Background: an optimization exercise with open tools, aiming at small area and a short achievable clock period. Do not read the settings as production practice. At most, simulation tests tie the RTL to the original design; equivalence was not proved. The series may have gaps, and a smaller design here may also do less where the tests do not look. Only the layout flow was run in runs 2 to 4; the RTL was not checked for function there.

$ cat design/flow/run.sh
#!/bin/bash
# synth_recipe.tcl (not shown) runs the flow's synth.tcl, then flattens the netlist and writes it again
# the make line also repeats each setting of config.mk as NAME=value (left out here)
make -C /OpenROAD-flow-scripts/flow DESIGN_CONFIG=/design/flow/config.mk WORK_HOME=/design/flow/orfs CLKGATE_MAP_FILE= SYNTH_SCRIPT=/design/flow/synth_recipe.tcl finish
$ cat design/flow/config.mk
export PLATFORM = sky130hd
export DESIGN_NAME = convolution
export DESIGN_NICKNAME = convolution
export VERILOG_FILES = /design/flow/design.v
export SDC_FILE = /design/flow/constraint.sdc
export NUM_CORES = 4
export LEC_CHECK = 0
export CAP_MARGIN = 20
export CORE_MARGIN = 2
export CORE_UTILIZATION = 40
export SLEW_MARGIN = 20
$ cat design/flow/constraint.sdc
create_clock -name core_clock -period 5.5 [get_ports {clk}]
set_input_delay 1.1000 -clock core_clock [delete_from_list [all_inputs] [get_ports {clk}]]
set_output_delay 1.1000 -clock core_clock [all_outputs]
set_load 0.01 [all_outputs]
$ cat design/flow/design.v
module convolution(
input        clk,
input [71:0] pixel_data_in,
input        pixel_data_valid_in,
output reg [7:0] convolved_data_out,
output reg   convolved_data_valid_out
);
wire [7:0] kernel_horizontal [8:0];
wire [7:0] kernel_vertical [8:0];
reg [10:0] mult_result_horizontal[8:0];
reg [10:0] mult_result_vertical[8:0];
reg [10:0] sum_horizontal;
reg [10:0] sum_vertical;
reg [10:0] sum_horizontal_reg;
reg [10:0] sum_vertical_reg;
reg mult_result_valid;
reg sum_result_valid;
reg convolved_data_valid_reg;
reg [20:0] convolved_data_intermediate1;
reg [20:0] convolved_data_intermediate2;
wire [21:0] convolved_data_combined;
reg convolved_data_intermediate_valid;
assign kernel_horizontal[0] = 8'd1;
assign kernel_horizontal[1] = 8'd0;
assign kernel_horizontal[2] = -8'd1;
assign kernel_horizontal[3] = 8'd2;
assign kernel_horizontal[4] = 8'd0;
assign kernel_horizontal[5] = -8'd2;
assign kernel_horizontal[6] = 8'd1;
assign kernel_horizontal[7] = 8'd0;
assign kernel_horizontal[8] = -8'd1;
assign kernel_vertical[0] = 8'd1;
assign kernel_vertical[1] = 8'd2;
assign kernel_vertical[2] = 8'd1;
assign kernel_vertical[3] = 8'd0;
assign kernel_vertical[4] = 8'd0;
assign kernel_vertical[5] = 8'd0;
assign kernel_vertical[6] = -8'd1;
assign kernel_vertical[7] = -8'd2;
assign kernel_vertical[8] = -8'd1;
always @(posedge clk) begin
    mult_result_horizontal[0] <= $signed(kernel_horizontal[0]) * $signed({1'b0, pixel_data_in[7:0]});
    mult_result_horizontal[1] <= $signed(kernel_horizontal[1]) * $signed({1'b0, pixel_data_in[15:8]});
    mult_result_horizontal[2] <= $signed(kernel_horizontal[2]) * $signed({1'b0, pixel_data_in[23:16]});
    mult_result_horizontal[3] <= $signed(kernel_horizontal[3]) * $signed({1'b0, pixel_data_in[31:24]});
    mult_result_horizontal[4] <= $signed(kernel_horizontal[4]) * $signed({1'b0, pixel_data_in[39:32]});
    mult_result_horizontal[5] <= $signed(kernel_horizontal[5]) * $signed({1'b0, pixel_data_in[47:40]});
    mult_result_horizontal[6] <= $signed(kernel_horizontal[6]) * $signed({1'b0, pixel_data_in[55:48]});
    mult_result_horizontal[7] <= $signed(kernel_horizontal[7]) * $signed({1'b0, pixel_data_in[63:56]});
    mult_result_horizontal[8] <= $signed(kernel_horizontal[8]) * $signed({1'b0, pixel_data_in[71:64]});
    mult_result_vertical[0] <= $signed(kernel_vertical[0]) * $signed({1'b0, pixel_data_in[7:0]});
    mult_result_vertical[1] <= $signed(kernel_vertical[1]) * $signed({1'b0, pixel_data_in[15:8]});
    mult_result_vertical[2] <= $signed(kernel_vertical[2]) * $signed({1'b0, pixel_data_in[23:16]});
    mult_result_vertical[3] <= $signed(kernel_vertical[3]) * $signed({1'b0, pixel_data_in[31:24]});
    mult_result_vertical[4] <= $signed(kernel_vertical[4]) * $signed({1'b0, pixel_data_in[39:32]});
    mult_result_vertical[5] <= $signed(kernel_vertical[5]) * $signed({1'b0, pixel_data_in[47:40]});
    mult_result_vertical[6] <= $signed(kernel_vertical[6]) * $signed({1'b0, pixel_data_in[55:48]});
    mult_result_vertical[7] <= $signed(kernel_vertical[7]) * $signed({1'b0, pixel_data_in[63:56]});
    mult_result_vertical[8] <= $signed(kernel_vertical[8]) * $signed({1'b0, pixel_data_in[71:64]});
    mult_result_valid <= pixel_data_valid_in;
end
always @(*) begin
    sum_horizontal = $signed(mult_result_horizontal[0]) + $signed(mult_result_horizontal[1]) + $signed(mult_result_horizontal[2]) +
                      $signed(mult_result_horizontal[3]) + $signed(mult_result_horizontal[4]) + $signed(mult_result_horizontal[5]) +
                      $signed(mult_result_horizontal[6]) + $signed(mult_result_horizontal[7]) + $signed(mult_result_horizontal[8]);
    sum_vertical = $signed(mult_result_vertical[0]) + $signed(mult_result_vertical[1]) + $signed(mult_result_vertical[2]) +
                   $signed(mult_result_vertical[3]) + $signed(mult_result_vertical[4]) + $signed(mult_result_vertical[5]) +
                   $signed(mult_result_vertical[6]) + $signed(mult_result_vertical[7]) + $signed(mult_result_vertical[8]);
end
always @(posedge clk) begin
    sum_horizontal_reg <= sum_horizontal;
    sum_vertical_reg <= sum_vertical;
    sum_result_valid <= mult_result_valid;
end
always @(posedge clk) begin
    convolved_data_intermediate1 <= $signed(sum_horizontal_reg) * $signed(sum_horizontal_reg);
    convolved_data_intermediate2 <= $signed(sum_vertical_reg) * $signed(sum_vertical_reg);
    convolved_data_intermediate_valid <= sum_result_valid;
end
assign convolved_data_combined = convolved_data_intermediate1 + convolved_data_intermediate2;
always @(posedge clk) begin
    if (convolved_data_combined > 4000)
        convolved_data_out <= 8'hFF;
    else
        convolved_data_out <= 8'h00;
    convolved_data_valid_out <= convolved_data_intermediate_valid;
end
endmodule
Fig. 1: run 1, placement by cell class
Drawn at 4 px/micron.
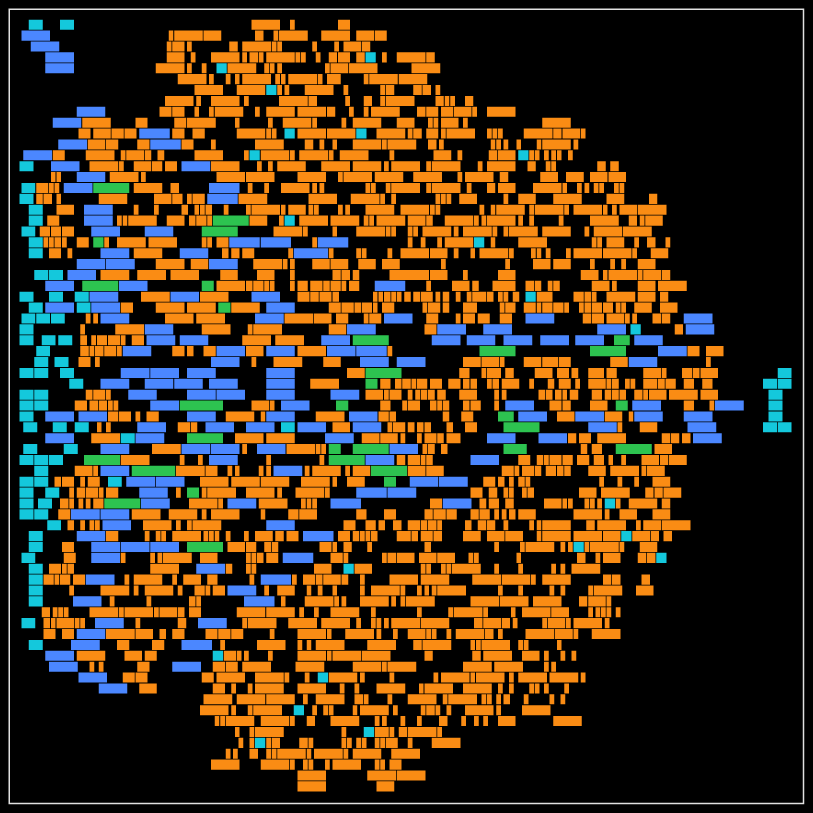
legend:
  cyan:
    class: other buffers and delay cells
    cells: 95
  green:
    class: clock drivers and dummy loads
    cells: 31
  orange:
    class: combinational and other logic
    cells: 1332
  blue:
    class: flops
    cells: 158
# rows: 71
finished layout cell area: 17100 sq um

Fig. 2: run 1, routed metal, one colour a layer
Drawn at 3 px/micron.
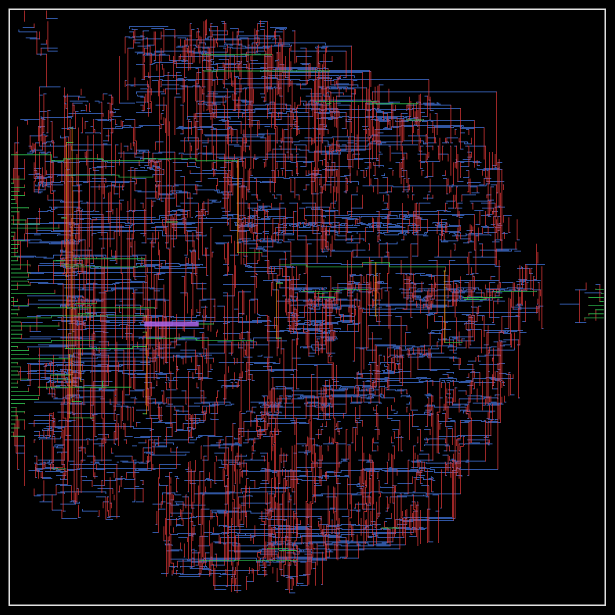
legend:
  purple:
    layer: metal 5
    wire_length: 16.6 microns
  red:
    layer: metal 2
    wire_length: 15000 microns
  green:
    layer: metal 3
    wire_length: 1030 microns
  blue:
    layer: metal 1
    wire_length: 12100 microns
  orange:
    layer: metal 4
    wire_length: 312 microns

Fig. 3: run 1, register map, names as in the netlist
Drawn at 2 px/micron. Other sequential cells in the stronger grey, the rest of the logic in the fainter grey.
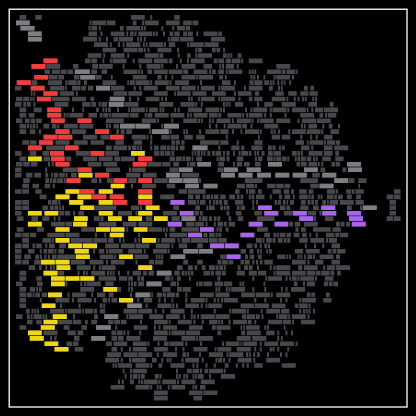
legend:
  yellow:
    netlist_name: mult_result_horizontal
    flops: 55
    where: west
  purple:
    netlist_name: convolved_data_intermediate1
    flops: 20
  red:
    netlist_name: mult_result_vertical
    flops: 36
FF+latch area: 3190 sq um
final core utilization: 45.7%
register share of the cell area: 18.6%

run 1: worst min path at each step:
stage | from | to | slack, ns | cells past startpoint
after CTS | sum_result_valid | convolved_data_intermediate_valid | 0.33 | 0
after floorplan | sum_result_valid | convolved_data_intermediate_valid | 0.31 | 0
final | sum_result_valid | convolved_data_intermediate_valid | 0.33 | 0
after global routing | sum_result_valid | convolved_data_intermediate_valid | 0.34 | 0
after detailed placement | convolved_data_intermediate_valid | convolved_data_valid_out | 0.32 | 0
after global placement | sum_result_valid | convolved_data_intermediate_valid | 0.31 | 0
run 1: area by class of cell:
class | instances | area, sq um
Sequential cell | 158 | 3190
Clock buffer | 17 | 425
Inverter | 387 | 1450
Fill cell | 3553 | 20300
Timing Repair Buffer | 95 | 898
Tap cell | 511 | 639
Multi-Input combinational cell | 945 | 10300
Clock inverter | 14 | 176
run 1: routing by layer:
metal / vias to the layer above / part of all wire, %
li1: 4739 / -
met1: 4818 / 43
met2: 160 / 53
met3: 24 / 3.6
met4: 2 / 1.1
met5: - / 0.056
==> results.toml, run 1 <==
[clock_network]
cts_tree = "built"
ctsResizeCount = 0
ctsHoldBuffers = 0
cts_buffers = 17
clk_pin_slew_ns = 0.07
cts_sinks = 158
clk_latency_ns = 0.44
cts_setup_buffers = 0
cts.htree.levels = 4
clk_path_buf_depth = 2
cts-root-buf = "clkbuf_16"

[timing]
worst_pin_slew_ns = 0.576
whs_ns = 0.330
finalCritPeriodShare_pct = 94.5
clock.fmax_mhz = 192
final.setup.tns_ns = 0
fin_crit_ns = 5.20
clock_skew_ns = 0.0161
maxSlewViolCount = 0
rsz0062_at_grt = "false"
setup_viol = 0
slew-limit-headroom_pct = 60.6
hold_violations = 0
layout_setup_ws_ns = 0.301

[setup_path]
worstSetupStartpointType = "flop"
reg2reg_to = "convolved_data_intermediate2[20]"
crit_path_max_incr_delay_ns = 0.61
cp_top_family = "adder cells"
rr_startpoint = "sum_vertical_reg[6]"
r2r_slack_ns = 0.30
path_cells = "buf_4, and2_1, inv_1, fa_1, inv_1, fa_1, fa_1, fa_1, inv_1, fa_1, inv_1, ha_1, and2_1, o21a_1, a311oi_1, o21bai_1, xnor2_1"
cp_max_fo = 6
startpoint = "sum_vertical_reg[6]"
slowest_stage = "fa_1"
endpoint = "convolved_data_intermediate2[20]"
crit_type = "flop to flop"
ff2ff_path_depth = 17
required_ns = 5.80
worstSetupEndpointType = "flop"
cp.depth = 17
critPathMostFrequentCell = "fa_1"
crit_buf_inv = 5
cp.arrival_ns = 5.50

[floorplanning]
die_h_microns = 198
coreArea_sq_um = 37400
io_pins = 83
dieWidth_microns = 198
initial_utilization_pct = 40.3
dieArea_sq_um = 39300

[routing]
antenna_left = 0
drc_errors = 0
vias = 9743
drt_pre_antenna_iters = 4
first_iter_violations = 389
vias_per_cell = 4.58
wl_per_cell_microns = 13.4
routed_wl_microns = 28500

[yosys]
synth_top_family_by_area = "adder cells"
synth_xor_area_share_pct = 6.27
synth_cell_types = 52
synth-seq-area-share_pct = 21.0
yosysTopAreaCellShare_pct = 35.3
synth_area_leaders = "fa_1 (35%), dfxtp_1 (21%), ha_1 (11%)"
post-synth-top-count-cell = "inv_1"
synth_simple_gate_area_share_pct = 10.0
syn-num-nets = 1996
synth_compound_area_share_pct = 5.41
synth-edff-count = 0
avgSynthCellArea_sq_um = 9.90
yosys_warnings = 3
synthFlopType = "dfxtp_1"
synth-adder-area-share_pct = 46.4
async_flop_share_pct = 0
synth_commonest_cells = "inv_1 (387), fa_1 (266), dfxtp_1 (158)"
ys_seq_elements = 158
synth_cells = 1523
synth_mux_area_share_pct = 0.265
synth_top_area_cell = "fa_1"
syn_area_sq_um = 15100

[grt]
overflow = 0
grt_pass1_wl_microns = 49900
grt_pass1_vias = 10700
grt_antenna_before_repair = 1
grt_max_degree = 21
grt.met2_usage_pct = 29.9
track_usage_pct = 16.2
top_usage_layer = "met2"
met3_usage_pct = 2.49
grtUsageMet1_pct = 19.9

[status]
status = "finished clean"

[placement]
io_buffers = 74
place.detailed.instances = 2096
place.gp.congestion = 0.797
dp_slack_ns = 0.0570
hpwlAfterDp_microns = 24600
place_area_sq_um = 16500

[layout]
syn2layout_area_growth_pct = 13.4
num_antenna_cells = 0
regMostFlops = "mult_result_horizontal"
final_common_cell = "inv_1"
final_cell_mix = "inv_1 (387), fa_1 (266), dfxtp_1 (141), ha_1 (133), nand2_1 (93)"
largest_reg_flops = 55
final_nets = 2077
layout-drive-gt1-share_pct = 5.14
reg.largest.list = "mult_result_horizontal (55), mult_result_vertical (36)"
stdcell_count = 2127

[worst_hold_path]
min_path_type = "flop to flop"

[run]
drv_cap = 0
==> run 1 -> run 2 <==
==> design/flow/design.v (replaced) <==
module convolution(
input        clk,
input [71:0] pixel_data_in,
input        pixel_data_valid_in,
output reg [7:0] convolved_data_out,
output reg   convolved_data_valid_out
);
wire [7:0] p0 = pixel_data_in[7:0];
wire [7:0] p1 = pixel_data_in[15:8];
wire [7:0] p2 = pixel_data_in[23:16];
wire [7:0] p3 = pixel_data_in[31:24];
wire [7:0] p5 = pixel_data_in[47:40];
wire [7:0] p6 = pixel_data_in[55:48];
wire [7:0] p7 = pixel_data_in[63:56];
wire [7:0] p8 = pixel_data_in[71:64];
wire signed [10:0] a = $signed({3'b0, p0}) - $signed({3'b0, p8});
wire signed [10:0] b = $signed({3'b0, p6}) - $signed({3'b0, p2});
wire signed [10:0] c = $signed({3'b0, p3}) - $signed({3'b0, p5});
wire signed [10:0] d = $signed({3'b0, p1}) - $signed({3'b0, p7});
wire signed [10:0] gx = a + b + (c <<< 1);
wire signed [10:0] gy = a - b + (d <<< 1);
wire bigx = ~(&gx[10:6] | ~|gx[10:6]);
wire bigy = ~(&gy[10:6] | ~|gy[10:6]);
wire signed [6:0] sx = gx[6:0];
wire signed [6:0] sy = gy[6:0];
wire [12:0] qx = sx * sx;
wire [12:0] qy = sy * sy;
wire [13:0] q = qx + qy;
wire is_edge = bigx | bigy | (q > 14'd4000);
always @(posedge clk) begin
    convolved_data_out <= {8{is_edge}};
    convolved_data_valid_out <= pixel_data_valid_in;
end
endmodule
Fig. 4: run 2, I/O nets highlighted
Drawn at 4 px/micron.
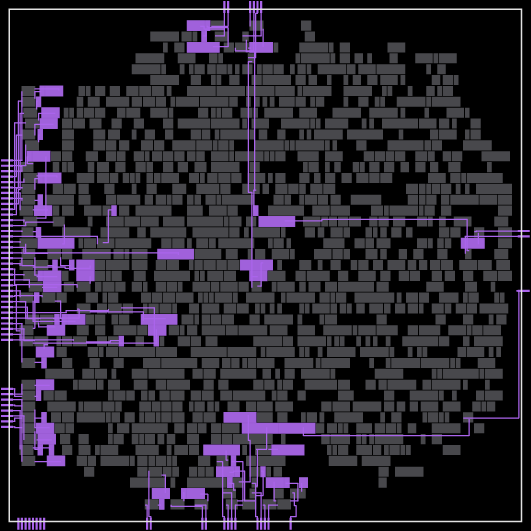
legend:
  purple:
    port: pixel_data_in
    direction: input
    edge: 42 west, 21 south, 6 north, 3 east
    end_cells: 70
    buffers: 67
    wire: 1340 microns
port bufs: 74
Top-Level Pins: 83

Fig. 5: run 2, the whole layout, all layers
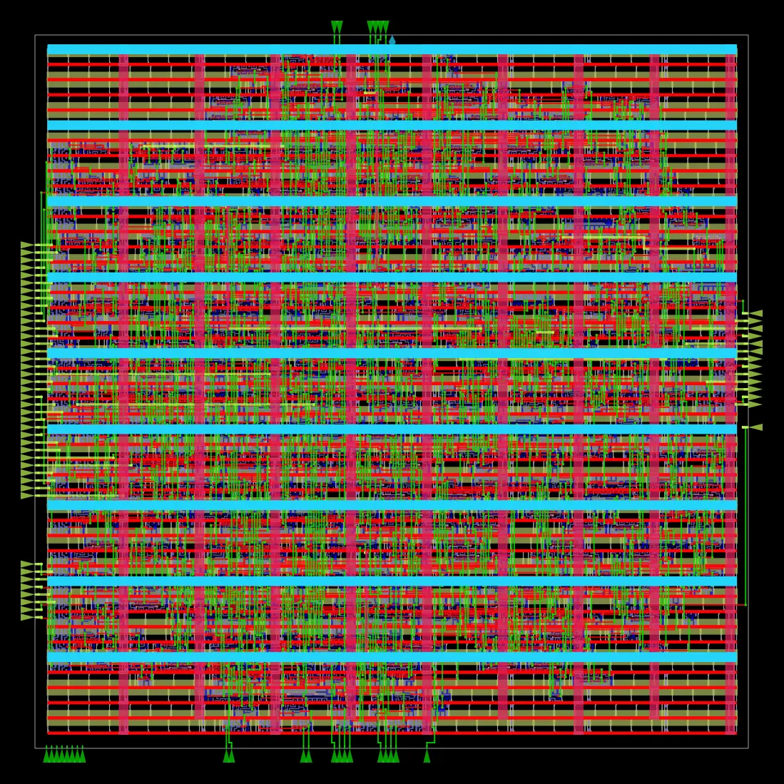
Detailed Route WL: 14700 microns
die span in x: 128 microns

==> results.toml, run 2 <==
[clock_network]
ctsHoldBuffers = 0
clk_path_buf_depth = 2
cts_buffers = 3
cts.htree.levels = 1
cts_tree = "built"
cts-root-buf = "clkbuf_16"
cts_sinks = 2
ctsResizeCount = 70
cts_setup_buffers = 22
clk_pin_slew_ns = 0.03

[setup_path]
worstSetupStartpointType = "primary input"
startpoint = "pixel_data_in[0]"
cp.depth = 39
cp_top_family = "adder cells"
worstSetupEndpointType = "flop"
crit_buf_inv = 8
crit_path_max_incr_delay_ns = 0.51
cp.arrival_ns = 8.72
crit_type = "primary input to flop"
critPathMostFrequentCell = "fa_1"
required_ns = 5.58
endpoint = "convolved_data_out[0]"
slowest_stage = "fa_1"
cp_max_fo = 5

[routing]
wl_per_cell_microns = 12.2
drc_errors = 0
antenna_left = 0
drt_pre_antenna_iters = 4
first_iter_violations = 136
vias_per_cell = 4.63
vias = 5614

[grt]
grt_max_degree = 11
overflow = 0
grt_antenna_before_repair = 0
track_usage_pct = 18.5
grt_pass1_wl_microns = 24900
grt_pass1_vias = 5725

[yosys]
synth_cells = 761
synth-adder-area-share_pct = 49.3
synth_commonest_cells = "inv_1 (204), ha_1 (118), fa_1 (77)"
async_flop_share_pct = 0
ys_seq_elements = 2
syn_area_sq_um = 6120
avgSynthCellArea_sq_um = 8.04
synth_compound_area_share_pct = 12.3
synth_cell_types = 47
synth_top_area_cell = "fa_1"
yosys_warnings = 1
synth-edff-count = 0
yosysTopAreaCellShare_pct = 25.2
synth_simple_gate_area_share_pct = 13.3
syn-num-nets = 1030
synth_mux_area_share_pct = 0.327
synth-seq-area-share_pct = 0.654
synth_top_family_by_area = "adder cells"
post-synth-top-count-cell = "inv_1"
synth_area_leaders = "fa_1 (25%), ha_1 (24%), inv_1 (13%)"
synth_xor_area_share_pct = 10.3
synthFlopType = "dfxtp_1"

[layout]
ff_latch_area_sq_um = 40.0
largestClassByArea = "multi-input gates"
multi_input_area_share_pct = 63.6
stdcell_count = 1213
multiInputGateArea_sq_um = 5930
num_antenna_cells = 0
reg.largest.list = "convolved_data_out (1), convolved_data_valid_out (1)"
final_common_cell = "buf_4"
nMultiInputCombCells = 542
final-clk-cell-share_pct = 0.806
final_nets = 1296
final_cell_mix = "buf_4 (191), inv_1 (180), ha_1 (86), fa_1 (69), clkdlybuf4s50_1 (60)"
buf_share_pct = 24.2
inverters_excl_clock = 204
n_sequential_cell = 2
seq_share_pct = 0.430
layout-drive-gt1-share_pct = 33.8
fillers = 1333
final.clkbuf_count = 3

[timing]
hold_violations = 0
rsz0062_at_grt = "true"
fin_crit_ns = 8.64
finalCritPeriodShare_pct = 157
setup_viol = 1
layout_setup_ws_ns = -3.14
slew-limit-headroom_pct = 78.1
maxSlewViolCount = 0
worst_pin_slew_ns = 0.326
clock.fmax_mhz = 116

[placement]
hpwlAfterDp_microns = 12700
place.detailed.instances = 1171
place.gp.congestion = 0.861

[worst_hold_path]
min_path_type = "primary input to flop"
hold_path_depth = 1
min_to = "convolved_data_valid_out"
hp-start = "pixel_data_valid_in"

[floorplanning]
initial_utilization_pct = 40.5
coreArea_sq_um = 15100
row_count = 45
dieArea_sq_um = 16300
nWellTaps = 188

[status]
status = "complete, but fails checks"
violations = "negative setup slack"

[run]
drv_cap = 0
Fig. 6: run 2, sizing map
Drawn at 3 px/micron.
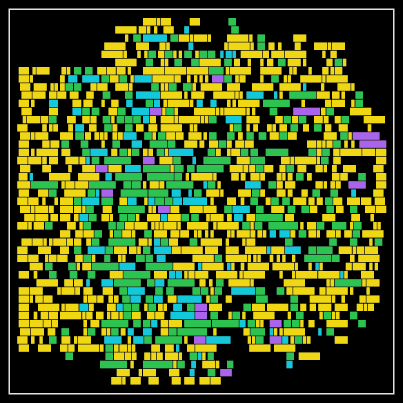
legend:
  yellow:
    size: _0 and _1 cells
    cells: 679
  green:
    size: _3 and _4 cells
    cells: 241
  purple:
    size: _6 and larger
    cells: 16
  cyan:
    size: _2 cells
    cells: 89
final worst slack: -3.14 ns
P&R area growth vs syn: 52.3%
finished layout cell area: 9320 sq um
non-clock buffer count: 274

-- run 2: metrics by stage --
| step | hold WS, ns | instance area (sq um) | setup WS, ns | setup TNS, ns | utilization, % |
|---|---|---|---|---|---|
| after floorplan | 1.13 | 6430 | -2.95 | -2.95 | - |
| after global placement | 1.56 | 8520 | -3.95 | -3.95 | 56.5 |
| after detailed placement | 1.56 | 8520 | -4.05 | -4.05 | 56.5 |
| after CTS | 1.35 | 8960 | -3.26 | -3.26 | 59.4 |
| after global routing | 1.35 | 9320 | -3.56 | -3.56 | 61.7 |
| final | 1.35 | 9320 | -3.14 | -3.14 | 61.7 |
-- run 2: cell families (layout without fill, tap and decap cells) --
logic type / count (synthesis) / count (layout)
buffers and inverters: 217 / 481
adder cells (fa/ha/maj): 195 / 195
AND/OR/NAND/NOR: 160 / 160
AO/OA/AOI/OAI: 113 / 113
XOR/XNOR: 72 / 72
multiplexers: 2 / 2
flip-flops: 2 / 2
-- run 2: per-layer routing --
metal  wire length [microns]  GRT usage [%]  vias to the layer above  part of all wire, %
met3                     439           1.42                        8                  3.0
li1                        -              -                     2919                    -
met2                    7920           36.2                       79                   54
met1                    6290           22.8                     2608                   43
met5                       0              0                        -                    0
met4                      82           2.00                        0                 0.56
==> run 2 -> run 3 <==
==> design/flow/design.v (replaced) <==
module convolution(
input        clk,
input [71:0] pixel_data_in,
input        pixel_data_valid_in,
output reg [7:0] convolved_data_out,
output reg   convolved_data_valid_out
);
wire [7:0] p0 = pixel_data_in[7:0];
wire [7:0] p1 = pixel_data_in[15:8];
wire [7:0] p2 = pixel_data_in[23:16];
wire [7:0] p3 = pixel_data_in[31:24];
wire [7:0] p5 = pixel_data_in[47:40];
wire [7:0] p6 = pixel_data_in[55:48];
wire [7:0] p7 = pixel_data_in[63:56];
wire [7:0] p8 = pixel_data_in[71:64];
wire [10:0] a = {3'b0, p0} - {3'b0, p8};
wire [10:0] b = {3'b0, p6} - {3'b0, p2};
wire [10:0] c = {3'b0, p3} - {3'b0, p5};
wire [10:0] d = {3'b0, p1} - {3'b0, p7};
reg [10:0] gx, gy;
reg        valid1;
always @(posedge clk) begin
    gx <= a + b + {c[9:0], 1'b0};
    gy <= a - b + {d[9:0], 1'b0};
    valid1 <= pixel_data_valid_in;
end
wire m64x = &gx[10:6] & ~|gx[5:0];
wire m64y = &gy[10:6] & ~|gy[5:0];
wire bigx = ~(&gx[10:6] | ~|gx[10:6]) | m64x;
wire bigy = ~(&gy[10:6] | ~|gy[10:6]) | m64y;
localparam [895:0] TX_TABLE = 896'h7efdfbf7ef9f3e7cf9f3e7af5ebd78f1e3c76edd3a74e5cb870ddbb66ad5a3466c98b060bd72d58ad5294e992a44480f9d3664b1420302800a308142c64d9d3e811244a993a954ad62d5cbd83062c99b468d5ab66eddc3872e5d3a74eddbc78f1e3d7af5ebe7cf9f3e7cf9fbf7efdfbf;
wire [6:0] tx = TX_TABLE[7*gx[6:0] +: 7];
wire [6:0] xy = gy[6:0] ^ {7{gy[10]}};
wire [7:0] cmp = {1'b0, xy} + {1'b0, ~tx} + {7'b0, gy[10]};
wire is_edge = bigx | bigy | cmp[7];
always @(posedge clk) begin
    convolved_data_out <= {8{is_edge}};
    convolved_data_valid_out <= valid1;
end
endmodule
==> design/flow/flow/run.sh (new file) <==
#!/bin/bash
# Own flow: the standard synthesis, then its combinational logic re-mapped by ABC for area
# (registers, their names and cell types kept as the standard synthesis made them), then the
# standard ORFS layout of that netlist with buf_1 port buffers.
set -euo pipefail
W=$PWD
R=orfs/results/sky130hd/convolution/base
YOSYS=$FLOW_HOME/../tools/install/yosys/bin/yosys
[ -x "$YOSYS" ] || YOSYS=yosys
LIB=$FLOW_HOME/platforms/sky130hd/lib/sky130_fd_sc_hd__tt_025C_1v80.lib

bash standard.sh synth > std_synth.log 2>&1
cp $R/1_2_yosys.v std_netlist.v
DU=$(grep -o -- "-dont_use [^ ]*" orfs/logs/sky130hd/convolution/base/1_2_yosys.log | sort -u | tr '\n' ' ')
mv orfs orfs_std

cat > resynth.ys <<EOT
read_liberty -ignore_miss_func $LIB
blackbox sky130_fd_sc_hd__df* sky130_fd_sc_hd__conb_*
read_verilog std_netlist.v
hierarchy -top $FLOW_TOP
flatten
opt_clean -purge
opt -fast
abc -script $W/flow/resynth.abc -liberty $LIB $DU
opt_clean -purge
hilomap -singleton -hicell sky130_fd_sc_hd__conb_1 HI -locell sky130_fd_sc_hd__conb_1 LO
splitnets
opt_clean -purge
stat -liberty $LIB
write_verilog -noattr -noexpr -nohex -nodec resynth.v
EOT
$YOSYS -s resynth.ys > resynth.log 2>&1

bash standard.sh SYNTH_NETLIST_FILES=$W/resynth.v \
  BUFFER_PORTS_ARGS="-buffer_cell sky130_fd_sc_hd__buf_1" finish > flow_layout.log 2>&1
==> design/flow/flow/resynth.abc (new file) <==
strash
ifraig
scorr
dc2
dch -f
map -a
topo
strash
dch -f
map -a
topo
strash
dch -f
map -a
topo
==> design/flow/standard.sh (new file) <==
#!/bin/bash
# synth_recipe.tcl (not shown) runs the flow's synth.tcl, then flattens the netlist and writes it again
# the make line also repeats each setting of config.mk as NAME=value (left out here)
make -C /OpenROAD-flow-scripts/flow DESIGN_CONFIG=/design/flow/config.mk WORK_HOME=/design/flow/orfs CLKGATE_MAP_FILE= SYNTH_SCRIPT=/design/flow/synth_recipe.tcl "${@:-finish}"
removed: design/flow/run.sh
Fig. 7: run 3, placement by cell class
Drawn at 8 px/micron.
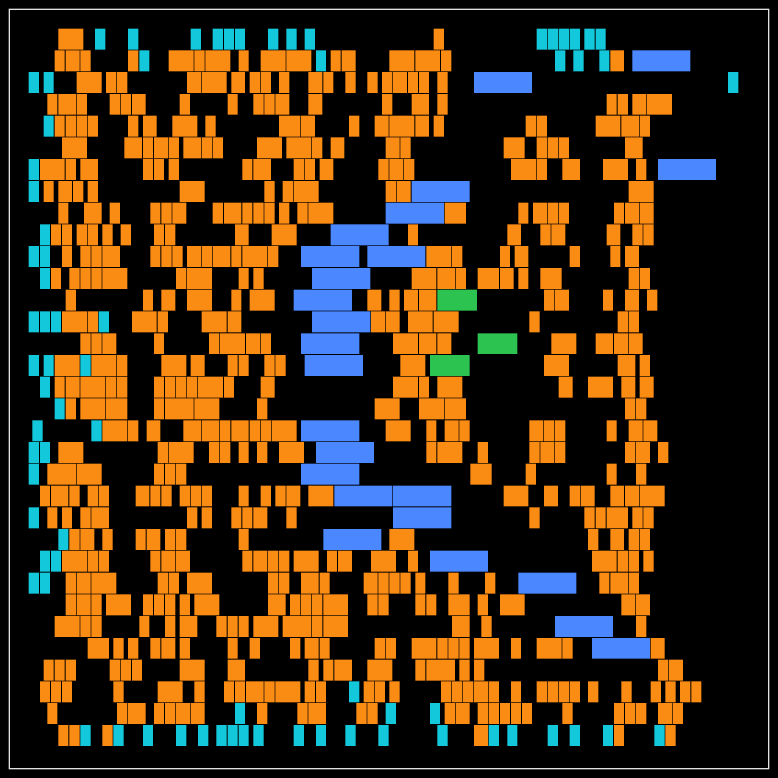
legend:
  green:
    class: clock drivers
    cells: 3
  orange:
    class: combinational and other logic
    cells: 567
  cyan:
    class: other buffers and delay cells
    cells: 74
  blue:
    class: flops
    cells: 24

Fig. 8: run 3, routed metal, one colour a layer
Drawn at 6 px/micron.
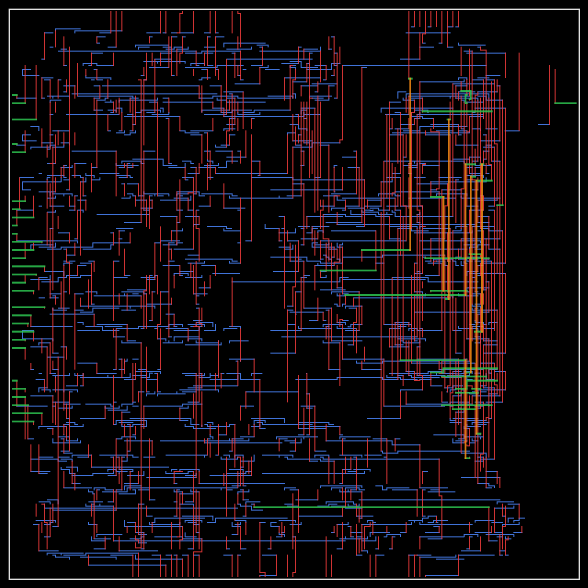
legend:
  green:
    layer: metal 3
    wire_length: 258 microns
  red:
    layer: metal 2
    wire_length: 3810 microns
  orange:
    layer: metal 4
    wire_length: 215 microns
  blue:
    layer: metal 1
    wire_length: 3560 microns

==> results.toml, run 3 <==
[timing]
layout_setup_ws_ns = 0.988
fin_crit_ns = 4.51
worst_pin_slew_ns = 0.559
slew-limit-headroom_pct = 62.7
rsz0062_at_grt = "false"
whs_ns = 0.343
maxSlewViolCount = 0
setup_viol = 0

[placement]
place.detailed.instances = 770
io_buffers = 74
place_area_sq_um = 3700
place.gp.congestion = 0.915
hpwlAfterDp_microns = 6970

[floorplanning]
initial_utilization_pct = 40.7
dieWidth_microns = 94.8
dieArea_sq_um = 8980
io_pins = 83
row_count = 33

[layout]
syn2layout_area_growth_pct = 13.7
layout-drive-gt1-share_pct = 4.49
reg.largest.list = "gy (11), gx (10)"
final_cell_mix = "nand2_1 (124), nor2_1 (119), clkinv_1 (102), buf_1 (74), xor2_1 (43)"
stdcell_count = 773
stdcell_area_sq_um = 3740
final_nets = 744

[setup_path]
cp_top_family = "simple AND/OR/NAND/NOR gates"
crit_buf_inv = 5
crit_type = "primary input to flop"
cp_max_fo = 3
crit_path_max_incr_delay_ns = 0.32
cp.arrival_ns = 4.71
worstSetupEndpointType = "flop"
required_ns = 5.69

[yosys]
syn-num-nets = 665
syn_area_sq_um = 3290
synth_cells = 591
avgSynthCellArea_sq_um = 5.57

[clock_network]
cts_tree = "built"
cts_setup_buffers = 0
cts.htree.levels = 1
clk_pin_slew_ns = 0.08
cts_sinks = 24
cts_buffers = 3
cts-root-buf = "clkbuf_8"
ctsHoldBuffers = 0

[routing]
first_iter_violations = 90
wl_per_cell_microns = 10.1
antenna_left = 0
drt_pre_antenna_iters = 4
drc_errors = 0
routed_wl_microns = 7840
vias_per_cell = 4.78

[grt]
grt_pass1_vias = 3292
grt_max_degree = 17
track_usage_pct = 18.8
grt_pass1_wl_microns = 13800
grt_antenna_before_repair = 0

[worst_hold_path]
min_to = "convolved_data_valid_out"
min_path_type = "flop to flop"
hp-start = "valid1"

[status]
status = "finished clean"

[run]
drv_cap = 0
Fig. 9: run 3, register map, names as in the netlist
Drawn at 4 px/micron. Other sequential cells in the stronger grey, the rest of the logic in the fainter grey.
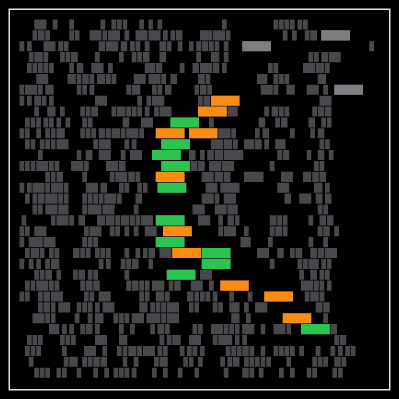
legend:
  green:
    netlist_name: gy
    flops: 11
    where: centre
  orange:
    netlist_name: gx
    flops: 10
not coloured: 3

-- run 3: cell types whose count changed in the layout (fill, tap and decap cells not counted), moves of 22 or more --
cell / change
inv_1: -180
nor2_1: +90
dfxtp_1: +22
clkinv_1: +102
ha_4: -27
buf_4: -191
buf_1: +74
fa_1: -69
clkdlybuf4s50_1: -60
ha_1: -86
xor2_1: +28
nand2_1: +98
-- run 3: worst max-delay path by stage --
stage                   to  slack, ns  cells past startpoint
global route         gx[9]       0.37                     25
finish               gx[9]       0.99                     26
global placement    gy[10]       0.77                     25
CTS                  gx[9]       0.89                     25
detailed placement   gx[9]       0.62                     25
floorplan            gx[9]       1.34                     25
-- run 3: cell type report --
| cell class | instances | area [sq um] |
|---|---|---|
| Timing Repair Buffer | 74 | 278 |
| Clock buffer | 3 | 41.3 |
| Multi-Input combinational cell | 465 | 2430 |
| Tap cell | 105 | 131 |
| Fill cell | 942 | 4350 |
| Inverter | 102 | 383 |
| Sequential cell | 24 | 480 |
-- run 3: per-layer routing --
layer	vias to the layer above	wire, microns	track usage [%]
li1	2033	-	-
met1	1569	3560	23.1
met2	79	3810	34.8
met3	16	258	1.12
met4	0	214	5.92
met5	-	0	0
==> run 3 -> run 4 <==
==> design/flow/flow/resynth.abc (replaced) <==
strash
ifraig
scorr
dc2
dch -f
map -a
topo
strash
dch -f
map -D 2000
topo
strash
dch -f
map -D 2000
topo
Fig. 10: run 4, register map, names as in the netlist
Drawn at 4 px/micron. Other sequential cells in the stronger grey, the rest of the logic in the fainter grey.
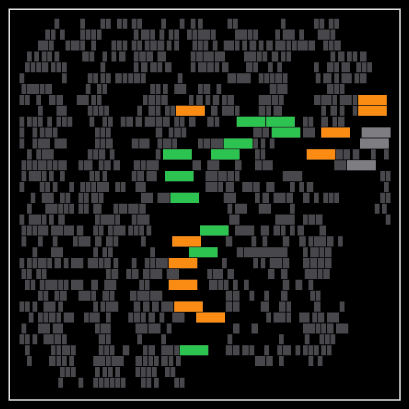
legend:
  orange:
    netlist_name: gx
    flops: 10
  green:
    netlist_name: gy
    flops: 11
not coloured: 3
FF+latch area: 480 sq um

Fig. 11: run 4, the whole layout, all layers
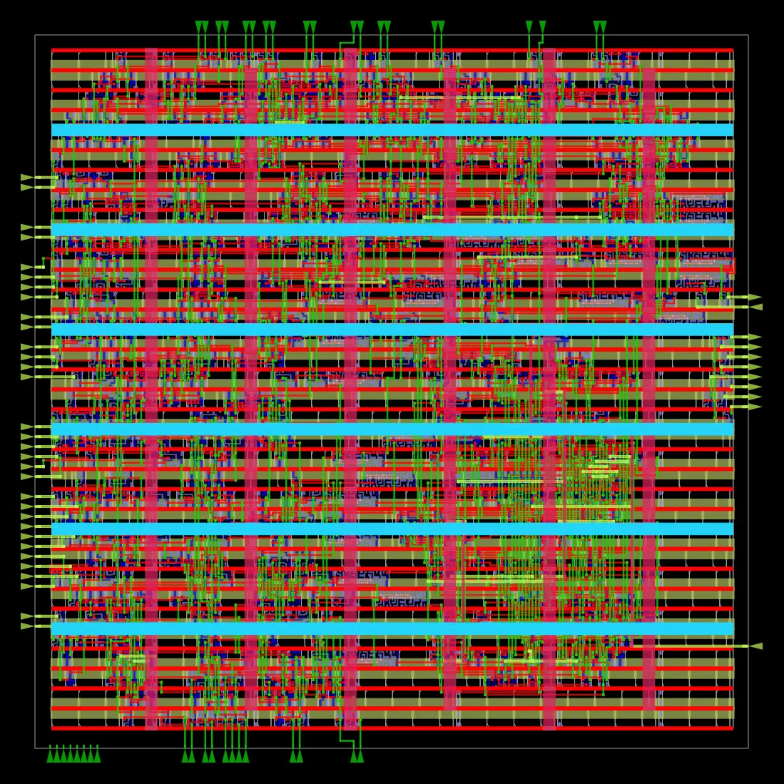
die span in x: 97.3 microns
Die H: 97.3 microns

==> results.toml, run 4 <==
[timing]
fin_crit_ns = 4.20
final.setup.tns_ns = 0
finalCritPeriodShare_pct = 76.4
worst_pin_slew_ns = 0.567
rsz0062_at_grt = "false"
maxSlewViolCount = 0
setup_viol = 0
slew-limit-headroom_pct = 61.8
hold_violations = 0
clock.fmax_mhz = 238
clock_skew_ns = 0.00278

[layout]
largestClassByArea = "multi-input gates"
nMultiInputCombCells = 518
multiInputGateArea_sq_um = 2630
num_antenna_cells = 0
stdcell_count = 828
regMostFlops = "gy"
final-clk-cell-share_pct = 1.80
multi_input_area_share_pct = 66.2
final_common_cell = "nand2_1"
final_nets = 795
buffers_excl_clock = 74
final.clkbuf_count = 3
layout-drive-gt1-share_pct = 2.50
largest_reg_flops = 11
buf_share_pct = 7.01
inverters_excl_clock = 100
n_sequential_cell = 24
reg.largest.list = "gy (11), gx (10)"
fillers = 976
syn2layout_area_growth_pct = 13.9
final_cell_mix = "nand2_1 (160), clkinv_1 (100), nor2_1 (98), buf_1 (74), nand3_1 (49)"

[clock_network]
cts-root-buf = "clkbuf_8"
cts_buffers = 3
clk_latency_ns = 0.27
ctsHoldBuffers = 0
cts_setup_buffers = 0
cts.htree.levels = 1
clk_path_buf_depth = 2
ctsResizeCount = 0
cts_sinks = 24
cts_tree = "built"
clk_pin_slew_ns = 0.09

[yosys]
syn-num-nets = 716
synth_cells = 642
syn_area_sq_um = 3480
yosys_warnings = 0
avgSynthCellArea_sq_um = 5.42

[routing]
dr_wl_met2_microns = 4030
antenna_left = 0
wl_met3_microns = 342
drc_errors = 0
drt_pre_antenna_iters = 5
first_iter_violations = 151
routed_wl_microns = 8920
wl_per_cell_microns = 10.8
vias = 4130
routed.top_layer = "met4"
vias_per_cell = 4.99
drt-met1-wl_microns = 4470

[setup_path]
startpoint = "pixel_data_in[1]"
cp_top_family = "compound AO/OA/AOI/OAI gates"
cp.depth = 20
crit_buf_inv = 3
cp.arrival_ns = 4.40
cp_max_fo = 4
reg2reg_to = "convolved_data_out[0]"
required_ns = 5.70
ff2ff_path_depth = 15
worstSetupEndpointType = "flop"
crit_type = "primary input to flop"
r2r_slack_ns = 2.09
slowest_stage = "o21ai_0"
worstSetupStartpointType = "primary input"
endpoint = "gx[10]"
rr_startpoint = "gx[3]"
critPathMostFrequentCell = "nand2_1"
path_cells = "buf_1, clkinv_1, nand2_1, a21oi_1, nand2_1, nand3b_1, o21a_1, o21ai_0, nand2_1, a211oi_1, nor2_1, o21ai_0, clkinv_1, nand2_1, nand2_1, o21ai_0, nand2_1, a21boi_0, o22ai_1, a41oi_1"
crit_path_max_incr_delay_ns = 0.47

[run]
drv_cap = 0

[grt]
overflow = 0
track_usage_pct = 19.1
grt_max_degree = 16
grt_pass1_vias = 3673
met3_usage_pct = 1.44
top_usage_layer = "met2"
grtUsageMet1_pct = 26.7
grt_pass1_wl_microns = 15600
grt.met2_usage_pct = 32.6
grt_antenna_before_repair = 0

[worst_hold_path]
min_path_type = "flop to flop"

[floorplanning]
io_pins = 83
nWellTaps = 108
dieArea_sq_um = 9460
initial_utilization_pct = 40.5

[placement]
place.detailed.instances = 824
io_buffers = 74
place.gp.congestion = 0.881
hpwlAfterDp_microns = 7690

[status]
status = "finished clean"
Fig. 12: run 4, placement by cell class
Drawn at 8 px/micron.
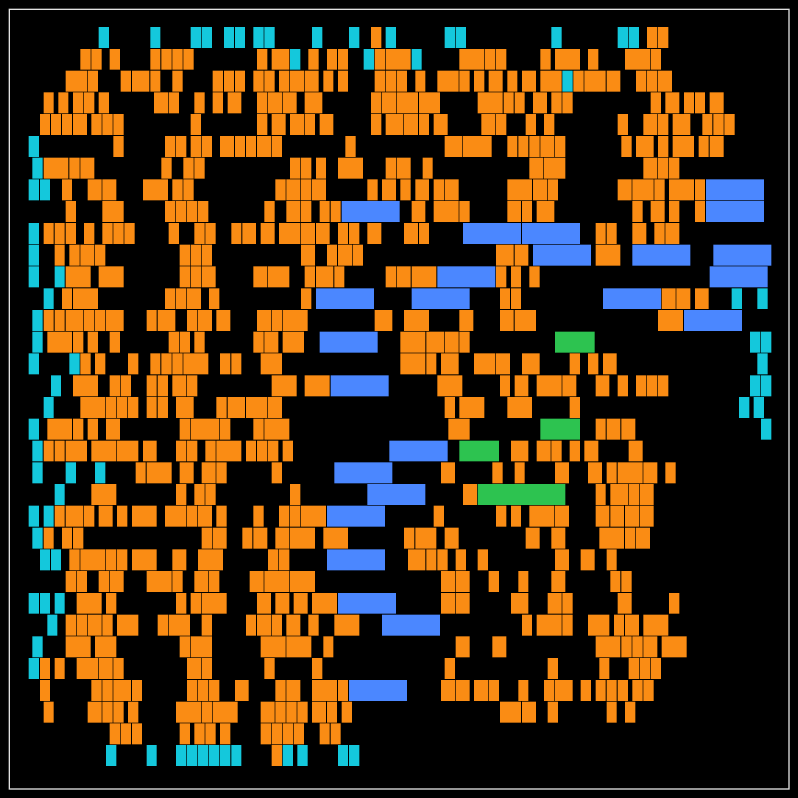
legend:
  cyan:
    class: other buffers and delay cells
    cells: 74
  orange:
    class: combinational and other logic
    cells: 618
  blue:
    class: flops
    cells: 24
  green:
    class: clock drivers and dummy loads
    cells: 4
finished layout cell area: 3970 sq um
register share of the cell area: 12.1%
# rows: 34
Core Area: 8590 sq um
final core utilization: 46.1%

[run 4: how the worst min path moves through the flow]
stage | slack, ns | start | to | cells after the start
floorplan | 0.31 | valid1 | convolved_data_valid_out | 0
global placement | 0.32 | valid1 | convolved_data_valid_out | 0
detailed placement | 0.32 | valid1 | convolved_data_valid_out | 0
CTS | 0.34 | valid1 | convolved_data_valid_out | 0
global route | 0.35 | valid1 | convolved_data_valid_out | 0
finish | 0.34 | valid1 | convolved_data_valid_out | 0
[run 4: stage by stage]
stage	hold WS [ns]	cell area, sq um	setup WS, ns
3_5_place_dp	0.317	3890	0.985
2_1_floorplan	0.310	3480	1.91
4_1_cts	0.344	3970	1.27
3_3_place_gp	0.319	3890	1.10
6_report	0.339	3970	1.30
5_1_grt	0.353	3970	0.805
==> run 4 -> run 5 <==
--- a/design/flow/design.v
+++ b/design/flow/design.v
@@ -14,14 +14,23 @@
 wire [7:0] p7 = pixel_data_in[63:56];
 wire [7:0] p8 = pixel_data_in[71:64];
-wire [10:0] a = {3'b0, p0} - {3'b0, p8};
-wire [10:0] b = {3'b0, p6} - {3'b0, p2};
-wire [10:0] c = {3'b0, p3} - {3'b0, p5};
-wire [10:0] d = {3'b0, p1} - {3'b0, p7};
+reg [8:0] a, b, c, d;
+reg       valid1;
+always @(posedge clk) begin
+    a <= {1'b0, p0} - {1'b0, p8};
+    b <= {1'b0, p6} - {1'b0, p2};
+    c <= {1'b0, p3} - {1'b0, p5};
+    d <= {1'b0, p1} - {1'b0, p7};
+    valid1 <= pixel_data_valid_in;
+end
+wire [10:0] ae = {{2{a[8]}}, a};
+wire [10:0] be = {{2{b[8]}}, b};
+wire [10:0] ce = {{2{c[8]}}, c};
+wire [10:0] de = {{2{d[8]}}, d};
 reg [10:0] gx, gy;
-reg        valid1;
+reg        valid2;
 always @(posedge clk) begin
-    gx <= a + b + {c[9:0], 1'b0};
-    gy <= a - b + {d[9:0], 1'b0};
-    valid1 <= pixel_data_valid_in;
+    gx <= ae + be + {ce[9:0], 1'b0};
+    gy <= ae - be + {de[9:0], 1'b0};
+    valid2 <= valid1;
 end
 wire m64x = &gx[10:6] & ~|gx[5:0];
@@ -36,5 +45,5 @@
 always @(posedge clk) begin
     convolved_data_out <= {8{is_edge}};
-    convolved_data_valid_out <= valid1;
+    convolved_data_valid_out <= valid2;
 end
 endmodule
==> design/flow/flow/resynth.abc (replaced) <==
strash
ifraig
scorr
dc2
dch -f
map -a
topo
strash
dch -f
map -D 1000
topo
strash
dch -f
map -D 1000
topo
Fig. 13: run 5, routed metal, one colour a layer
Drawn at 6 px/micron.
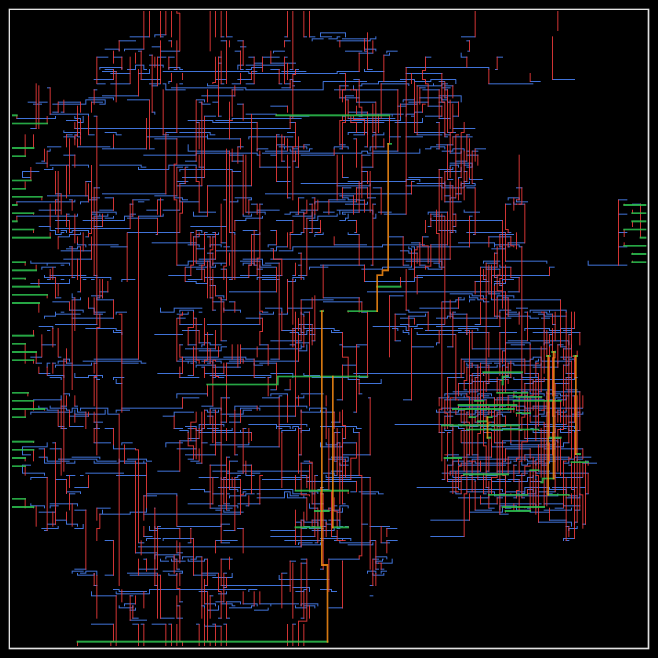
legend:
  orange:
    layer: metal 4
    wire_length: 175 microns
  blue:
    layer: metal 1
    wire_length: 4000 microns
  red:
    layer: metal 2
    wire_length: 3930 microns
  green:
    layer: metal 3
    wire_length: 356 microns

Fig. 14: run 5, register map, names as in the netlist
Drawn at 4 px/micron. Other sequential cells in the stronger grey, the rest of the logic in the fainter grey.
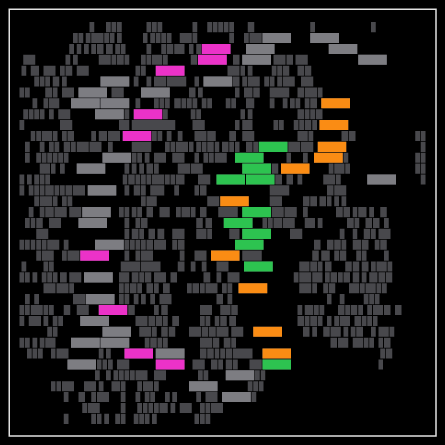
legend:
  green:
    netlist_name: gy
    flops: 11
    where: centre
  orange:
    netlist_name: gx
    flops: 10
  magenta:
    netlist_name: d
    flops: 9
not coloured: 31

==> results.toml, run 5 <==
[yosys]
avgSynthCellArea_sq_um = 6.46
synth_cells = 648
syn-num-nets = 722
syn_area_sq_um = 4190
yosys_warnings = 0

[floorplanning]
die_h_microns = 106
coreArea_sq_um = 10200
initial_utilization_pct = 40.9
dieWidth_microns = 106
io_pins = 83
nWellTaps = 136
dieArea_sq_um = 11300

[routing]
vias = 4156
vias_per_cell = 4.76
wl_met3_microns = 356
routed_wl_microns = 8460
drt_pre_antenna_iters = 4
first_iter_violations = 153
wl_per_cell_microns = 9.69
dr_wl_met2_microns = 3930
routed.top_layer = "met4"
drt-met1-wl_microns = 4000
drc_errors = 0
antenna_left = 0

[layout]
fillers = 1060
largest_reg_flops = 11
final_nets = 807
largestClassByArea = "multi-input gates"
stdcell_area_sq_um = 4810
reg.largest.list = "gy (11), gx (10)"
final_cell_mix = "nand2_1 (137), clkinv_1 (105), nor2_1 (85), buf_1 (74), dfxtp_1 (61)"
final.clkbuf_count = 11
inverters_excl_clock = 105
n_sequential_cell = 61
final-clk-cell-share_pct = 3.77
num_antenna_cells = 0
buf_share_pct = 5.77
nMultiInputCombCells = 482
multiInputGateArea_sq_um = 2570
stdcell_count = 873
buffers_excl_clock = 74
layout-drive-gt1-share_pct = 4.75
final_common_cell = "nand2_1"
regMostFlops = "gy"
syn2layout_area_growth_pct = 15.0
final_core_util_pct = 47.1
ff_latch_area_sq_um = 1220
multi_input_area_share_pct = 53.4

[timing]
rsz0062_at_grt = "false"
clock_skew_ns = 0.00952
whs_ns = 0.329
worst_pin_slew_ns = 0.535
fin_crit_ns = 2.44
clock.fmax_mhz = 409
final.setup.tns_ns = 0
maxSlewViolCount = 0
hold_violations = 0
layout_setup_ws_ns = 3.06
slew-limit-headroom_pct = 64.2
finalCritPeriodShare_pct = 44.4
setup_viol = 0

[clock_network]
clk_path_buf_depth = 2
cts_tree = "built"
ctsResizeCount = 0
cts.htree.levels = 3
ctsHoldBuffers = 0
cts_buffers = 9
cts-root-buf = "clkbuf_8"
clk_latency_ns = 0.33
cts_setup_buffers = 0
clk_pin_slew_ns = 0.07
cts_sinks = 61

[grt]
track_usage_pct = 16.6
grt_pass1_wl_microns = 15600
grt_max_degree = 14
grt_pass1_vias = 3979
grt_antenna_before_repair = 0
overflow = 0

[setup_path]
worstSetupStartpointType = "primary input"
worstSetupEndpointType = "flop"
slowest_stage = "a21boi_0"
cp.arrival_ns = 2.64
required_ns = 5.70
crit_type = "primary input to flop"
cp_max_fo = 2
path_cells = "buf_1, clkinv_1, nand2_1, a21boi_0, nand2_1, nand2_1, nand2_1, o21ai_0, nand2_1, nand3_1, nand3_1, o21ai_0, a21oi_1"
critPathMostFrequentCell = "nand2_1"
crit_path_max_incr_delay_ns = 0.28

[placement]
hpwlAfterDp_microns = 7050
place_area_sq_um = 4630
place.gp.congestion = 0.851
dp_slack_ns = 2.67
place.detailed.instances = 858
io_buffers = 74

[run]
drv_cap = 0

[worst_hold_path]
min_path_type = "flop to flop"

[status]
status = "finished clean"
Fig. 15: run 5, placement by cell class
Drawn at 8 px/micron.
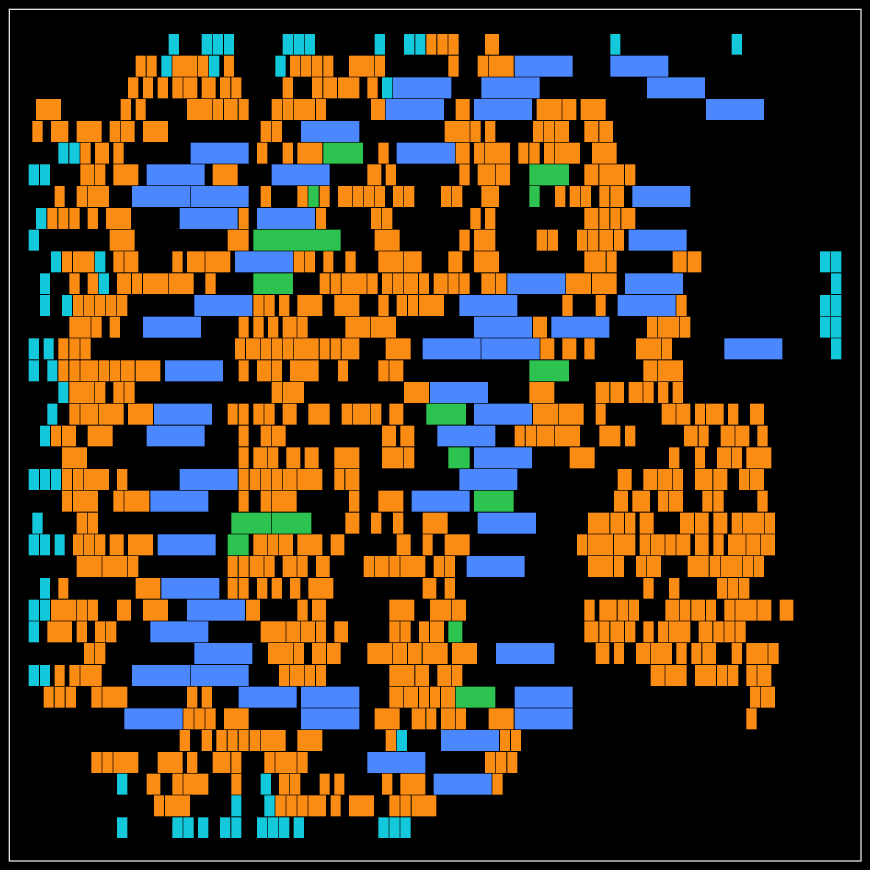
legend:
  green:
    class: clock drivers and dummy loads
    cells: 15
  blue:
    class: flops
    cells: 61
  cyan:
    class: other buffers and delay cells
    cells: 74
  orange:
    class: combinational and other logic
    cells: 587
register share of the cell area: 25.4%
# rows: 37

run 5: cell types whose count changed in the layout (fill, tap and decap cells not counted), sizes merged, moves of 4 or more:
cell    delta
dfxtp     +37
nand2     -23
xor2      +18
nor2      -13
clkbuf     +8
o21ai      -7
clkinv     +6
nand4      -6
o211ai     +6
a21o       +5
nor3       -5
o21a       -4
o22ai      -4
run 5: path summary, 6_finish.rpt:
path / startpoint / endpoint / slack (ns) / depth (start not counted)
max: pixel_data_in[49] / b[8] / 3.06 / 13
min: valid2 / convolved_data_valid_out / 0.33 / 0
min reg2reg: valid2 / convolved_data_valid_out / 0.33 / 0
max reg2reg: gx[4] / convolved_data_out[0] / 3.12 / 9
run 5: critical path: cells and delay by family:
family                 cells  cell delay [ns]
buffers and inverters      2             0.15
AND/OR/NAND/NOR            7             0.64
AO/OA/AOI/OAI              4             0.73
run 5: metal layers:
metal,up-vias,track usage [%]
met2,113,29.0
li1,2272,-
met5,-,0
met1,1756,19.8
met3,15,3.07
met4,0,7.42
==> run 5 -> run 6 <==
--- a/design/flow/config.mk
+++ b/design/flow/config.mk
@@ -9,3 +9,4 @@
 export CORE_MARGIN = 2
 export CORE_UTILIZATION = 40
+export SETUP_SLACK_MARGIN = 3.5
 export SLEW_MARGIN = 20
Fig. 16: run 6, the whole layout, all layers
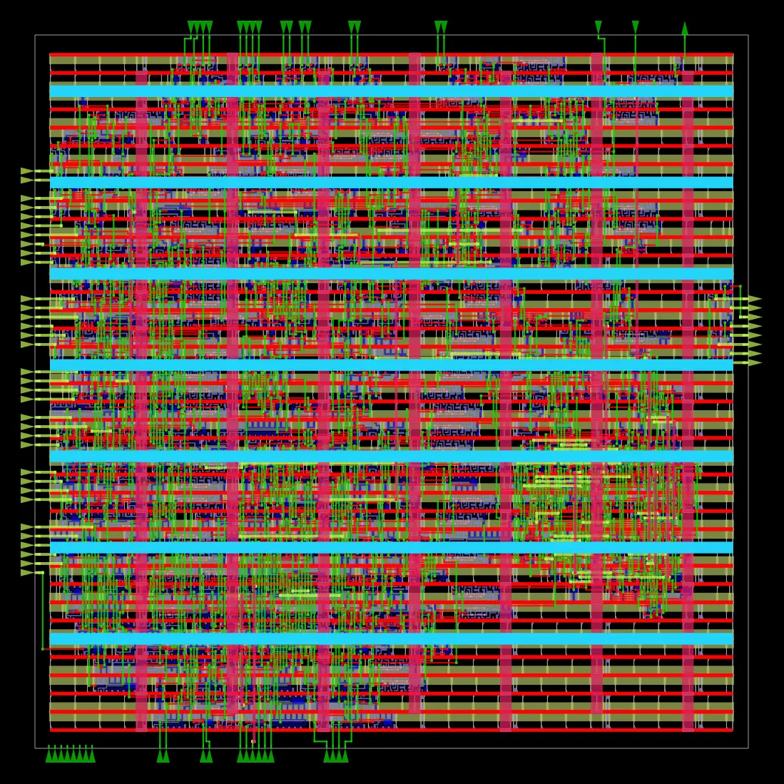
Detailed Route WL: 9970 microns
Die H: 106 microns
final core utilization: 57.7%

Fig. 17: run 6, placement by cell class
Drawn at 8 px/micron.
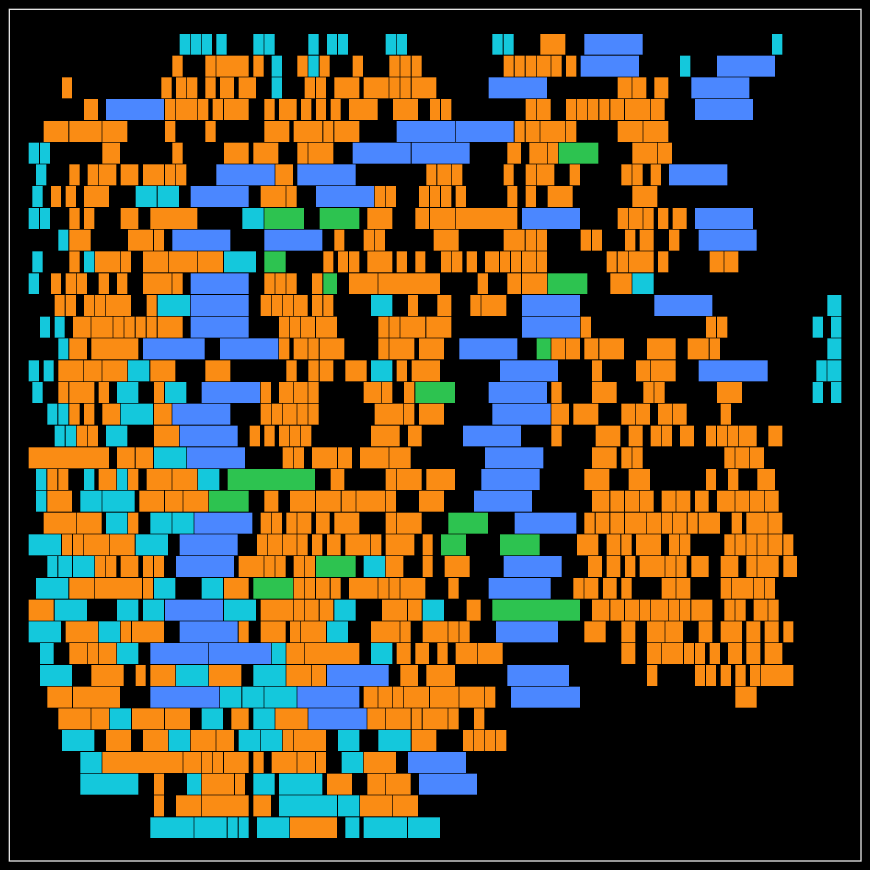
legend:
  orange:
    class: combinational and other logic
    cells: 587
  green:
    class: clock drivers and dummy loads
    cells: 16
  cyan:
    class: other buffers and delay cells
    cells: 123
  blue:
    class: flops
    cells: 61
finished layout cell area: 5910 sq um
register share of the cell area: 21.0%
Core Area: 10200 sq um

==> results.toml, run 6 <==
[grt]
grt.met2_usage_pct = 31.2
grt_max_degree = 14
grt_pass1_wl_microns = 16400
track_usage_pct = 17.4
grt_antenna_before_repair = 0
overflow = 0
met3_usage_pct = 3.00
grt_pass1_vias = 4181
top_usage_layer = "met2"
grtUsageMet1_pct = 20.3

[clock_network]
cts-root-buf = "clkbuf_8"
cts.htree.levels = 3
clk_latency_ns = 0.34
cts_sinks = 61
ctsHoldBuffers = 0
cts_buffers = 9

[setup_path]
worstSetupStartpointType = "primary input"
path_cells = "buf_6, inv_4, nor2_4, nand2_2, nand2_4, o21ai_2, nand2_1, nand2_2, nand2_2, nand2_2, nand2_1, o211ai_1, and3_4, nor2_2"
cp.arrival_ns = 2.31
crit_type = "primary input to flop"
crit_path_max_incr_delay_ns = 0.24
critPathMostFrequentCell = "nand2_2"

[routing]
drt-met1-wl_microns = 4210
antenna_left = 0
wl_met3_microns = 492
dr_wl_met2_microns = 5000
wl_per_cell_microns = 10.8
drt_pre_antenna_iters = 7
vias_per_cell = 4.91
routed.top_layer = "met4"
drc_errors = 0
first_iter_violations = 158

[status]
status = "finished clean"

[layout]
layout-drive-gt1-share_pct = 26.8
final_nets = 856
fillers = 959
multiInputGateArea_sq_um = 2980
reg.largest.list = "gy (11), gx (10)"
regMostFlops = "gy"
final_cell_mix = "nand2_1 (111), clkinv_1 (91), nor2_1 (73), dfxtp_1 (50), buf_1 (50)"
stdcell_count = 923
largest_reg_flops = 11
syn2layout_area_growth_pct = 41.2
final_common_cell = "nand2_1"
num_antenna_cells = 0

[timing]
final.setup.tns_ns = 0
hold_violations = 0
whs_ns = 0.331
clock_skew_ns = 0.0131
rsz0062_at_grt = "true"
layout_setup_ws_ns = 3.42
clock.fmax_mhz = 480
finalCritPeriodShare_pct = 37.9
fin_crit_ns = 2.08
worst_pin_slew_ns = 0.430
maxSlewViolCount = 0
slew-limit-headroom_pct = 71.3

[floorplanning]
initial_utilization_pct = 40.9
io_pins = 83
dieArea_sq_um = 11300
row_count = 37
dieWidth_microns = 106

[placement]
dp_slack_ns = 2.86
place_area_sq_um = 4780
hpwlAfterDp_microns = 7060
place.gp.congestion = 0.857
place.detailed.instances = 858
io_buffers = 74

[run]
drv_cap = 0

[yosys]
syn-num-nets = 722
yosys_warnings = 0
syn_area_sq_um = 4190
Fig. 18: run 6, register map, names as in the netlist
Drawn at 4 px/micron. Other sequential cells in the stronger grey, the rest of the logic in the fainter grey.
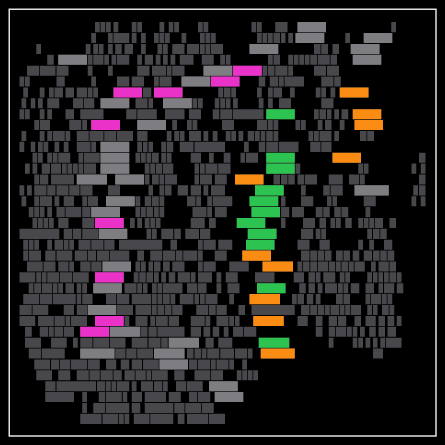
legend:
  magenta:
    netlist_name: d
    flops: 9
  green:
    netlist_name: gy
    flops: 11
    where: centre
  orange:
    netlist_name: gx
    flops: 10
not coloured: 31

## run 6: changes by cell type in the layout (fill, tap and decap cells not counted), moves of 14 or more
cell	previous run	this run
nand3_1	46	31
buf_1	74	50
nand3_2	0	15
buf_6	0	20
buf_4	0	40
clkinv_1	105	91
nand2_2	0	18
nand2_1	137	111
## run 6: timing repair
action | in CTS | in global routing
setup buffers | 40 | 9
resized for setup | 84 | 90
pin swaps | 25 | 36
gates cloned | 0 | 0
endpoints found under the setup margin | 29 | 34
## run 6: layout make-up
| cell class | count | share of cell area (%) |
|---|---|---|
| Clock inverter | 6 | 1.46 |
| Inverter | 105 | 7.60 |
| Sequential cell | 61 | 21.0 |
| Tap cell | 136 | 2.88 |
| Multi-Input combinational cell | 482 | 50.5 |
| Timing Repair Buffer | 123 | 14.2 |
| Clock buffer | 10 | 2.33 |
## run 6: path summary, 6_finish.rpt
path	from	endpoint	slack, ns	cells after the start
setup / recovery	pixel_data_in[56]	d[7]	3.42	14
hold / removal	valid2	convolved_data_valid_out	0.33	0
setup reg to reg	gx[2]	convolved_data_out[0]	3.54	11
hold reg to reg	valid2	convolved_data_valid_out	0.33	0
==> run 6 -> run 7 <==
--- a/design/flow/config.mk
+++ b/design/flow/config.mk
@@ -9,4 +9,4 @@
 export CORE_MARGIN = 2
 export CORE_UTILIZATION = 40
-export SETUP_SLACK_MARGIN = 3.5
+export SETUP_SLACK_MARGIN = 3.1
 export SLEW_MARGIN = 20
Fig. 19: run 7, register map, names as in the netlist
Drawn at 4 px/micron. Other sequential cells in the stronger grey, the rest of the logic in the fainter grey.
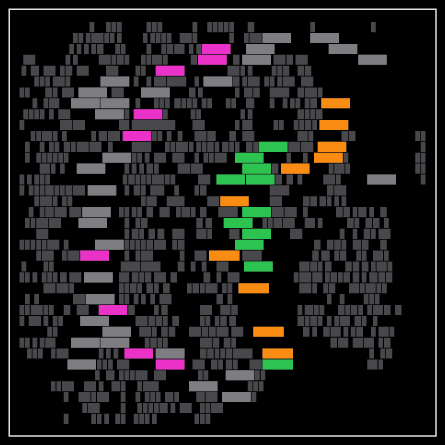
legend:
  orange:
    netlist_name: gx
    flops: 10
  magenta:
    netlist_name: d
    flops: 9
  green:
    netlist_name: gy
    flops: 11
    where: centre
not coloured: 31

Fig. 20: run 7, the whole layout, all layers
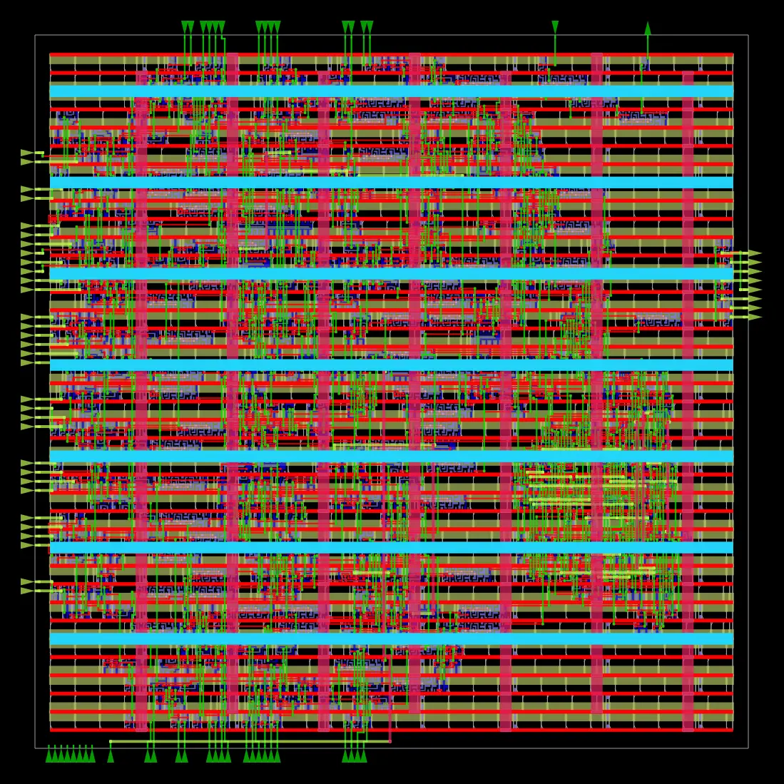
die span in x: 106 microns
Non-Filler Instances: 873
finished layout cell area: 4870 sq um
final core utilization: 47.6%

==> results.toml, run 7 <==
[status]
status = "finished clean"

[placement]
dp_slack_ns = 2.67
place.gp.congestion = 0.851
io_buffers = 74

[clock_network]
ctsHoldBuffers = 0
clk_latency_ns = 0.33
cts.htree.levels = 3
cts_buffers = 9
cts_setup_buffers = 0

[floorplanning]
io_pins = 83
initial_utilization_pct = 40.9
coreArea_sq_um = 10200
dieArea_sq_um = 11300
row_count = 37
nWellTaps = 136

[routing]
drt_pre_antenna_iters = 5
routed_wl_microns = 8500
antenna_left = 0
drc_errors = 0
vias_per_cell = 4.74
wl_per_cell_microns = 9.73
first_iter_violations = 110

[yosys]
yosys_warnings = 0
syn-num-nets = 722
syn_area_sq_um = 4190

[grt]
track_usage_pct = 16.6
overflow = 0
grt_pass1_vias = 3979
grt_pass1_wl_microns = 15600
grt_antenna_before_repair = 0
grt_max_degree = 14

[layout]
buf_share_pct = 5.71
buffers_excl_clock = 74
final_nets = 807
seq_share_pct = 25.2
num_antenna_cells = 0
multi_input_area_share_pct = 53.5
largest_reg_flops = 11
final.clkbuf_count = 11
final-clk-cell-share_pct = 3.73
multiInputGateArea_sq_um = 2610
final_cell_mix = "nand2_1 (135), clkinv_1 (102), nor2_1 (84), buf_1 (74), dfxtp_1 (56)"
nMultiInputCombCells = 482
syn2layout_area_growth_pct = 16.3
fillers = 1054
reg.largest.list = "gy (11), gx (10)"
layout-drive-gt1-share_pct = 7.19
final_common_cell = "nand2_1"
inverters_excl_clock = 105
largestClassByArea = "multi-input gates"
regMostFlops = "gy"
n_sequential_cell = 61

[worst_hold_path]
hp-start = "valid2"

[setup_path]
critPathMostFrequentCell = "nand2_1"
worstSetupStartpointType = "primary input"
slowest_stage = "or2_2"
startpoint = "pixel_data_in[57]"
crit_path_max_incr_delay_ns = 0.29
cp.arrival_ns = 2.50
rr_startpoint = "gx[2]"
crit_type = "primary input to flop"
path_cells = "buf_1, clkinv_1, or2_2, nand2_2, o21ai_1, nand2_1, nand2_1, nand2_1, nand2_1, nand2_1, o211ai_1, and3_2, a21oi_1"

[timing]
maxSlewViolCount = 0
hold_violations = 0
rsz0062_at_grt = "true"
slew-limit-headroom_pct = 64.2
worst_pin_slew_ns = 0.536
final.setup.tns_ns = 0
clock_skew_ns = 0.0103
fin_crit_ns = 2.23
clock.fmax_mhz = 448
finalCritPeriodShare_pct = 40.6

[run]
drv_cap = 0
Fig. 21: run 7, I/O nets highlighted
Drawn at 6 px/micron.
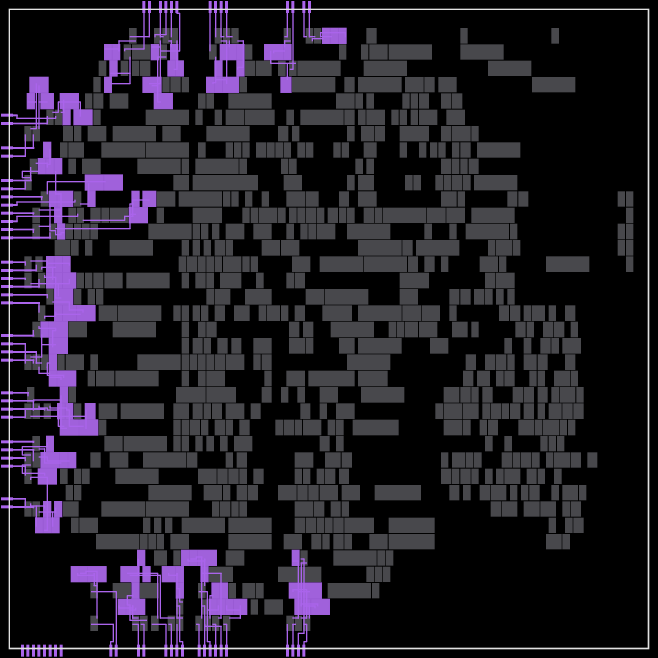
legend:
  purple:
    port: pixel_data_in
    direction: input
    edge: 32 west, 26 south, 14 north
    end_cells: 104
    buffers: 64
    wire: 880 microns

-- run 7: repair_timing --
action | CTS | global route
endpoints found under the setup margin | 5 | 13
pin swaps | 0 | 1
resized for setup | 3 | 22
cloned | 0 | 0
-- run 7: layer usage --
| layer | up-vias | share of wire, % | track usage [%] |
|---|---|---|---|
| met1 | 1765 | 47 | 19.8 |
| met3 | 12 | 4.3 | 3.07 |
| met5 | - | 0 | 0 |
| met4 | 0 | 1.8 | 7.42 |
| li1 | 2274 | - | - |
| met2 | 89 | 47 | 29.0 |
-- run 7: final timing paths --
| kind | to | slack [ns] | cells past startpoint |
|---|---|---|---|
| min reg2reg | convolved_data_valid_out | 0.33 | 0 |
| min | convolved_data_valid_out | 0.33 | 0 |
| max reg2reg | convolved_data_out[0] | 3.32 | 11 |
| max | d[8] | 3.27 | 13 |
-- run 7: critical path: cells and delay by family --
kind / cells / cell delay, ns
and+or+nand+nor: 8 / 0.96
AOI/OAI and AO/OA: 3 / 0.29
buffers and inverters: 2 / 0.13
-- run 7: metrics by stage --
stage / std cells / hold slack (ns)
global placement: 858 / 0.311
CTS: 873 / 0.333
detailed placement: 858 / 0.316
floorplan: 648 / 0.310
global route: 873 / 0.337
finish: 873 / 0.329
==> run 7 -> run 8 <==
--- a/design/flow/config.mk
+++ b/design/flow/config.mk
@@ -9,4 +9,4 @@
 export CORE_MARGIN = 2
 export CORE_UTILIZATION = 40
-export SETUP_SLACK_MARGIN = 3.1
+export SETUP_SLACK_MARGIN = 3.3
 export SLEW_MARGIN = 20
Fig. 22: run 8, the whole layout, all layers
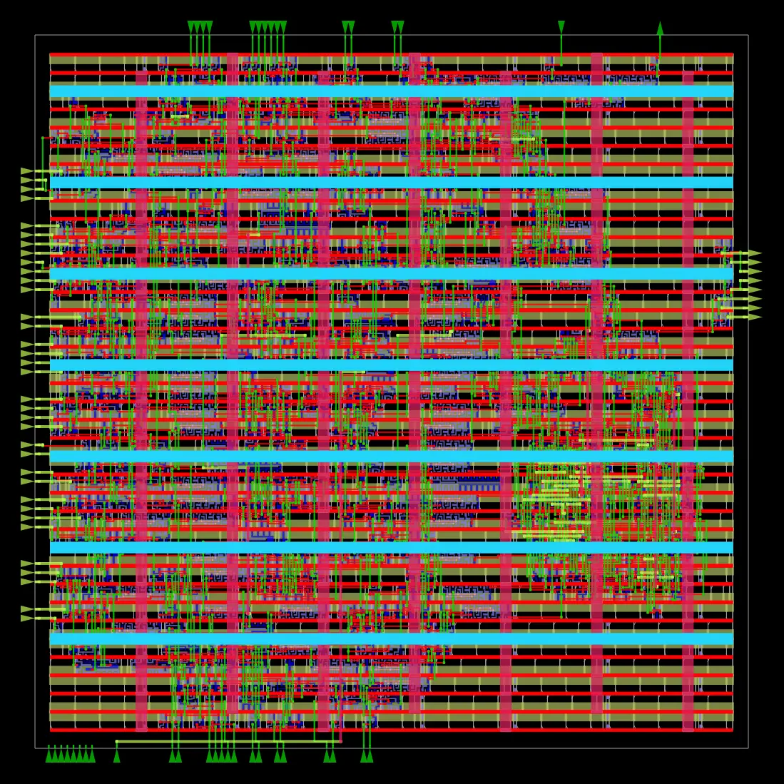
Non-Filler Instances: 877
Detailed Route WL: 8590 microns
Die ar.: 11300 sq um
finished layout cell area: 5100 sq um

Fig. 23: run 8, placement by cell class
Drawn at 8 px/micron.
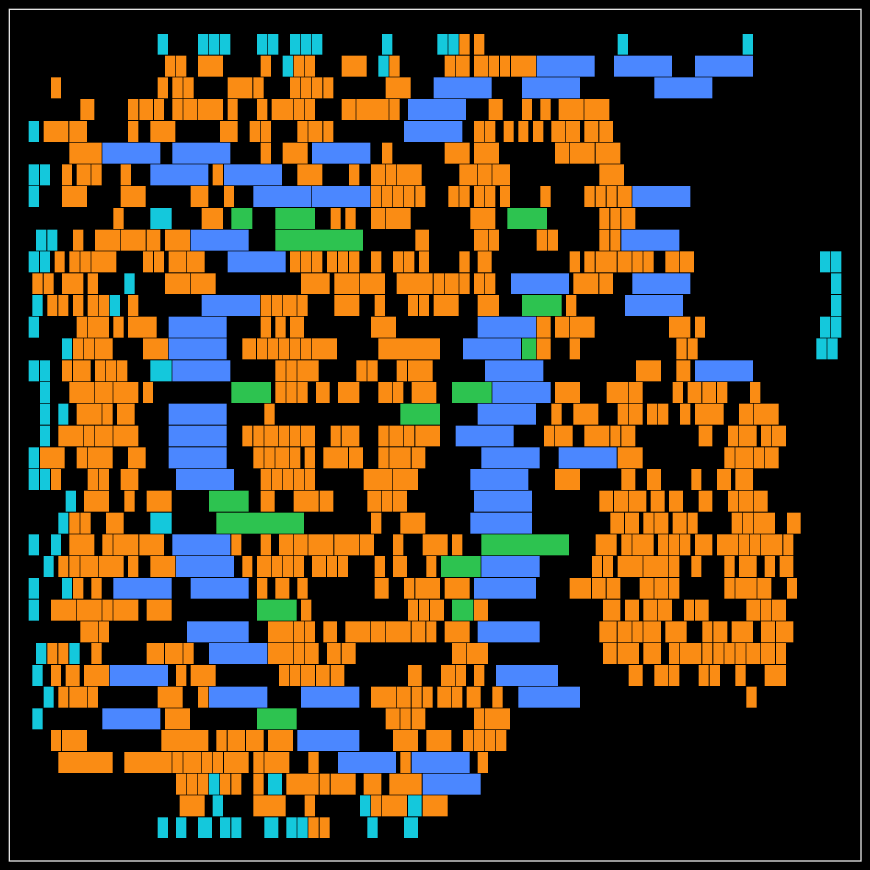
legend:
  cyan:
    class: other buffers and delay cells
    cells: 77
  green:
    class: clock drivers and dummy loads
    cells: 16
  orange:
    class: combinational and other logic
    cells: 587
  blue:
    class: flops
    cells: 61

==> results.toml, run 8 <==
[layout]
ff_latch_area_sq_um = 1230
reg.largest.list = "gy (11), gx (10)"
layout-drive-gt1-share_pct = 13.4
buf_share_pct = 6.01
num_antenna_cells = 0
seq_share_pct = 24.1
largest_reg_flops = 11
final.clkbuf_count = 10
regMostFlops = "gy"
nMultiInputCombCells = 482
final_cell_mix = "nand2_1 (120), clkinv_1 (99), nor2_1 (76), buf_1 (69), dfxtp_1 (54)"
final_core_util_pct = 49.9
final_nets = 810
final-clk-cell-share_pct = 4.85
syn2layout_area_growth_pct = 21.9
fillers = 1020
final_common_cell = "nand2_1"
inverters_excl_clock = 105
n_sequential_cell = 61
largestClassByArea = "multi-input gates"
multiInputGateArea_sq_um = 2750
multi_input_area_share_pct = 53.8
buffers_excl_clock = 77

[setup_path]
worstSetupEndpointType = "flop"
slowest_stage = "and3_4"
crit_path_max_incr_delay_ns = 0.22
worstSetupStartpointType = "primary input"
cp.arrival_ns = 2.35
cp_max_fo = 2
path_cells = "clkbuf_2, inv_2, nor2_4, nand2_2, nand2_4, o21ai_4, nand2_2, nand2_2, nand2_2, nand2_2, nand2_1, o211ai_1, and3_4, a21oi_1"
crit_type = "primary input to flop"
r2r_slack_ns = 3.50
required_ns = 5.71
critPathMostFrequentCell = "nand2_2"

[status]
status = "finished clean"

[routing]
wl_per_cell_microns = 9.79
drt-met1-wl_microns = 4060
wl_met3_microns = 349
routed.top_layer = "met4"
vias = 4187
first_iter_violations = 150
vias_per_cell = 4.77
antenna_left = 0
drt_pre_antenna_iters = 7
dr_wl_met2_microns = 4020
drc_errors = 0

[grt]
grt_antenna_before_repair = 0
grt_pass1_wl_microns = 14800
overflow = 0
grtUsageMet1_pct = 19.9
met3_usage_pct = 2.94
grt_max_degree = 14
top_usage_layer = "met2"
track_usage_pct = 15.8
grt.met2_usage_pct = 26.3
grt_pass1_vias = 3680

[yosys]
synth_cells = 648
yosys_warnings = 0
syn-num-nets = 722
avgSynthCellArea_sq_um = 6.46
syn_area_sq_um = 4190

[floorplanning]
io_pins = 83
coreArea_sq_um = 10200
row_count = 37
initial_utilization_pct = 40.9
dieWidth_microns = 106
die_h_microns = 106
nWellTaps = 136

[clock_network]
clk_path_buf_depth = 2
clk_latency_ns = 0.33
ctsHoldBuffers = 0
cts_buffers = 9
cts.htree.levels = 3
cts_tree = "built"
cts-root-buf = "clkbuf_8"
clk_pin_slew_ns = 0.07
cts_sinks = 61

[timing]
clock_skew_ns = 0.0107
whs_ns = 0.330
layout_setup_ws_ns = 3.36
hold_violations = 0
final.setup.tns_ns = 0
fin_crit_ns = 2.14
clock.fmax_mhz = 467
slew-limit-headroom_pct = 71.6
rsz0062_at_grt = "true"
maxSlewViolCount = 0
finalCritPeriodShare_pct = 38.9
setup_viol = 0
worst_pin_slew_ns = 0.424

[placement]
place_area_sq_um = 4680
io_buffers = 74
dp_slack_ns = 2.90
hpwlAfterDp_microns = 7100
place.detailed.instances = 858
place.gp.congestion = 0.873

[run]
drv_cap = 0

[worst_hold_path]
min_path_type = "flop to flop"
Fig. 24: run 8, register map, names as in the netlist
Drawn at 4 px/micron. Other sequential cells in the stronger grey, the rest of the logic in the fainter grey.
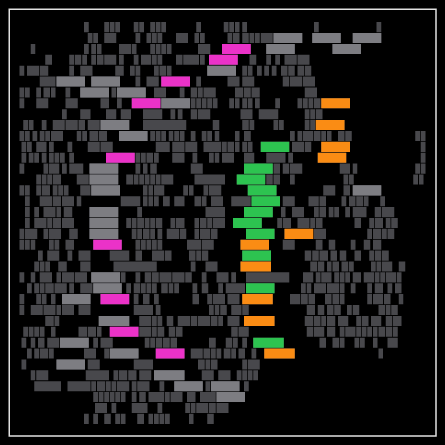
legend:
  green:
    netlist_name: gy
    flops: 11
    where: centre
  orange:
    netlist_name: gx
    flops: 10
  magenta:
    netlist_name: d
    flops: 9
not coloured: 31

[run 8: cell types whose count changed in the layout (fill, tap and decap cells not counted), moves of 3 or more]
cell / before / now
clkinv_1: 102 / 99
buf_1: 74 / 69
o21ai_1: 2 / 5
nor2_2: 1 / 8
buf_4: 0 / 3
o21ai_0: 33 / 28
clkbuf_2: 0 / 5
nand2_2: 2 / 16
nand2_1: 135 / 120
nor2_1: 84 / 76
clkinv_2: 1 / 5
[run 8: critical path, delay by kind of cell]
family                 cells  cell delay, ns
and+or+nand+nor            9            0.77
AOI/OAI and AO/OA          3            0.32
buffers and inverters      2            0.16
[run 8: worst paths after layout]
path,depth (start not counted),start,endpoint
max reg2reg,9,gx[3],convolved_data_out[0]
min,0,valid2,convolved_data_valid_out
min reg2reg,0,valid2,convolved_data_valid_out
max,14,pixel_data_in[64],a[8]
[run 8: what timing repair did]
item | in CTS | in global routing
pin swaps | 0 | 11
hold endpoints to repair | 0 | 0
setup endpoints to repair | 6 | 17
buffers inserted | 0 | 3
gates resized for setup | 9 | 49
==> run 8 -> run 9 <==
--- a/design/flow/config.mk
+++ b/design/flow/config.mk
@@ -11,2 +11,3 @@
 export SETUP_SLACK_MARGIN = 3.3
 export SLEW_MARGIN = 20
+export TNS_END_PERCENT = 0
Fig. 25: run 9, routed metal, one colour a layer
Drawn at 6 px/micron.
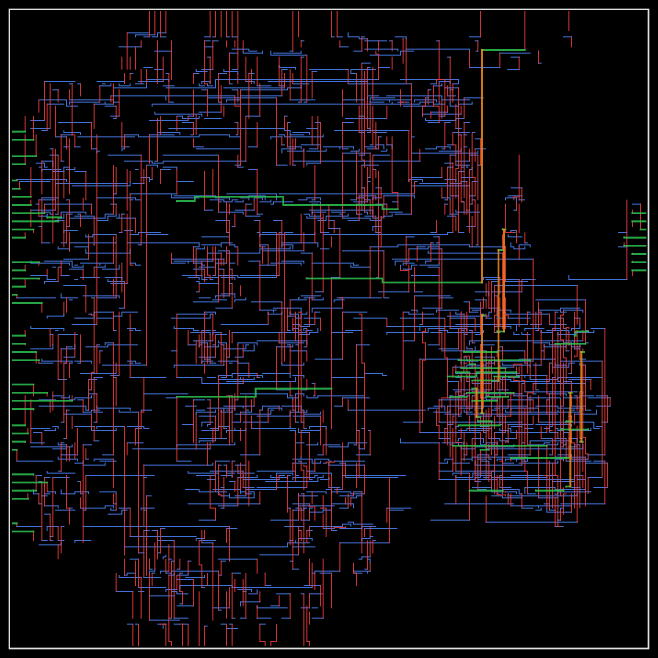
legend:
  red:
    layer: metal 2
    wire_length: 3950 microns
  blue:
    layer: metal 1
    wire_length: 4040 microns
  orange:
    layer: metal 4
    wire_length: 129 microns
  green:
    layer: metal 3
    wire_length: 375 microns

Fig. 26: run 9, I/O nets highlighted
Drawn at 6 px/micron.
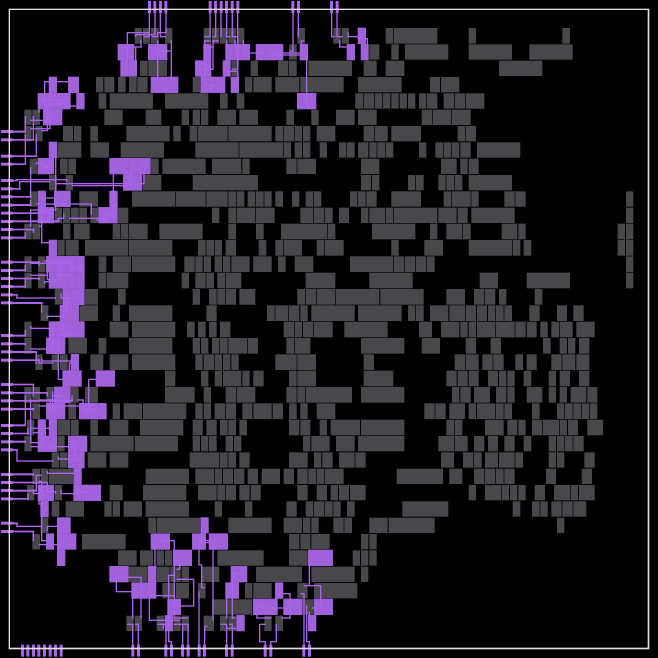
legend:
  purple:
    port: pixel_data_in
    direction: input
    edge: 36 west, 22 south, 14 north
    end_cells: 104
    buffers: 64
    wire: 938 microns

==> results.toml, run 9 <==
[status]
status = "finished clean"

[setup_path]
required_ns = 5.72
worstSetupEndpointType = "flop"
cp_top_family = "simple AND/OR/NAND/NOR gates"
path_cells = "clkbuf_2, inv_2, nor2_4, nand2_2, nand2_2, o21ai_2, nand2_1, nand2_2, nand2_2, nand2_2, nand2_1, o211ai_1, and3_4, a21oi_1"
slowest_stage = "and3_4"
startpoint = "pixel_data_in[64]"
rr_startpoint = "gx[3]"
ff2ff_path_depth = 9
cp.arrival_ns = 2.35
endpoint = "a[8]"
worstSetupStartpointType = "primary input"
crit_path_max_incr_delay_ns = 0.22
r2r_slack_ns = 3.45
critPathMostFrequentCell = "nand2_2"

[timing]
fin_crit_ns = 2.13
clock_skew_ns = 0.0115
maxSlewViolCount = 0
hold_violations = 0
rsz0062_at_grt = "true"
final.setup.tns_ns = 0
worst_pin_slew_ns = 0.448
clock.fmax_mhz = 470
finalCritPeriodShare_pct = 38.7
whs_ns = 0.329

[worst_hold_path]
min_to = "convolved_data_valid_out"
hold_path_depth = 0
hp-start = "valid2"

[grt]
grt_pass1_vias = 3812
grt_max_degree = 14
overflow = 0
grtUsageMet1_pct = 20.2
met3_usage_pct = 2.94
top_usage_layer = "met2"
grt_antenna_before_repair = 0
track_usage_pct = 16.0
grt_pass1_wl_microns = 15100
grt.met2_usage_pct = 26.9

[clock_network]
cts.htree.levels = 3
cts_sinks = 61
clk_pin_slew_ns = 0.07
clk_latency_ns = 0.33
clk_path_buf_depth = 2
cts-root-buf = "clkbuf_8"
cts_tree = "built"
cts_buffers = 9

[routing]
routed_wl_microns = 8500
wl_met3_microns = 374
routed.top_layer = "met4"
vias_per_cell = 4.79
vias = 4193
dr_wl_met2_microns = 3950
drc_errors = 0
drt_pre_antenna_iters = 5
first_iter_violations = 186
drt-met1-wl_microns = 4040

[layout]
largest_reg_flops = 11
final_nets = 808
num_antenna_cells = 0
regMostFlops = "gy"
syn2layout_area_growth_pct = 19.3
layout-drive-gt1-share_pct = 11.6
final_cell_mix = "nand2_1 (124), clkinv_1 (100), nor2_1 (78), buf_1 (70), dfxtp_1 (54)"
final_common_cell = "nand2_1"

[yosys]
yosys_warnings = 0
syn-num-nets = 722
avgSynthCellArea_sq_um = 6.46

[floorplanning]
dieArea_sq_um = 11300
coreArea_sq_um = 10200
die_h_microns = 106
io_pins = 83
row_count = 37

[placement]
place.gp.congestion = 0.871
io_buffers = 74
hpwlAfterDp_microns = 7080

[run]
drv_cap = 0
Fig. 27: run 9, placement by cell class
Drawn at 8 px/micron.
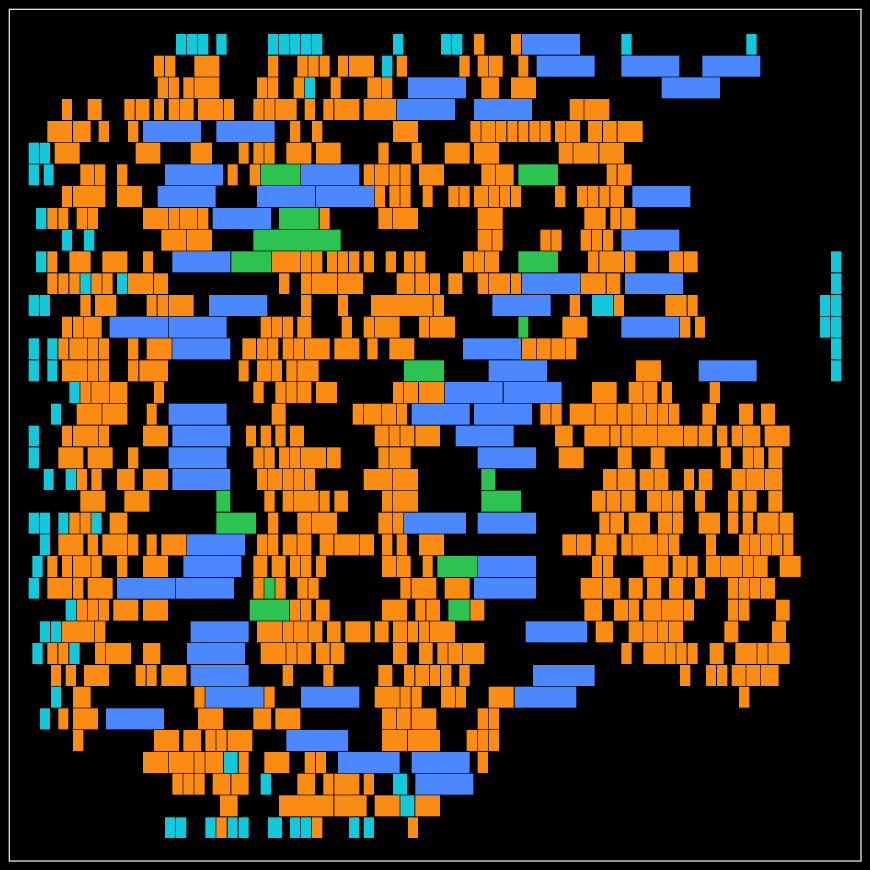
legend:
  blue:
    class: flops
    cells: 61
  green:
    class: clock drivers and dummy loads
    cells: 16
  orange:
    class: combinational and other logic
    cells: 587
  cyan:
    class: other buffers and delay cells
    cells: 75

==> run 9: per-stage QoR <==
step | setup slack, ns | util [%] | cells | area [sq um]
6_report | 3.37 | 48.8 | 875 | 4990
5_1_grt | 3.24 | 48.8 | 875 | 4990
4_1_cts | 3.23 | 47.6 | 874 | 4870
3_5_place_dp | 2.86 | 45.7 | 858 | 4670
3_3_place_gp | 2.88 | 45.7 | 858 | 4670
2_1_floorplan | 3.29 | - | 648 | 4230
==> run 9: area by class of cell <==
class | instances | area [sq um]
timing repair buffer | 75 | 290
clock inverter | 4 | 47.5
inverter | 105 | 398
fill | 1056 | 5240
tap | 136 | 170
sequential | 61 | 1230
clock buffer | 12 | 145
multi-input combinational | 482 | 2710
==> run 9: what timing repair did <==
| action | CTS | global route |
|---|---|---|
| setup buffers | 0 | 1 |
| endpoints found under the setup margin | 7 | 19 |
| cloned | 0 | 0 |
| gates resized for setup | 5 | 44 |
| pin swaps | 0 | 11 |
==> run 9 -> run 10 <==
--- a/design/flow/config.mk
+++ b/design/flow/config.mk
@@ -11,3 +11,3 @@
 export SETUP_SLACK_MARGIN = 3.3
 export SLEW_MARGIN = 20
-export TNS_END_PERCENT = 0
+export TNS_END_PERCENT = 10
Fig. 28: run 10, register map, names as in the netlist
Drawn at 4 px/micron. Other sequential cells in the stronger grey, the rest of the logic in the fainter grey.
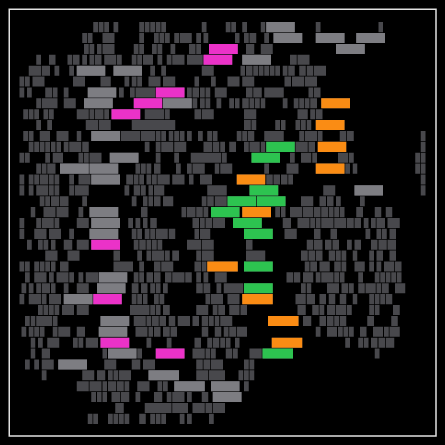
legend:
  orange:
    netlist_name: gx
    flops: 10
  magenta:
    netlist_name: d
    flops: 9
  green:
    netlist_name: gy
    flops: 11
    where: centre
not coloured: 31

==> results.toml, run 10 <==
[status]
status = "finished clean"

[layout]
buffers_excl_clock = 75
final.clkbuf_count = 12
final_cell_mix = "nand2_1 (124), clkinv_1 (100), nor2_1 (78), buf_1 (70), dfxtp_1 (54)"
final_nets = 808
regMostFlops = "gy"
largestClassByArea = "multi-input gates"
final-clk-cell-share_pct = 3.86
n_sequential_cell = 61
fillers = 1056
buf_share_pct = 5.81
layout-drive-gt1-share_pct = 11.6
syn2layout_area_growth_pct = 19.3
multi_input_area_share_pct = 54.3
seq_share_pct = 24.6
multiInputGateArea_sq_um = 2710
reg.largest.list = "gy (11), gx (10)"
largest_reg_flops = 11
final_common_cell = "nand2_1"
inverters_excl_clock = 105
ff_latch_area_sq_um = 1230
num_antenna_cells = 0
nMultiInputCombCells = 482

[floorplanning]
io_pins = 83
dieWidth_microns = 106
nWellTaps = 136
dieArea_sq_um = 11300
initial_utilization_pct = 40.9
die_h_microns = 106
coreArea_sq_um = 10200
row_count = 37

[timing]
final.setup.tns_ns = 0
finalCritPeriodShare_pct = 38.7
slew-limit-headroom_pct = 69.8
rsz0062_at_grt = "true"
whs_ns = 0.329
hold_violations = 0
worst_pin_slew_ns = 0.448
maxSlewViolCount = 0
setup_viol = 0
clock_skew_ns = 0.0115
clock.fmax_mhz = 470
fin_crit_ns = 2.13

[placement]
hpwlAfterDp_microns = 7080
place.detailed.instances = 858
place.gp.congestion = 0.871
io_buffers = 74

[clock_network]
cts_sinks = 61
clk_pin_slew_ns = 0.07
cts-root-buf = "clkbuf_8"
cts.htree.levels = 3
cts_buffers = 9
cts_setup_buffers = 0
cts_tree = "built"
clk_latency_ns = 0.33
clk_path_buf_depth = 2
ctsHoldBuffers = 0
ctsResizeCount = 5

[routing]
wl_per_cell_microns = 9.71
vias = 4193
drc_errors = 0
antenna_left = 0
vias_per_cell = 4.79
first_iter_violations = 186
drt_pre_antenna_iters = 5
routed_wl_microns = 8500

[setup_path]
crit_path_max_incr_delay_ns = 0.22
crit_type = "primary input to flop"
critPathMostFrequentCell = "nand2_2"
worstSetupStartpointType = "primary input"
slowest_stage = "and3_4"
cp_top_family = "simple AND/OR/NAND/NOR gates"
worstSetupEndpointType = "flop"
required_ns = 5.72
crit_buf_inv = 2
path_cells = "clkbuf_2, inv_2, nor2_4, nand2_2, nand2_2, o21ai_2, nand2_1, nand2_2, nand2_2, nand2_2, nand2_1, o211ai_1, and3_4, a21oi_1"
cp.arrival_ns = 2.35
cp_max_fo = 2

[grt]
grt_max_degree = 14
track_usage_pct = 16.0
grt_pass1_wl_microns = 15100
grt_antenna_before_repair = 0
overflow = 0
grt_pass1_vias = 3812

[run]
drv_cap = 0

[yosys]
yosys_warnings = 0
syn-num-nets = 722
avgSynthCellArea_sq_um = 6.46
synth_cells = 648
syn_area_sq_um = 4190

[worst_hold_path]
min_path_type = "flop to flop"
Fig. 29: run 10, the whole layout, all layers
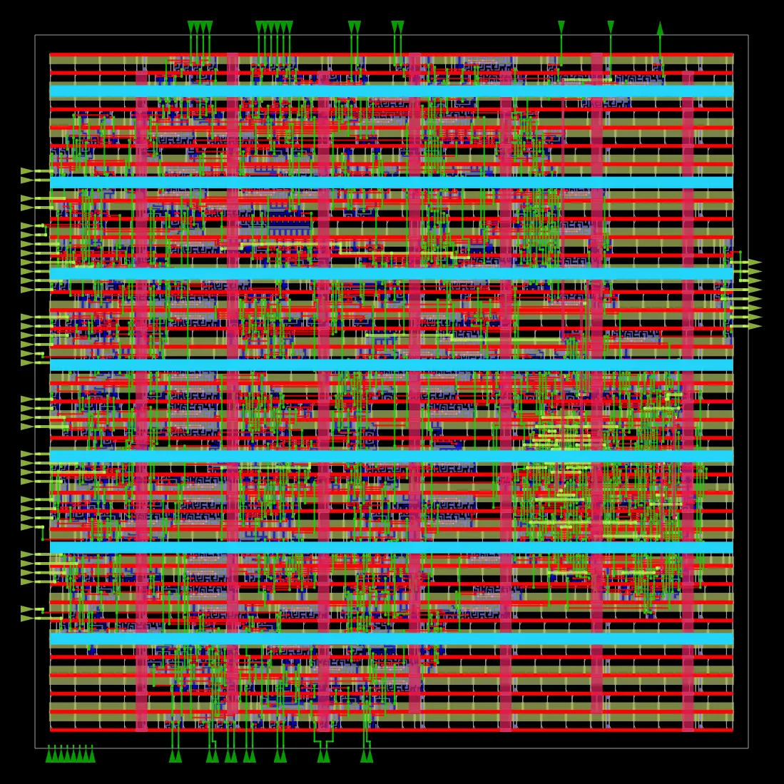
finished layout cell area: 4990 sq um
Non-Filler Instances: 875
final core utilization: 48.8%

## run 10: cell counts in the layout (fill, tap and decap cells not counted)
No cell type changed its count.
## run 10: stage by stage
stage	setup slack [ns]	instance area, sq um
after global routing	3.24	4990
after CTS	3.23	4870
after detailed placement	2.86	4670
after floorplan	3.29	4230
after global placement	2.88	4670
final	3.37	4990
## run 10: routing by layer
layer | GRT usage, % | up-vias | share of wire [%]
li1 | - | 2278 | -
met1 | 20.2 | 1788 | 48
met2 | 26.9 | 113 | 46
met3 | 2.94 | 14 | 4.4
met4 | 6.48 | 0 | 1.5
met5 | 0 | - | 0
## run 10: worst paths after layout
check,from,depth (start not counted),to,slack [ns]
max,pixel_data_in[64],14,a[8],3.37
min,valid2,0,convolved_data_valid_out,0.33
max reg2reg,gx[3],9,convolved_data_out[0],3.45
min reg2reg,valid2,0,convolved_data_valid_out,0.33
==> run 10 -> run 11 <==
--- a/design/flow/config.mk
+++ b/design/flow/config.mk
@@ -8,6 +8,5 @@
 export CAP_MARGIN = 20
 export CORE_MARGIN = 2
-export CORE_UTILIZATION = 40
-export SETUP_SLACK_MARGIN = 3.3
+export CORE_UTILIZATION = 60
+export SETUP_SLACK_MARGIN = 3.2
 export SLEW_MARGIN = 20
-export TNS_END_PERCENT = 10
Fig. 30: run 11, the whole layout, all layers
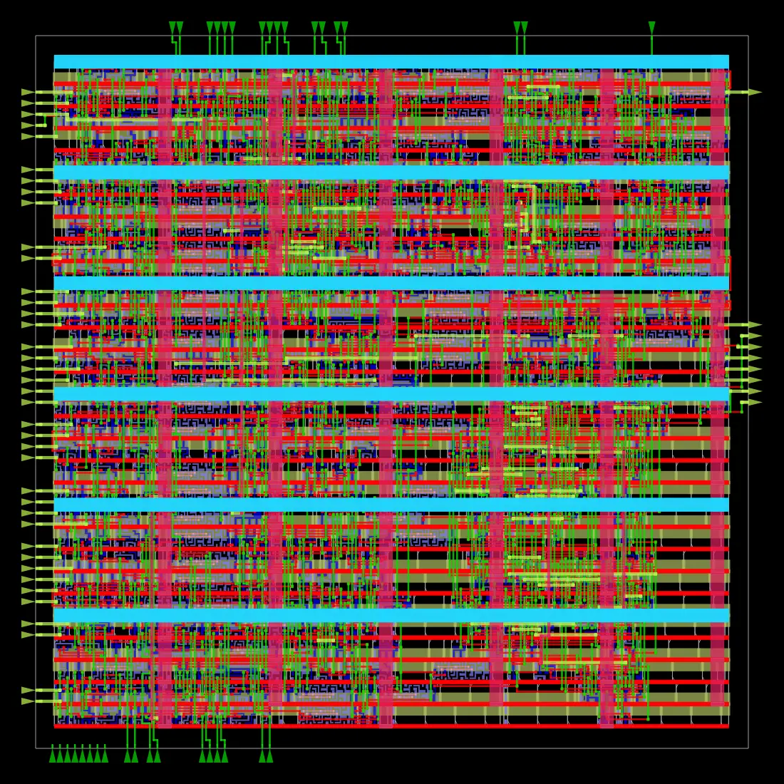
Die ar.: 7660 sq um
finished layout cell area: 4910 sq um

Fig. 31: run 11, register map, names as in the netlist
Drawn at 6 px/micron. Other sequential cells in the stronger grey, the rest of the logic in the fainter grey.
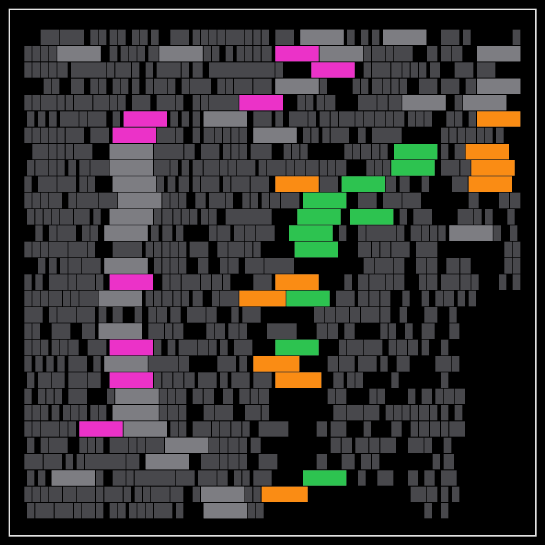
legend:
  orange:
    netlist_name: gx
    flops: 10
  magenta:
    netlist_name: d
    flops: 9
  green:
    netlist_name: gy
    flops: 11
not coloured: 31
final core utilization: 72.6%
register share of the cell area: 25.0%

==> results.toml, run 11 <==
[timing]
whs_ns = 0.332
fin_crit_ns = 2.19
rsz0062_at_grt = "true"
clock_skew_ns = 0.0113
slew-limit-headroom_pct = 65.7
worst_pin_slew_ns = 0.513
setup_viol = 0
finalCritPeriodShare_pct = 39.8
clock.fmax_mhz = 457
final.setup.tns_ns = 0
layout_setup_ws_ns = 3.31
hold_violations = 0
maxSlewViolCount = 0

[clock_network]
cts_tree = "built"
clk_latency_ns = 0.34
cts_buffers = 9
clk_pin_slew_ns = 0.08
cts.htree.levels = 3
clk_path_buf_depth = 2
cts_sinks = 61
cts-root-buf = "clkbuf_8"
ctsHoldBuffers = 0

[floorplanning]
row_count = 30
initial_utilization_pct = 61.9
io_pins = 83
dieWidth_microns = 87.5
coreArea_sq_um = 6760
die_h_microns = 87.5

[yosys]
syn-num-nets = 722
synth_cells = 648
syn_area_sq_um = 4190
yosys_warnings = 0
avgSynthCellArea_sq_um = 6.46

[routing]
antenna_left = 0
vias_per_cell = 5.27
routed_wl_microns = 9280
vias = 4318
drt_pre_antenna_iters = 4
wl_per_cell_microns = 11.3
first_iter_violations = 102
drc_errors = 0

[placement]
place.detailed.instances = 802
io_buffers = 74
place_area_sq_um = 4570
dp_slack_ns = 2.74
hpwlAfterDp_microns = 7350
place.gp.congestion = 0.885

[layout]
largest_reg_flops = 11
syn2layout_area_growth_pct = 17.2
final_common_cell = "nand2_1"
num_antenna_cells = 0
layout-drive-gt1-share_pct = 9.88
regMostFlops = "gy"
final_nets = 808
stdcell_count = 819
reg.largest.list = "gy (11), gx (10)"
final_cell_mix = "nand2_1 (128), clkinv_1 (102), nor2_1 (79), buf_1 (74), dfxtp_1 (56)"

[setup_path]
path_cells = "buf_1, clkinv_1, or2_2, nand2_2, o21ai_1, nand2_1, nand2_2, nand2_1, nand2_1, nand2_1, o211ai_1, and3_4, a21oi_1"
crit_path_max_incr_delay_ns = 0.29
cp_top_family = "simple AND/OR/NAND/NOR gates"
worstSetupStartpointType = "primary input"
required_ns = 5.77
cp_max_fo = 2
worstSetupEndpointType = "flop"
ff2ff_path_depth = 9
cp.depth = 13
cp.arrival_ns = 2.45
crit_type = "primary input to flop"
slowest_stage = "or2_2"
critPathMostFrequentCell = "nand2_1"
crit_buf_inv = 2

[run]
drv_cap = 0

[status]
status = "finished clean"

[grt]
grt_pass1_vias = 3888
grt_antenna_before_repair = 0
track_usage_pct = 24.3
grt_pass1_wl_microns = 15000
overflow = 0
grt_max_degree = 14

[worst_hold_path]
min_path_type = "flop to flop"
hold_path_depth = 0
Fig. 32: run 11, routed metal, one colour a layer
Drawn at 6 px/micron.
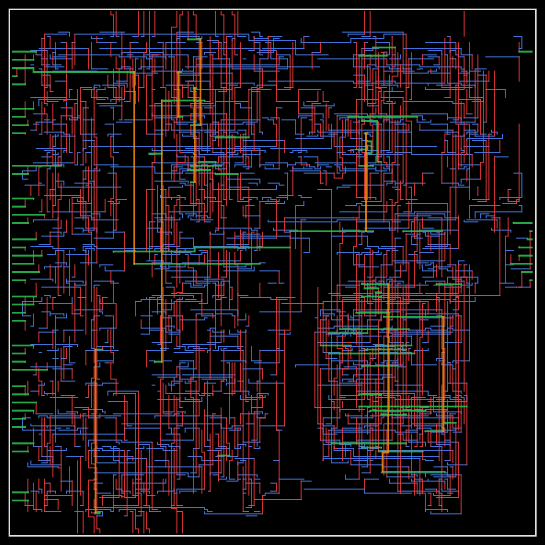
legend:
  green:
    layer: metal 3
    wire_length: 463 microns
  blue:
    layer: metal 1
    wire_length: 3980 microns
  orange:
    layer: metal 4
    wire_length: 208 microns
  red:
    layer: metal 2
    wire_length: 4620 microns

## run 11: area by class of cell
class,count,area (sq um)
well taps,80,100
repair buffers,75,285
clock inverters,7,72.6
clock buffers,9,124
inverters,105,400
fillers,529,1850
flip-flops and latches,61,1230
multi-input cells,482,2700
## run 11: worst register-to-register path, cell delays in order (launching register included)
cell and delay [ns]:
dfxtp_2 0.47, clkinv_2 0.20, nor2_1 0.31, clkinv_1 0.15
a22oi_1 0.19, nor3_1 0.07, o2111ai_1 0.28, o21ai_0 0.14
a21oi_1 0.13, o21ai_0 0.09
## run 11: worst paths after layout
kind | slack [ns] | startpoint | end
min reg2reg | 0.33 | valid1 | valid2
min | 0.33 | valid1 | valid2
max reg2reg | 3.36 | gx[3] | convolved_data_out[0]
max | 3.31 | pixel_data_in[57] | d[8]
## run 11: repair_timing
action,in CTS,in global routing
buffers inserted,0,1
resized for setup,9,36
pin swaps,0,4
endpoints found under the setup margin,6,14
## run 11: per-layer routing
metal | track usage, % | part of all wire, % | vias up
li1 | - | - | 2280
met1 | 27.8 | 43 | 1881
met2 | 43.5 | 50 | 137
met3 | 4.55 | 5.0 | 20
met4 | 11.0 | 2.2 | 0
met5 | 0 | 0 | -
==> run 11 -> run 12 <==
--- a/design/flow/flow/run.sh
+++ b/design/flow/flow/run.sh
@@ -34,3 +34,3 @@
 
 bash standard.sh SYNTH_NETLIST_FILES=$W/resynth.v \
-  BUFFER_PORTS_ARGS="-buffer_cell sky130_fd_sc_hd__buf_1" finish > flow_layout.log 2>&1
+  BUFFER_PORTS_ARGS="-buffer_cell sky130_fd_sc_hd__buf_1" RECOVER_POWER=100 finish > flow_layout.log 2>&1
--- a/design/flow/config.mk
+++ b/design/flow/config.mk
@@ -8,5 +8,6 @@
 export CAP_MARGIN = 20
 export CORE_MARGIN = 2
-export CORE_UTILIZATION = 60
-export SETUP_SLACK_MARGIN = 3.2
+export CORE_UTILIZATION = 40
+export SETUP_SLACK_MARGIN = 3.3
 export SLEW_MARGIN = 20
+export TNS_END_PERCENT = 10
Fig. 33: run 12, I/O nets highlighted
Drawn at 6 px/micron.
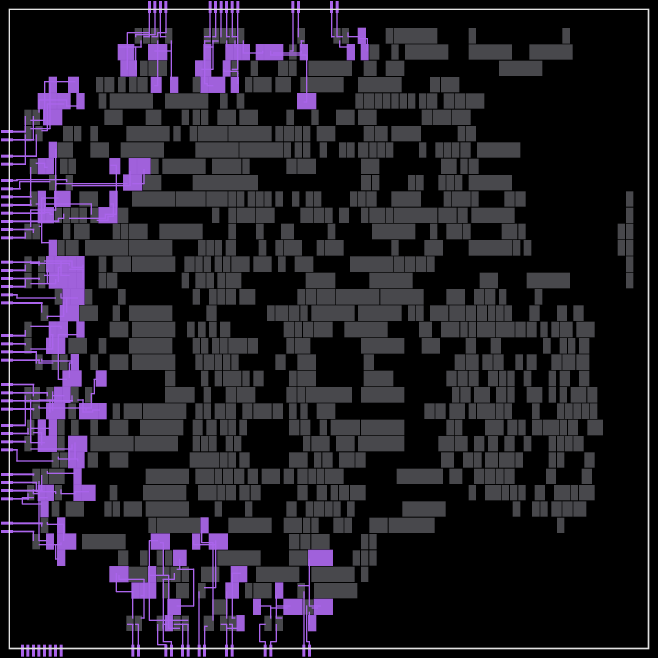
legend:
  purple:
    port: pixel_data_in
    direction: input
    edge: 36 west, 22 south, 14 north
    end_cells: 104
    buffers: 64
    wire: 948 microns

Fig. 34: run 12, placement by cell class
Drawn at 8 px/micron.
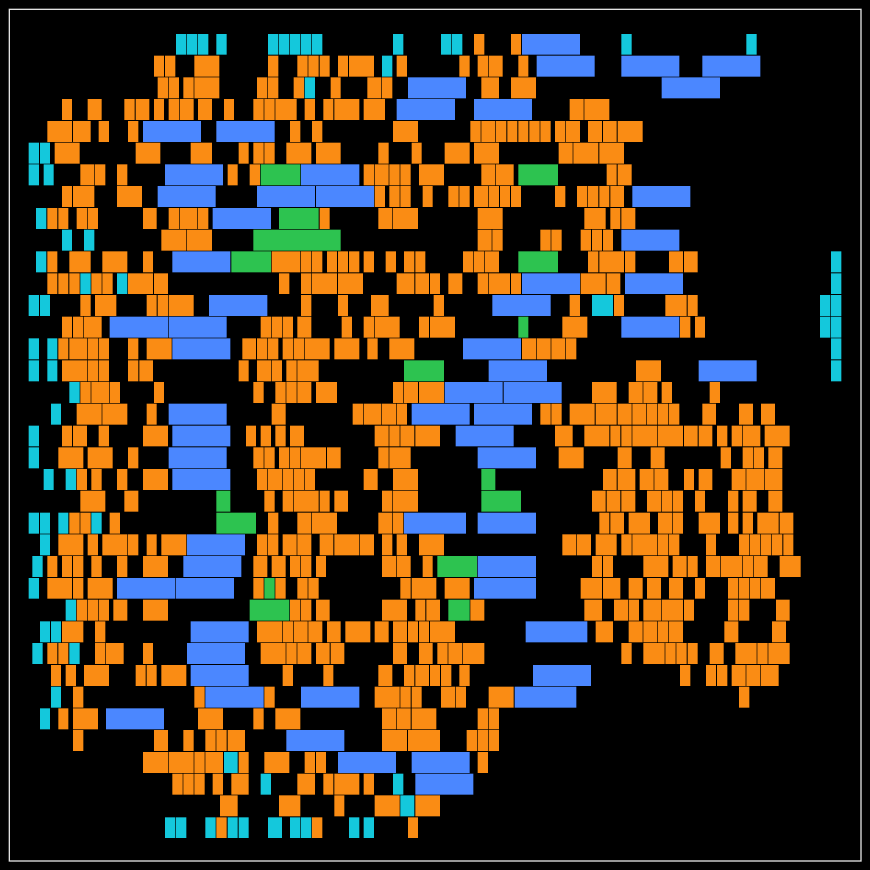
legend:
  cyan:
    class: other buffers and delay cells
    cells: 75
  blue:
    class: flops
    cells: 61
  orange:
    class: combinational and other logic
    cells: 587
  green:
    class: clock drivers and dummy loads
    cells: 16
finished layout cell area: 4880 sq um
final core utilization: 47.7%

==> results.toml, run 12 <==
[routing]
wl_met3_microns = 375
vias = 4204
wl_per_cell_microns = 9.71
first_iter_violations = 171
drt-met1-wl_microns = 4050
dr_wl_met2_microns = 3950
vias_per_cell = 4.80
drt_pre_antenna_iters = 5

[worst_hold_path]
min_path_type = "flop to flop"
min_to = "convolved_data_valid_out"
hp-start = "valid2"
hold_path_depth = 0

[grt]
grt_pass1_vias = 3812
track_usage_pct = 16.0
overflow = 0
grt_pass1_wl_microns = 15100
grt.met2_usage_pct = 26.9
grt_max_degree = 14
grt_antenna_before_repair = 0
met3_usage_pct = 2.94
top_usage_layer = "met2"

[setup_path]
crit_buf_inv = 2
slowest_stage = "a21boi_0"
critPathMostFrequentCell = "nand2_1"
cp.depth = 13
ff2ff_path_depth = 11
cp_max_fo = 2
r2r_slack_ns = 3.33
crit_path_max_incr_delay_ns = 0.32
reg2reg_to = "convolved_data_out[0]"
worstSetupEndpointType = "flop"
crit_type = "primary input to flop"
required_ns = 5.70
path_cells = "buf_1, clkinv_1, nand2_2, a21boi_0, nand2_2, nand2_1, nand2_1, o21ai_0, nand2_1, nand3_1, nand3_1, o21ai_0, xor2_1"

[placement]
hpwlAfterDp_microns = 7080
place.detailed.instances = 858
place.gp.congestion = 0.871
dp_slack_ns = 2.86
place_area_sq_um = 4670
io_buffers = 74

[layout]
regMostFlops = "gy"
stdcell_count = 875
reg.largest.list = "gy (11), gx (10)"
fillers = 1078
num_antenna_cells = 0
final_cell_mix = "nand2_1 (131), clkinv_1 (100), nor2_1 (81), buf_1 (70), dfxtp_1 (57)"
syn2layout_area_growth_pct = 16.7
final_nets = 808
layout-drive-gt1-share_pct = 7.85
largest_reg_flops = 11
final_common_cell = "nand2_1"

[timing]
setup_viol = 0
hold_violations = 0
worst_pin_slew_ns = 0.465
whs_ns = 0.329
slew-limit-headroom_pct = 68.7
rsz0062_at_grt = "true"
clock_skew_ns = 0.0120
maxSlewViolCount = 0
final.setup.tns_ns = 0
clock.fmax_mhz = 405
layout_setup_ws_ns = 3.03

[clock_network]
ctsResizeCount = 5
cts_tree = "built"
cts_sinks = 61
cts-root-buf = "clkbuf_8"
cts_buffers = 9
clk_latency_ns = 0.33
cts_setup_buffers = 0

[yosys]
syn_area_sq_um = 4190
avgSynthCellArea_sq_um = 6.46
syn-num-nets = 722
synth_cells = 648

[floorplanning]
coreArea_sq_um = 10200
die_h_microns = 106

[status]
status = "finished clean"

[run]
drv_cap = 0
Fig. 35: run 12, the whole layout, all layers
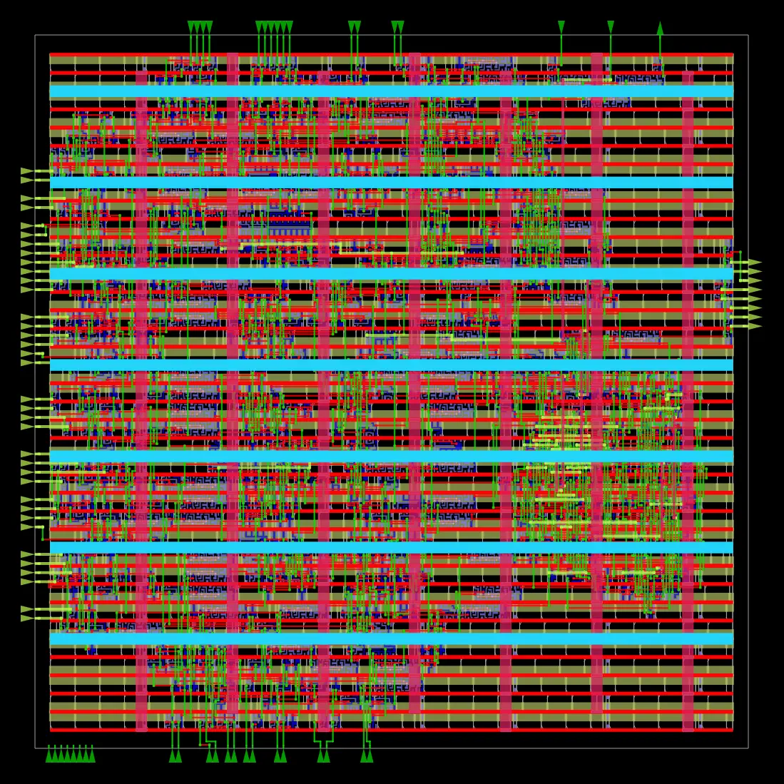
Die ar.: 11300 sq um
Detailed Route WL: 8500 microns

## run 12: cell count changes in the layout (fill, tap and decap cells not counted), sizes merged
cell / previous run / this run
buf: 75 / 71
clkbuf: 9 / 16
clkinv: 106 / 105
clkinvlp: 3 / 1
## run 12: how the worst max path moves through the flow
stage,from,slack [ns],endpoint
3_5_place_dp,pixel_data_in[49],2.86,b[8]
5_1_grt,pixel_data_in[49],2.79,b[7]
2_1_floorplan,pixel_data_in[49],3.29,b[7]
6_report,pixel_data_in[49],3.03,b[7]
4_1_cts,pixel_data_in[49],3.23,b[8]
3_3_place_gp,pixel_data_in[49],2.88,b[8]
## run 12: cell type report
type                       instances  area share, %
multi-input combinational        482           53.4
sequential                        61           25.1
clock inverter                     4          0.974
tap                              136           3.48
timing repair buffer              75           5.92
clock buffer                      12           2.97
inverter                         105           8.15

## Gallery

Routed metal, one colour a layer.
panel A
Drawn at 6 px/micron.
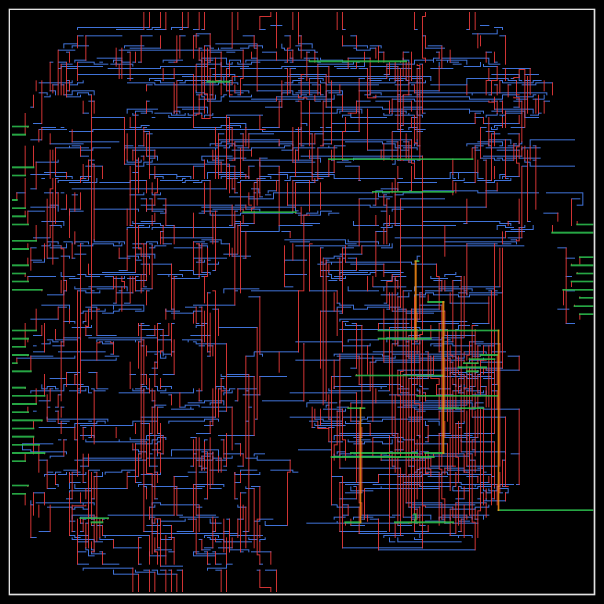
panel B
Drawn at 6 px/micron.
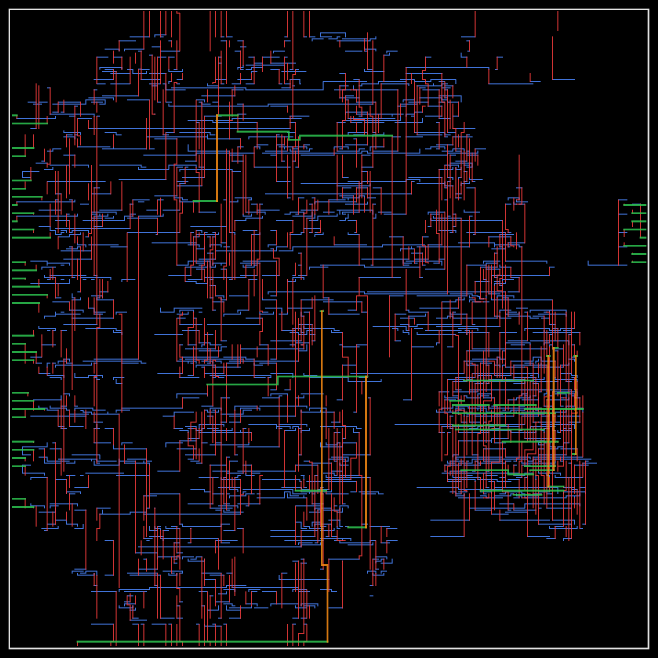
panel C
Drawn at 4 px/micron.
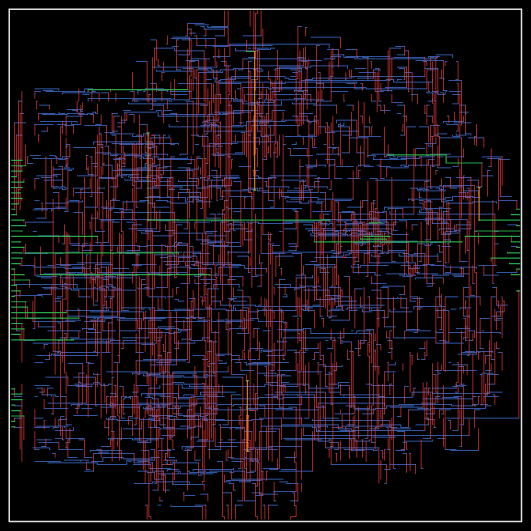
Of these, largest die: panel C
Of these, smallest die: panel A
panel B: run 7
panel C: run 2
panel A: run 4


==> layout pictures side by side <==
The whole layout, all layers.
(a)
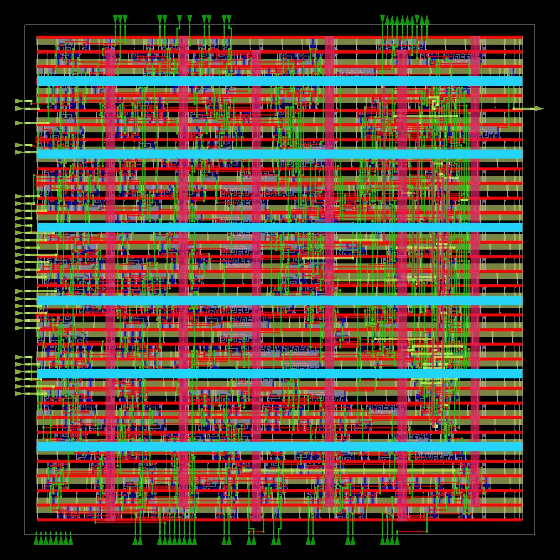
(b)
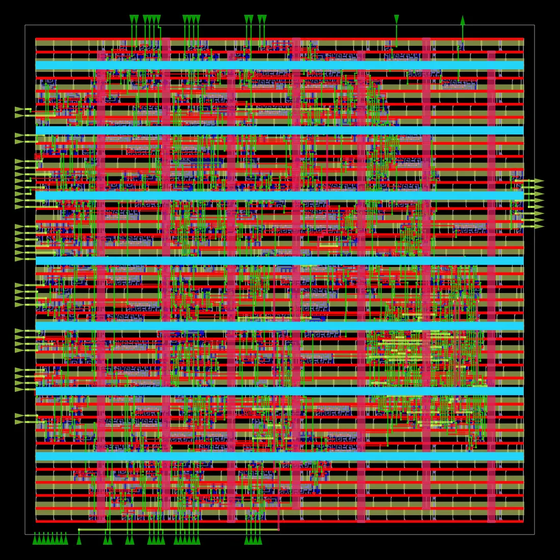
(c)
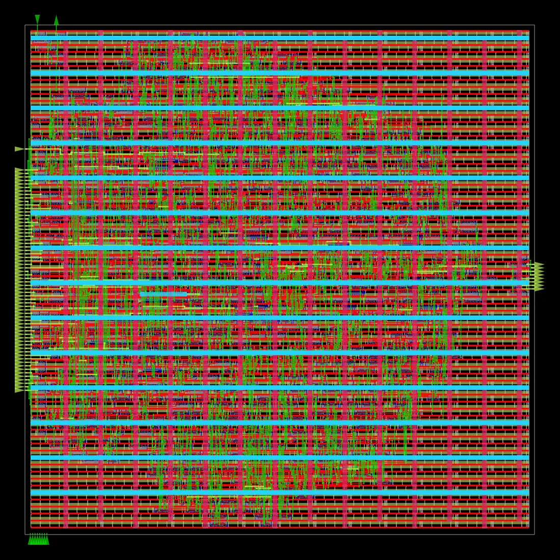
(a) -> run 3
(b) -> run 5
(c) -> run 1
Of these, most wire: (c)
Of these, most cells: (c)

[port drivers added, routing unchanged]
In the flow no input, the clock included, has a driving cell. The finished layouts below were timed again as built, in two steps. Step 1, drivers: a clkbuf_16 drives clk and a buf_2 each remaining input, both assumed. Step 2 adds t to the input delays and takes it off the output delays; t is the mean of the earliest and latest rising clock arrival at the registers after step 1. Input paths then give back, and output paths get back, about the clock's delay inside the block. Three values: ideal ports, drivers, drivers and shift; two values: the first two.
| run | t, ns | setup slack, ns | worst setup path at the end | worst register clock-pin slew, ns | cell pins on the clock port's net |
|---|---|---|---|---|---|
| run 1 | 0.472 | 0.301 / 0.301 / 0.301 | register to register | 0.07 / 0.07 | 1 |
| run 2 | 0.245 | -3.138 / -3.144 / -3.389 | input to register | 0.03 / 0.03 | 1 |
| run 3 | 0.283 | 0.988 / 0.993 / 0.709 | input to register | 0.08 / 0.08 | 1 |
| run 4 | 0.296 | 1.301 / 1.310 / 1.014 | input to register | 0.09 / 0.09 | 1 |
| run 5 | 0.360 | 3.057 / 3.065 / 2.704 | input to register | 0.07 / 0.07 | 1 |
| run 6 | 0.363 | 3.416 / 3.412 / 3.049 | input to register | 0.07 / 0.07 | 1 |
| run 7 | 0.360 | 3.268 / 3.277 / 2.917 | input to register | 0.07 / 0.07 | 1 |
| run 8 | 0.359 | 3.360 / 3.371 / 3.012 | input to register | 0.07 / 0.07 | 1 |
| run 9 | 0.351 | 3.372 / 3.379 / 3.028 | input to register | 0.07 / 0.07 | 1 |
| run 10 | 0.351 | 3.372 / 3.379 / 3.028 | input to register | 0.07 / 0.07 | 1 |
| run 11 | 0.364 | 3.311 / 3.318 / 2.954 | input to register | 0.08 / 0.08 | 1 |
| run 12 | 0.350 | 3.032 / 3.039 / 2.689 | input to register | 0.07 / 0.07 | 1 |
The setup slack of run 6, which loses most, moves by -0.004 ns with the drivers and by -0.367 ns with both steps.
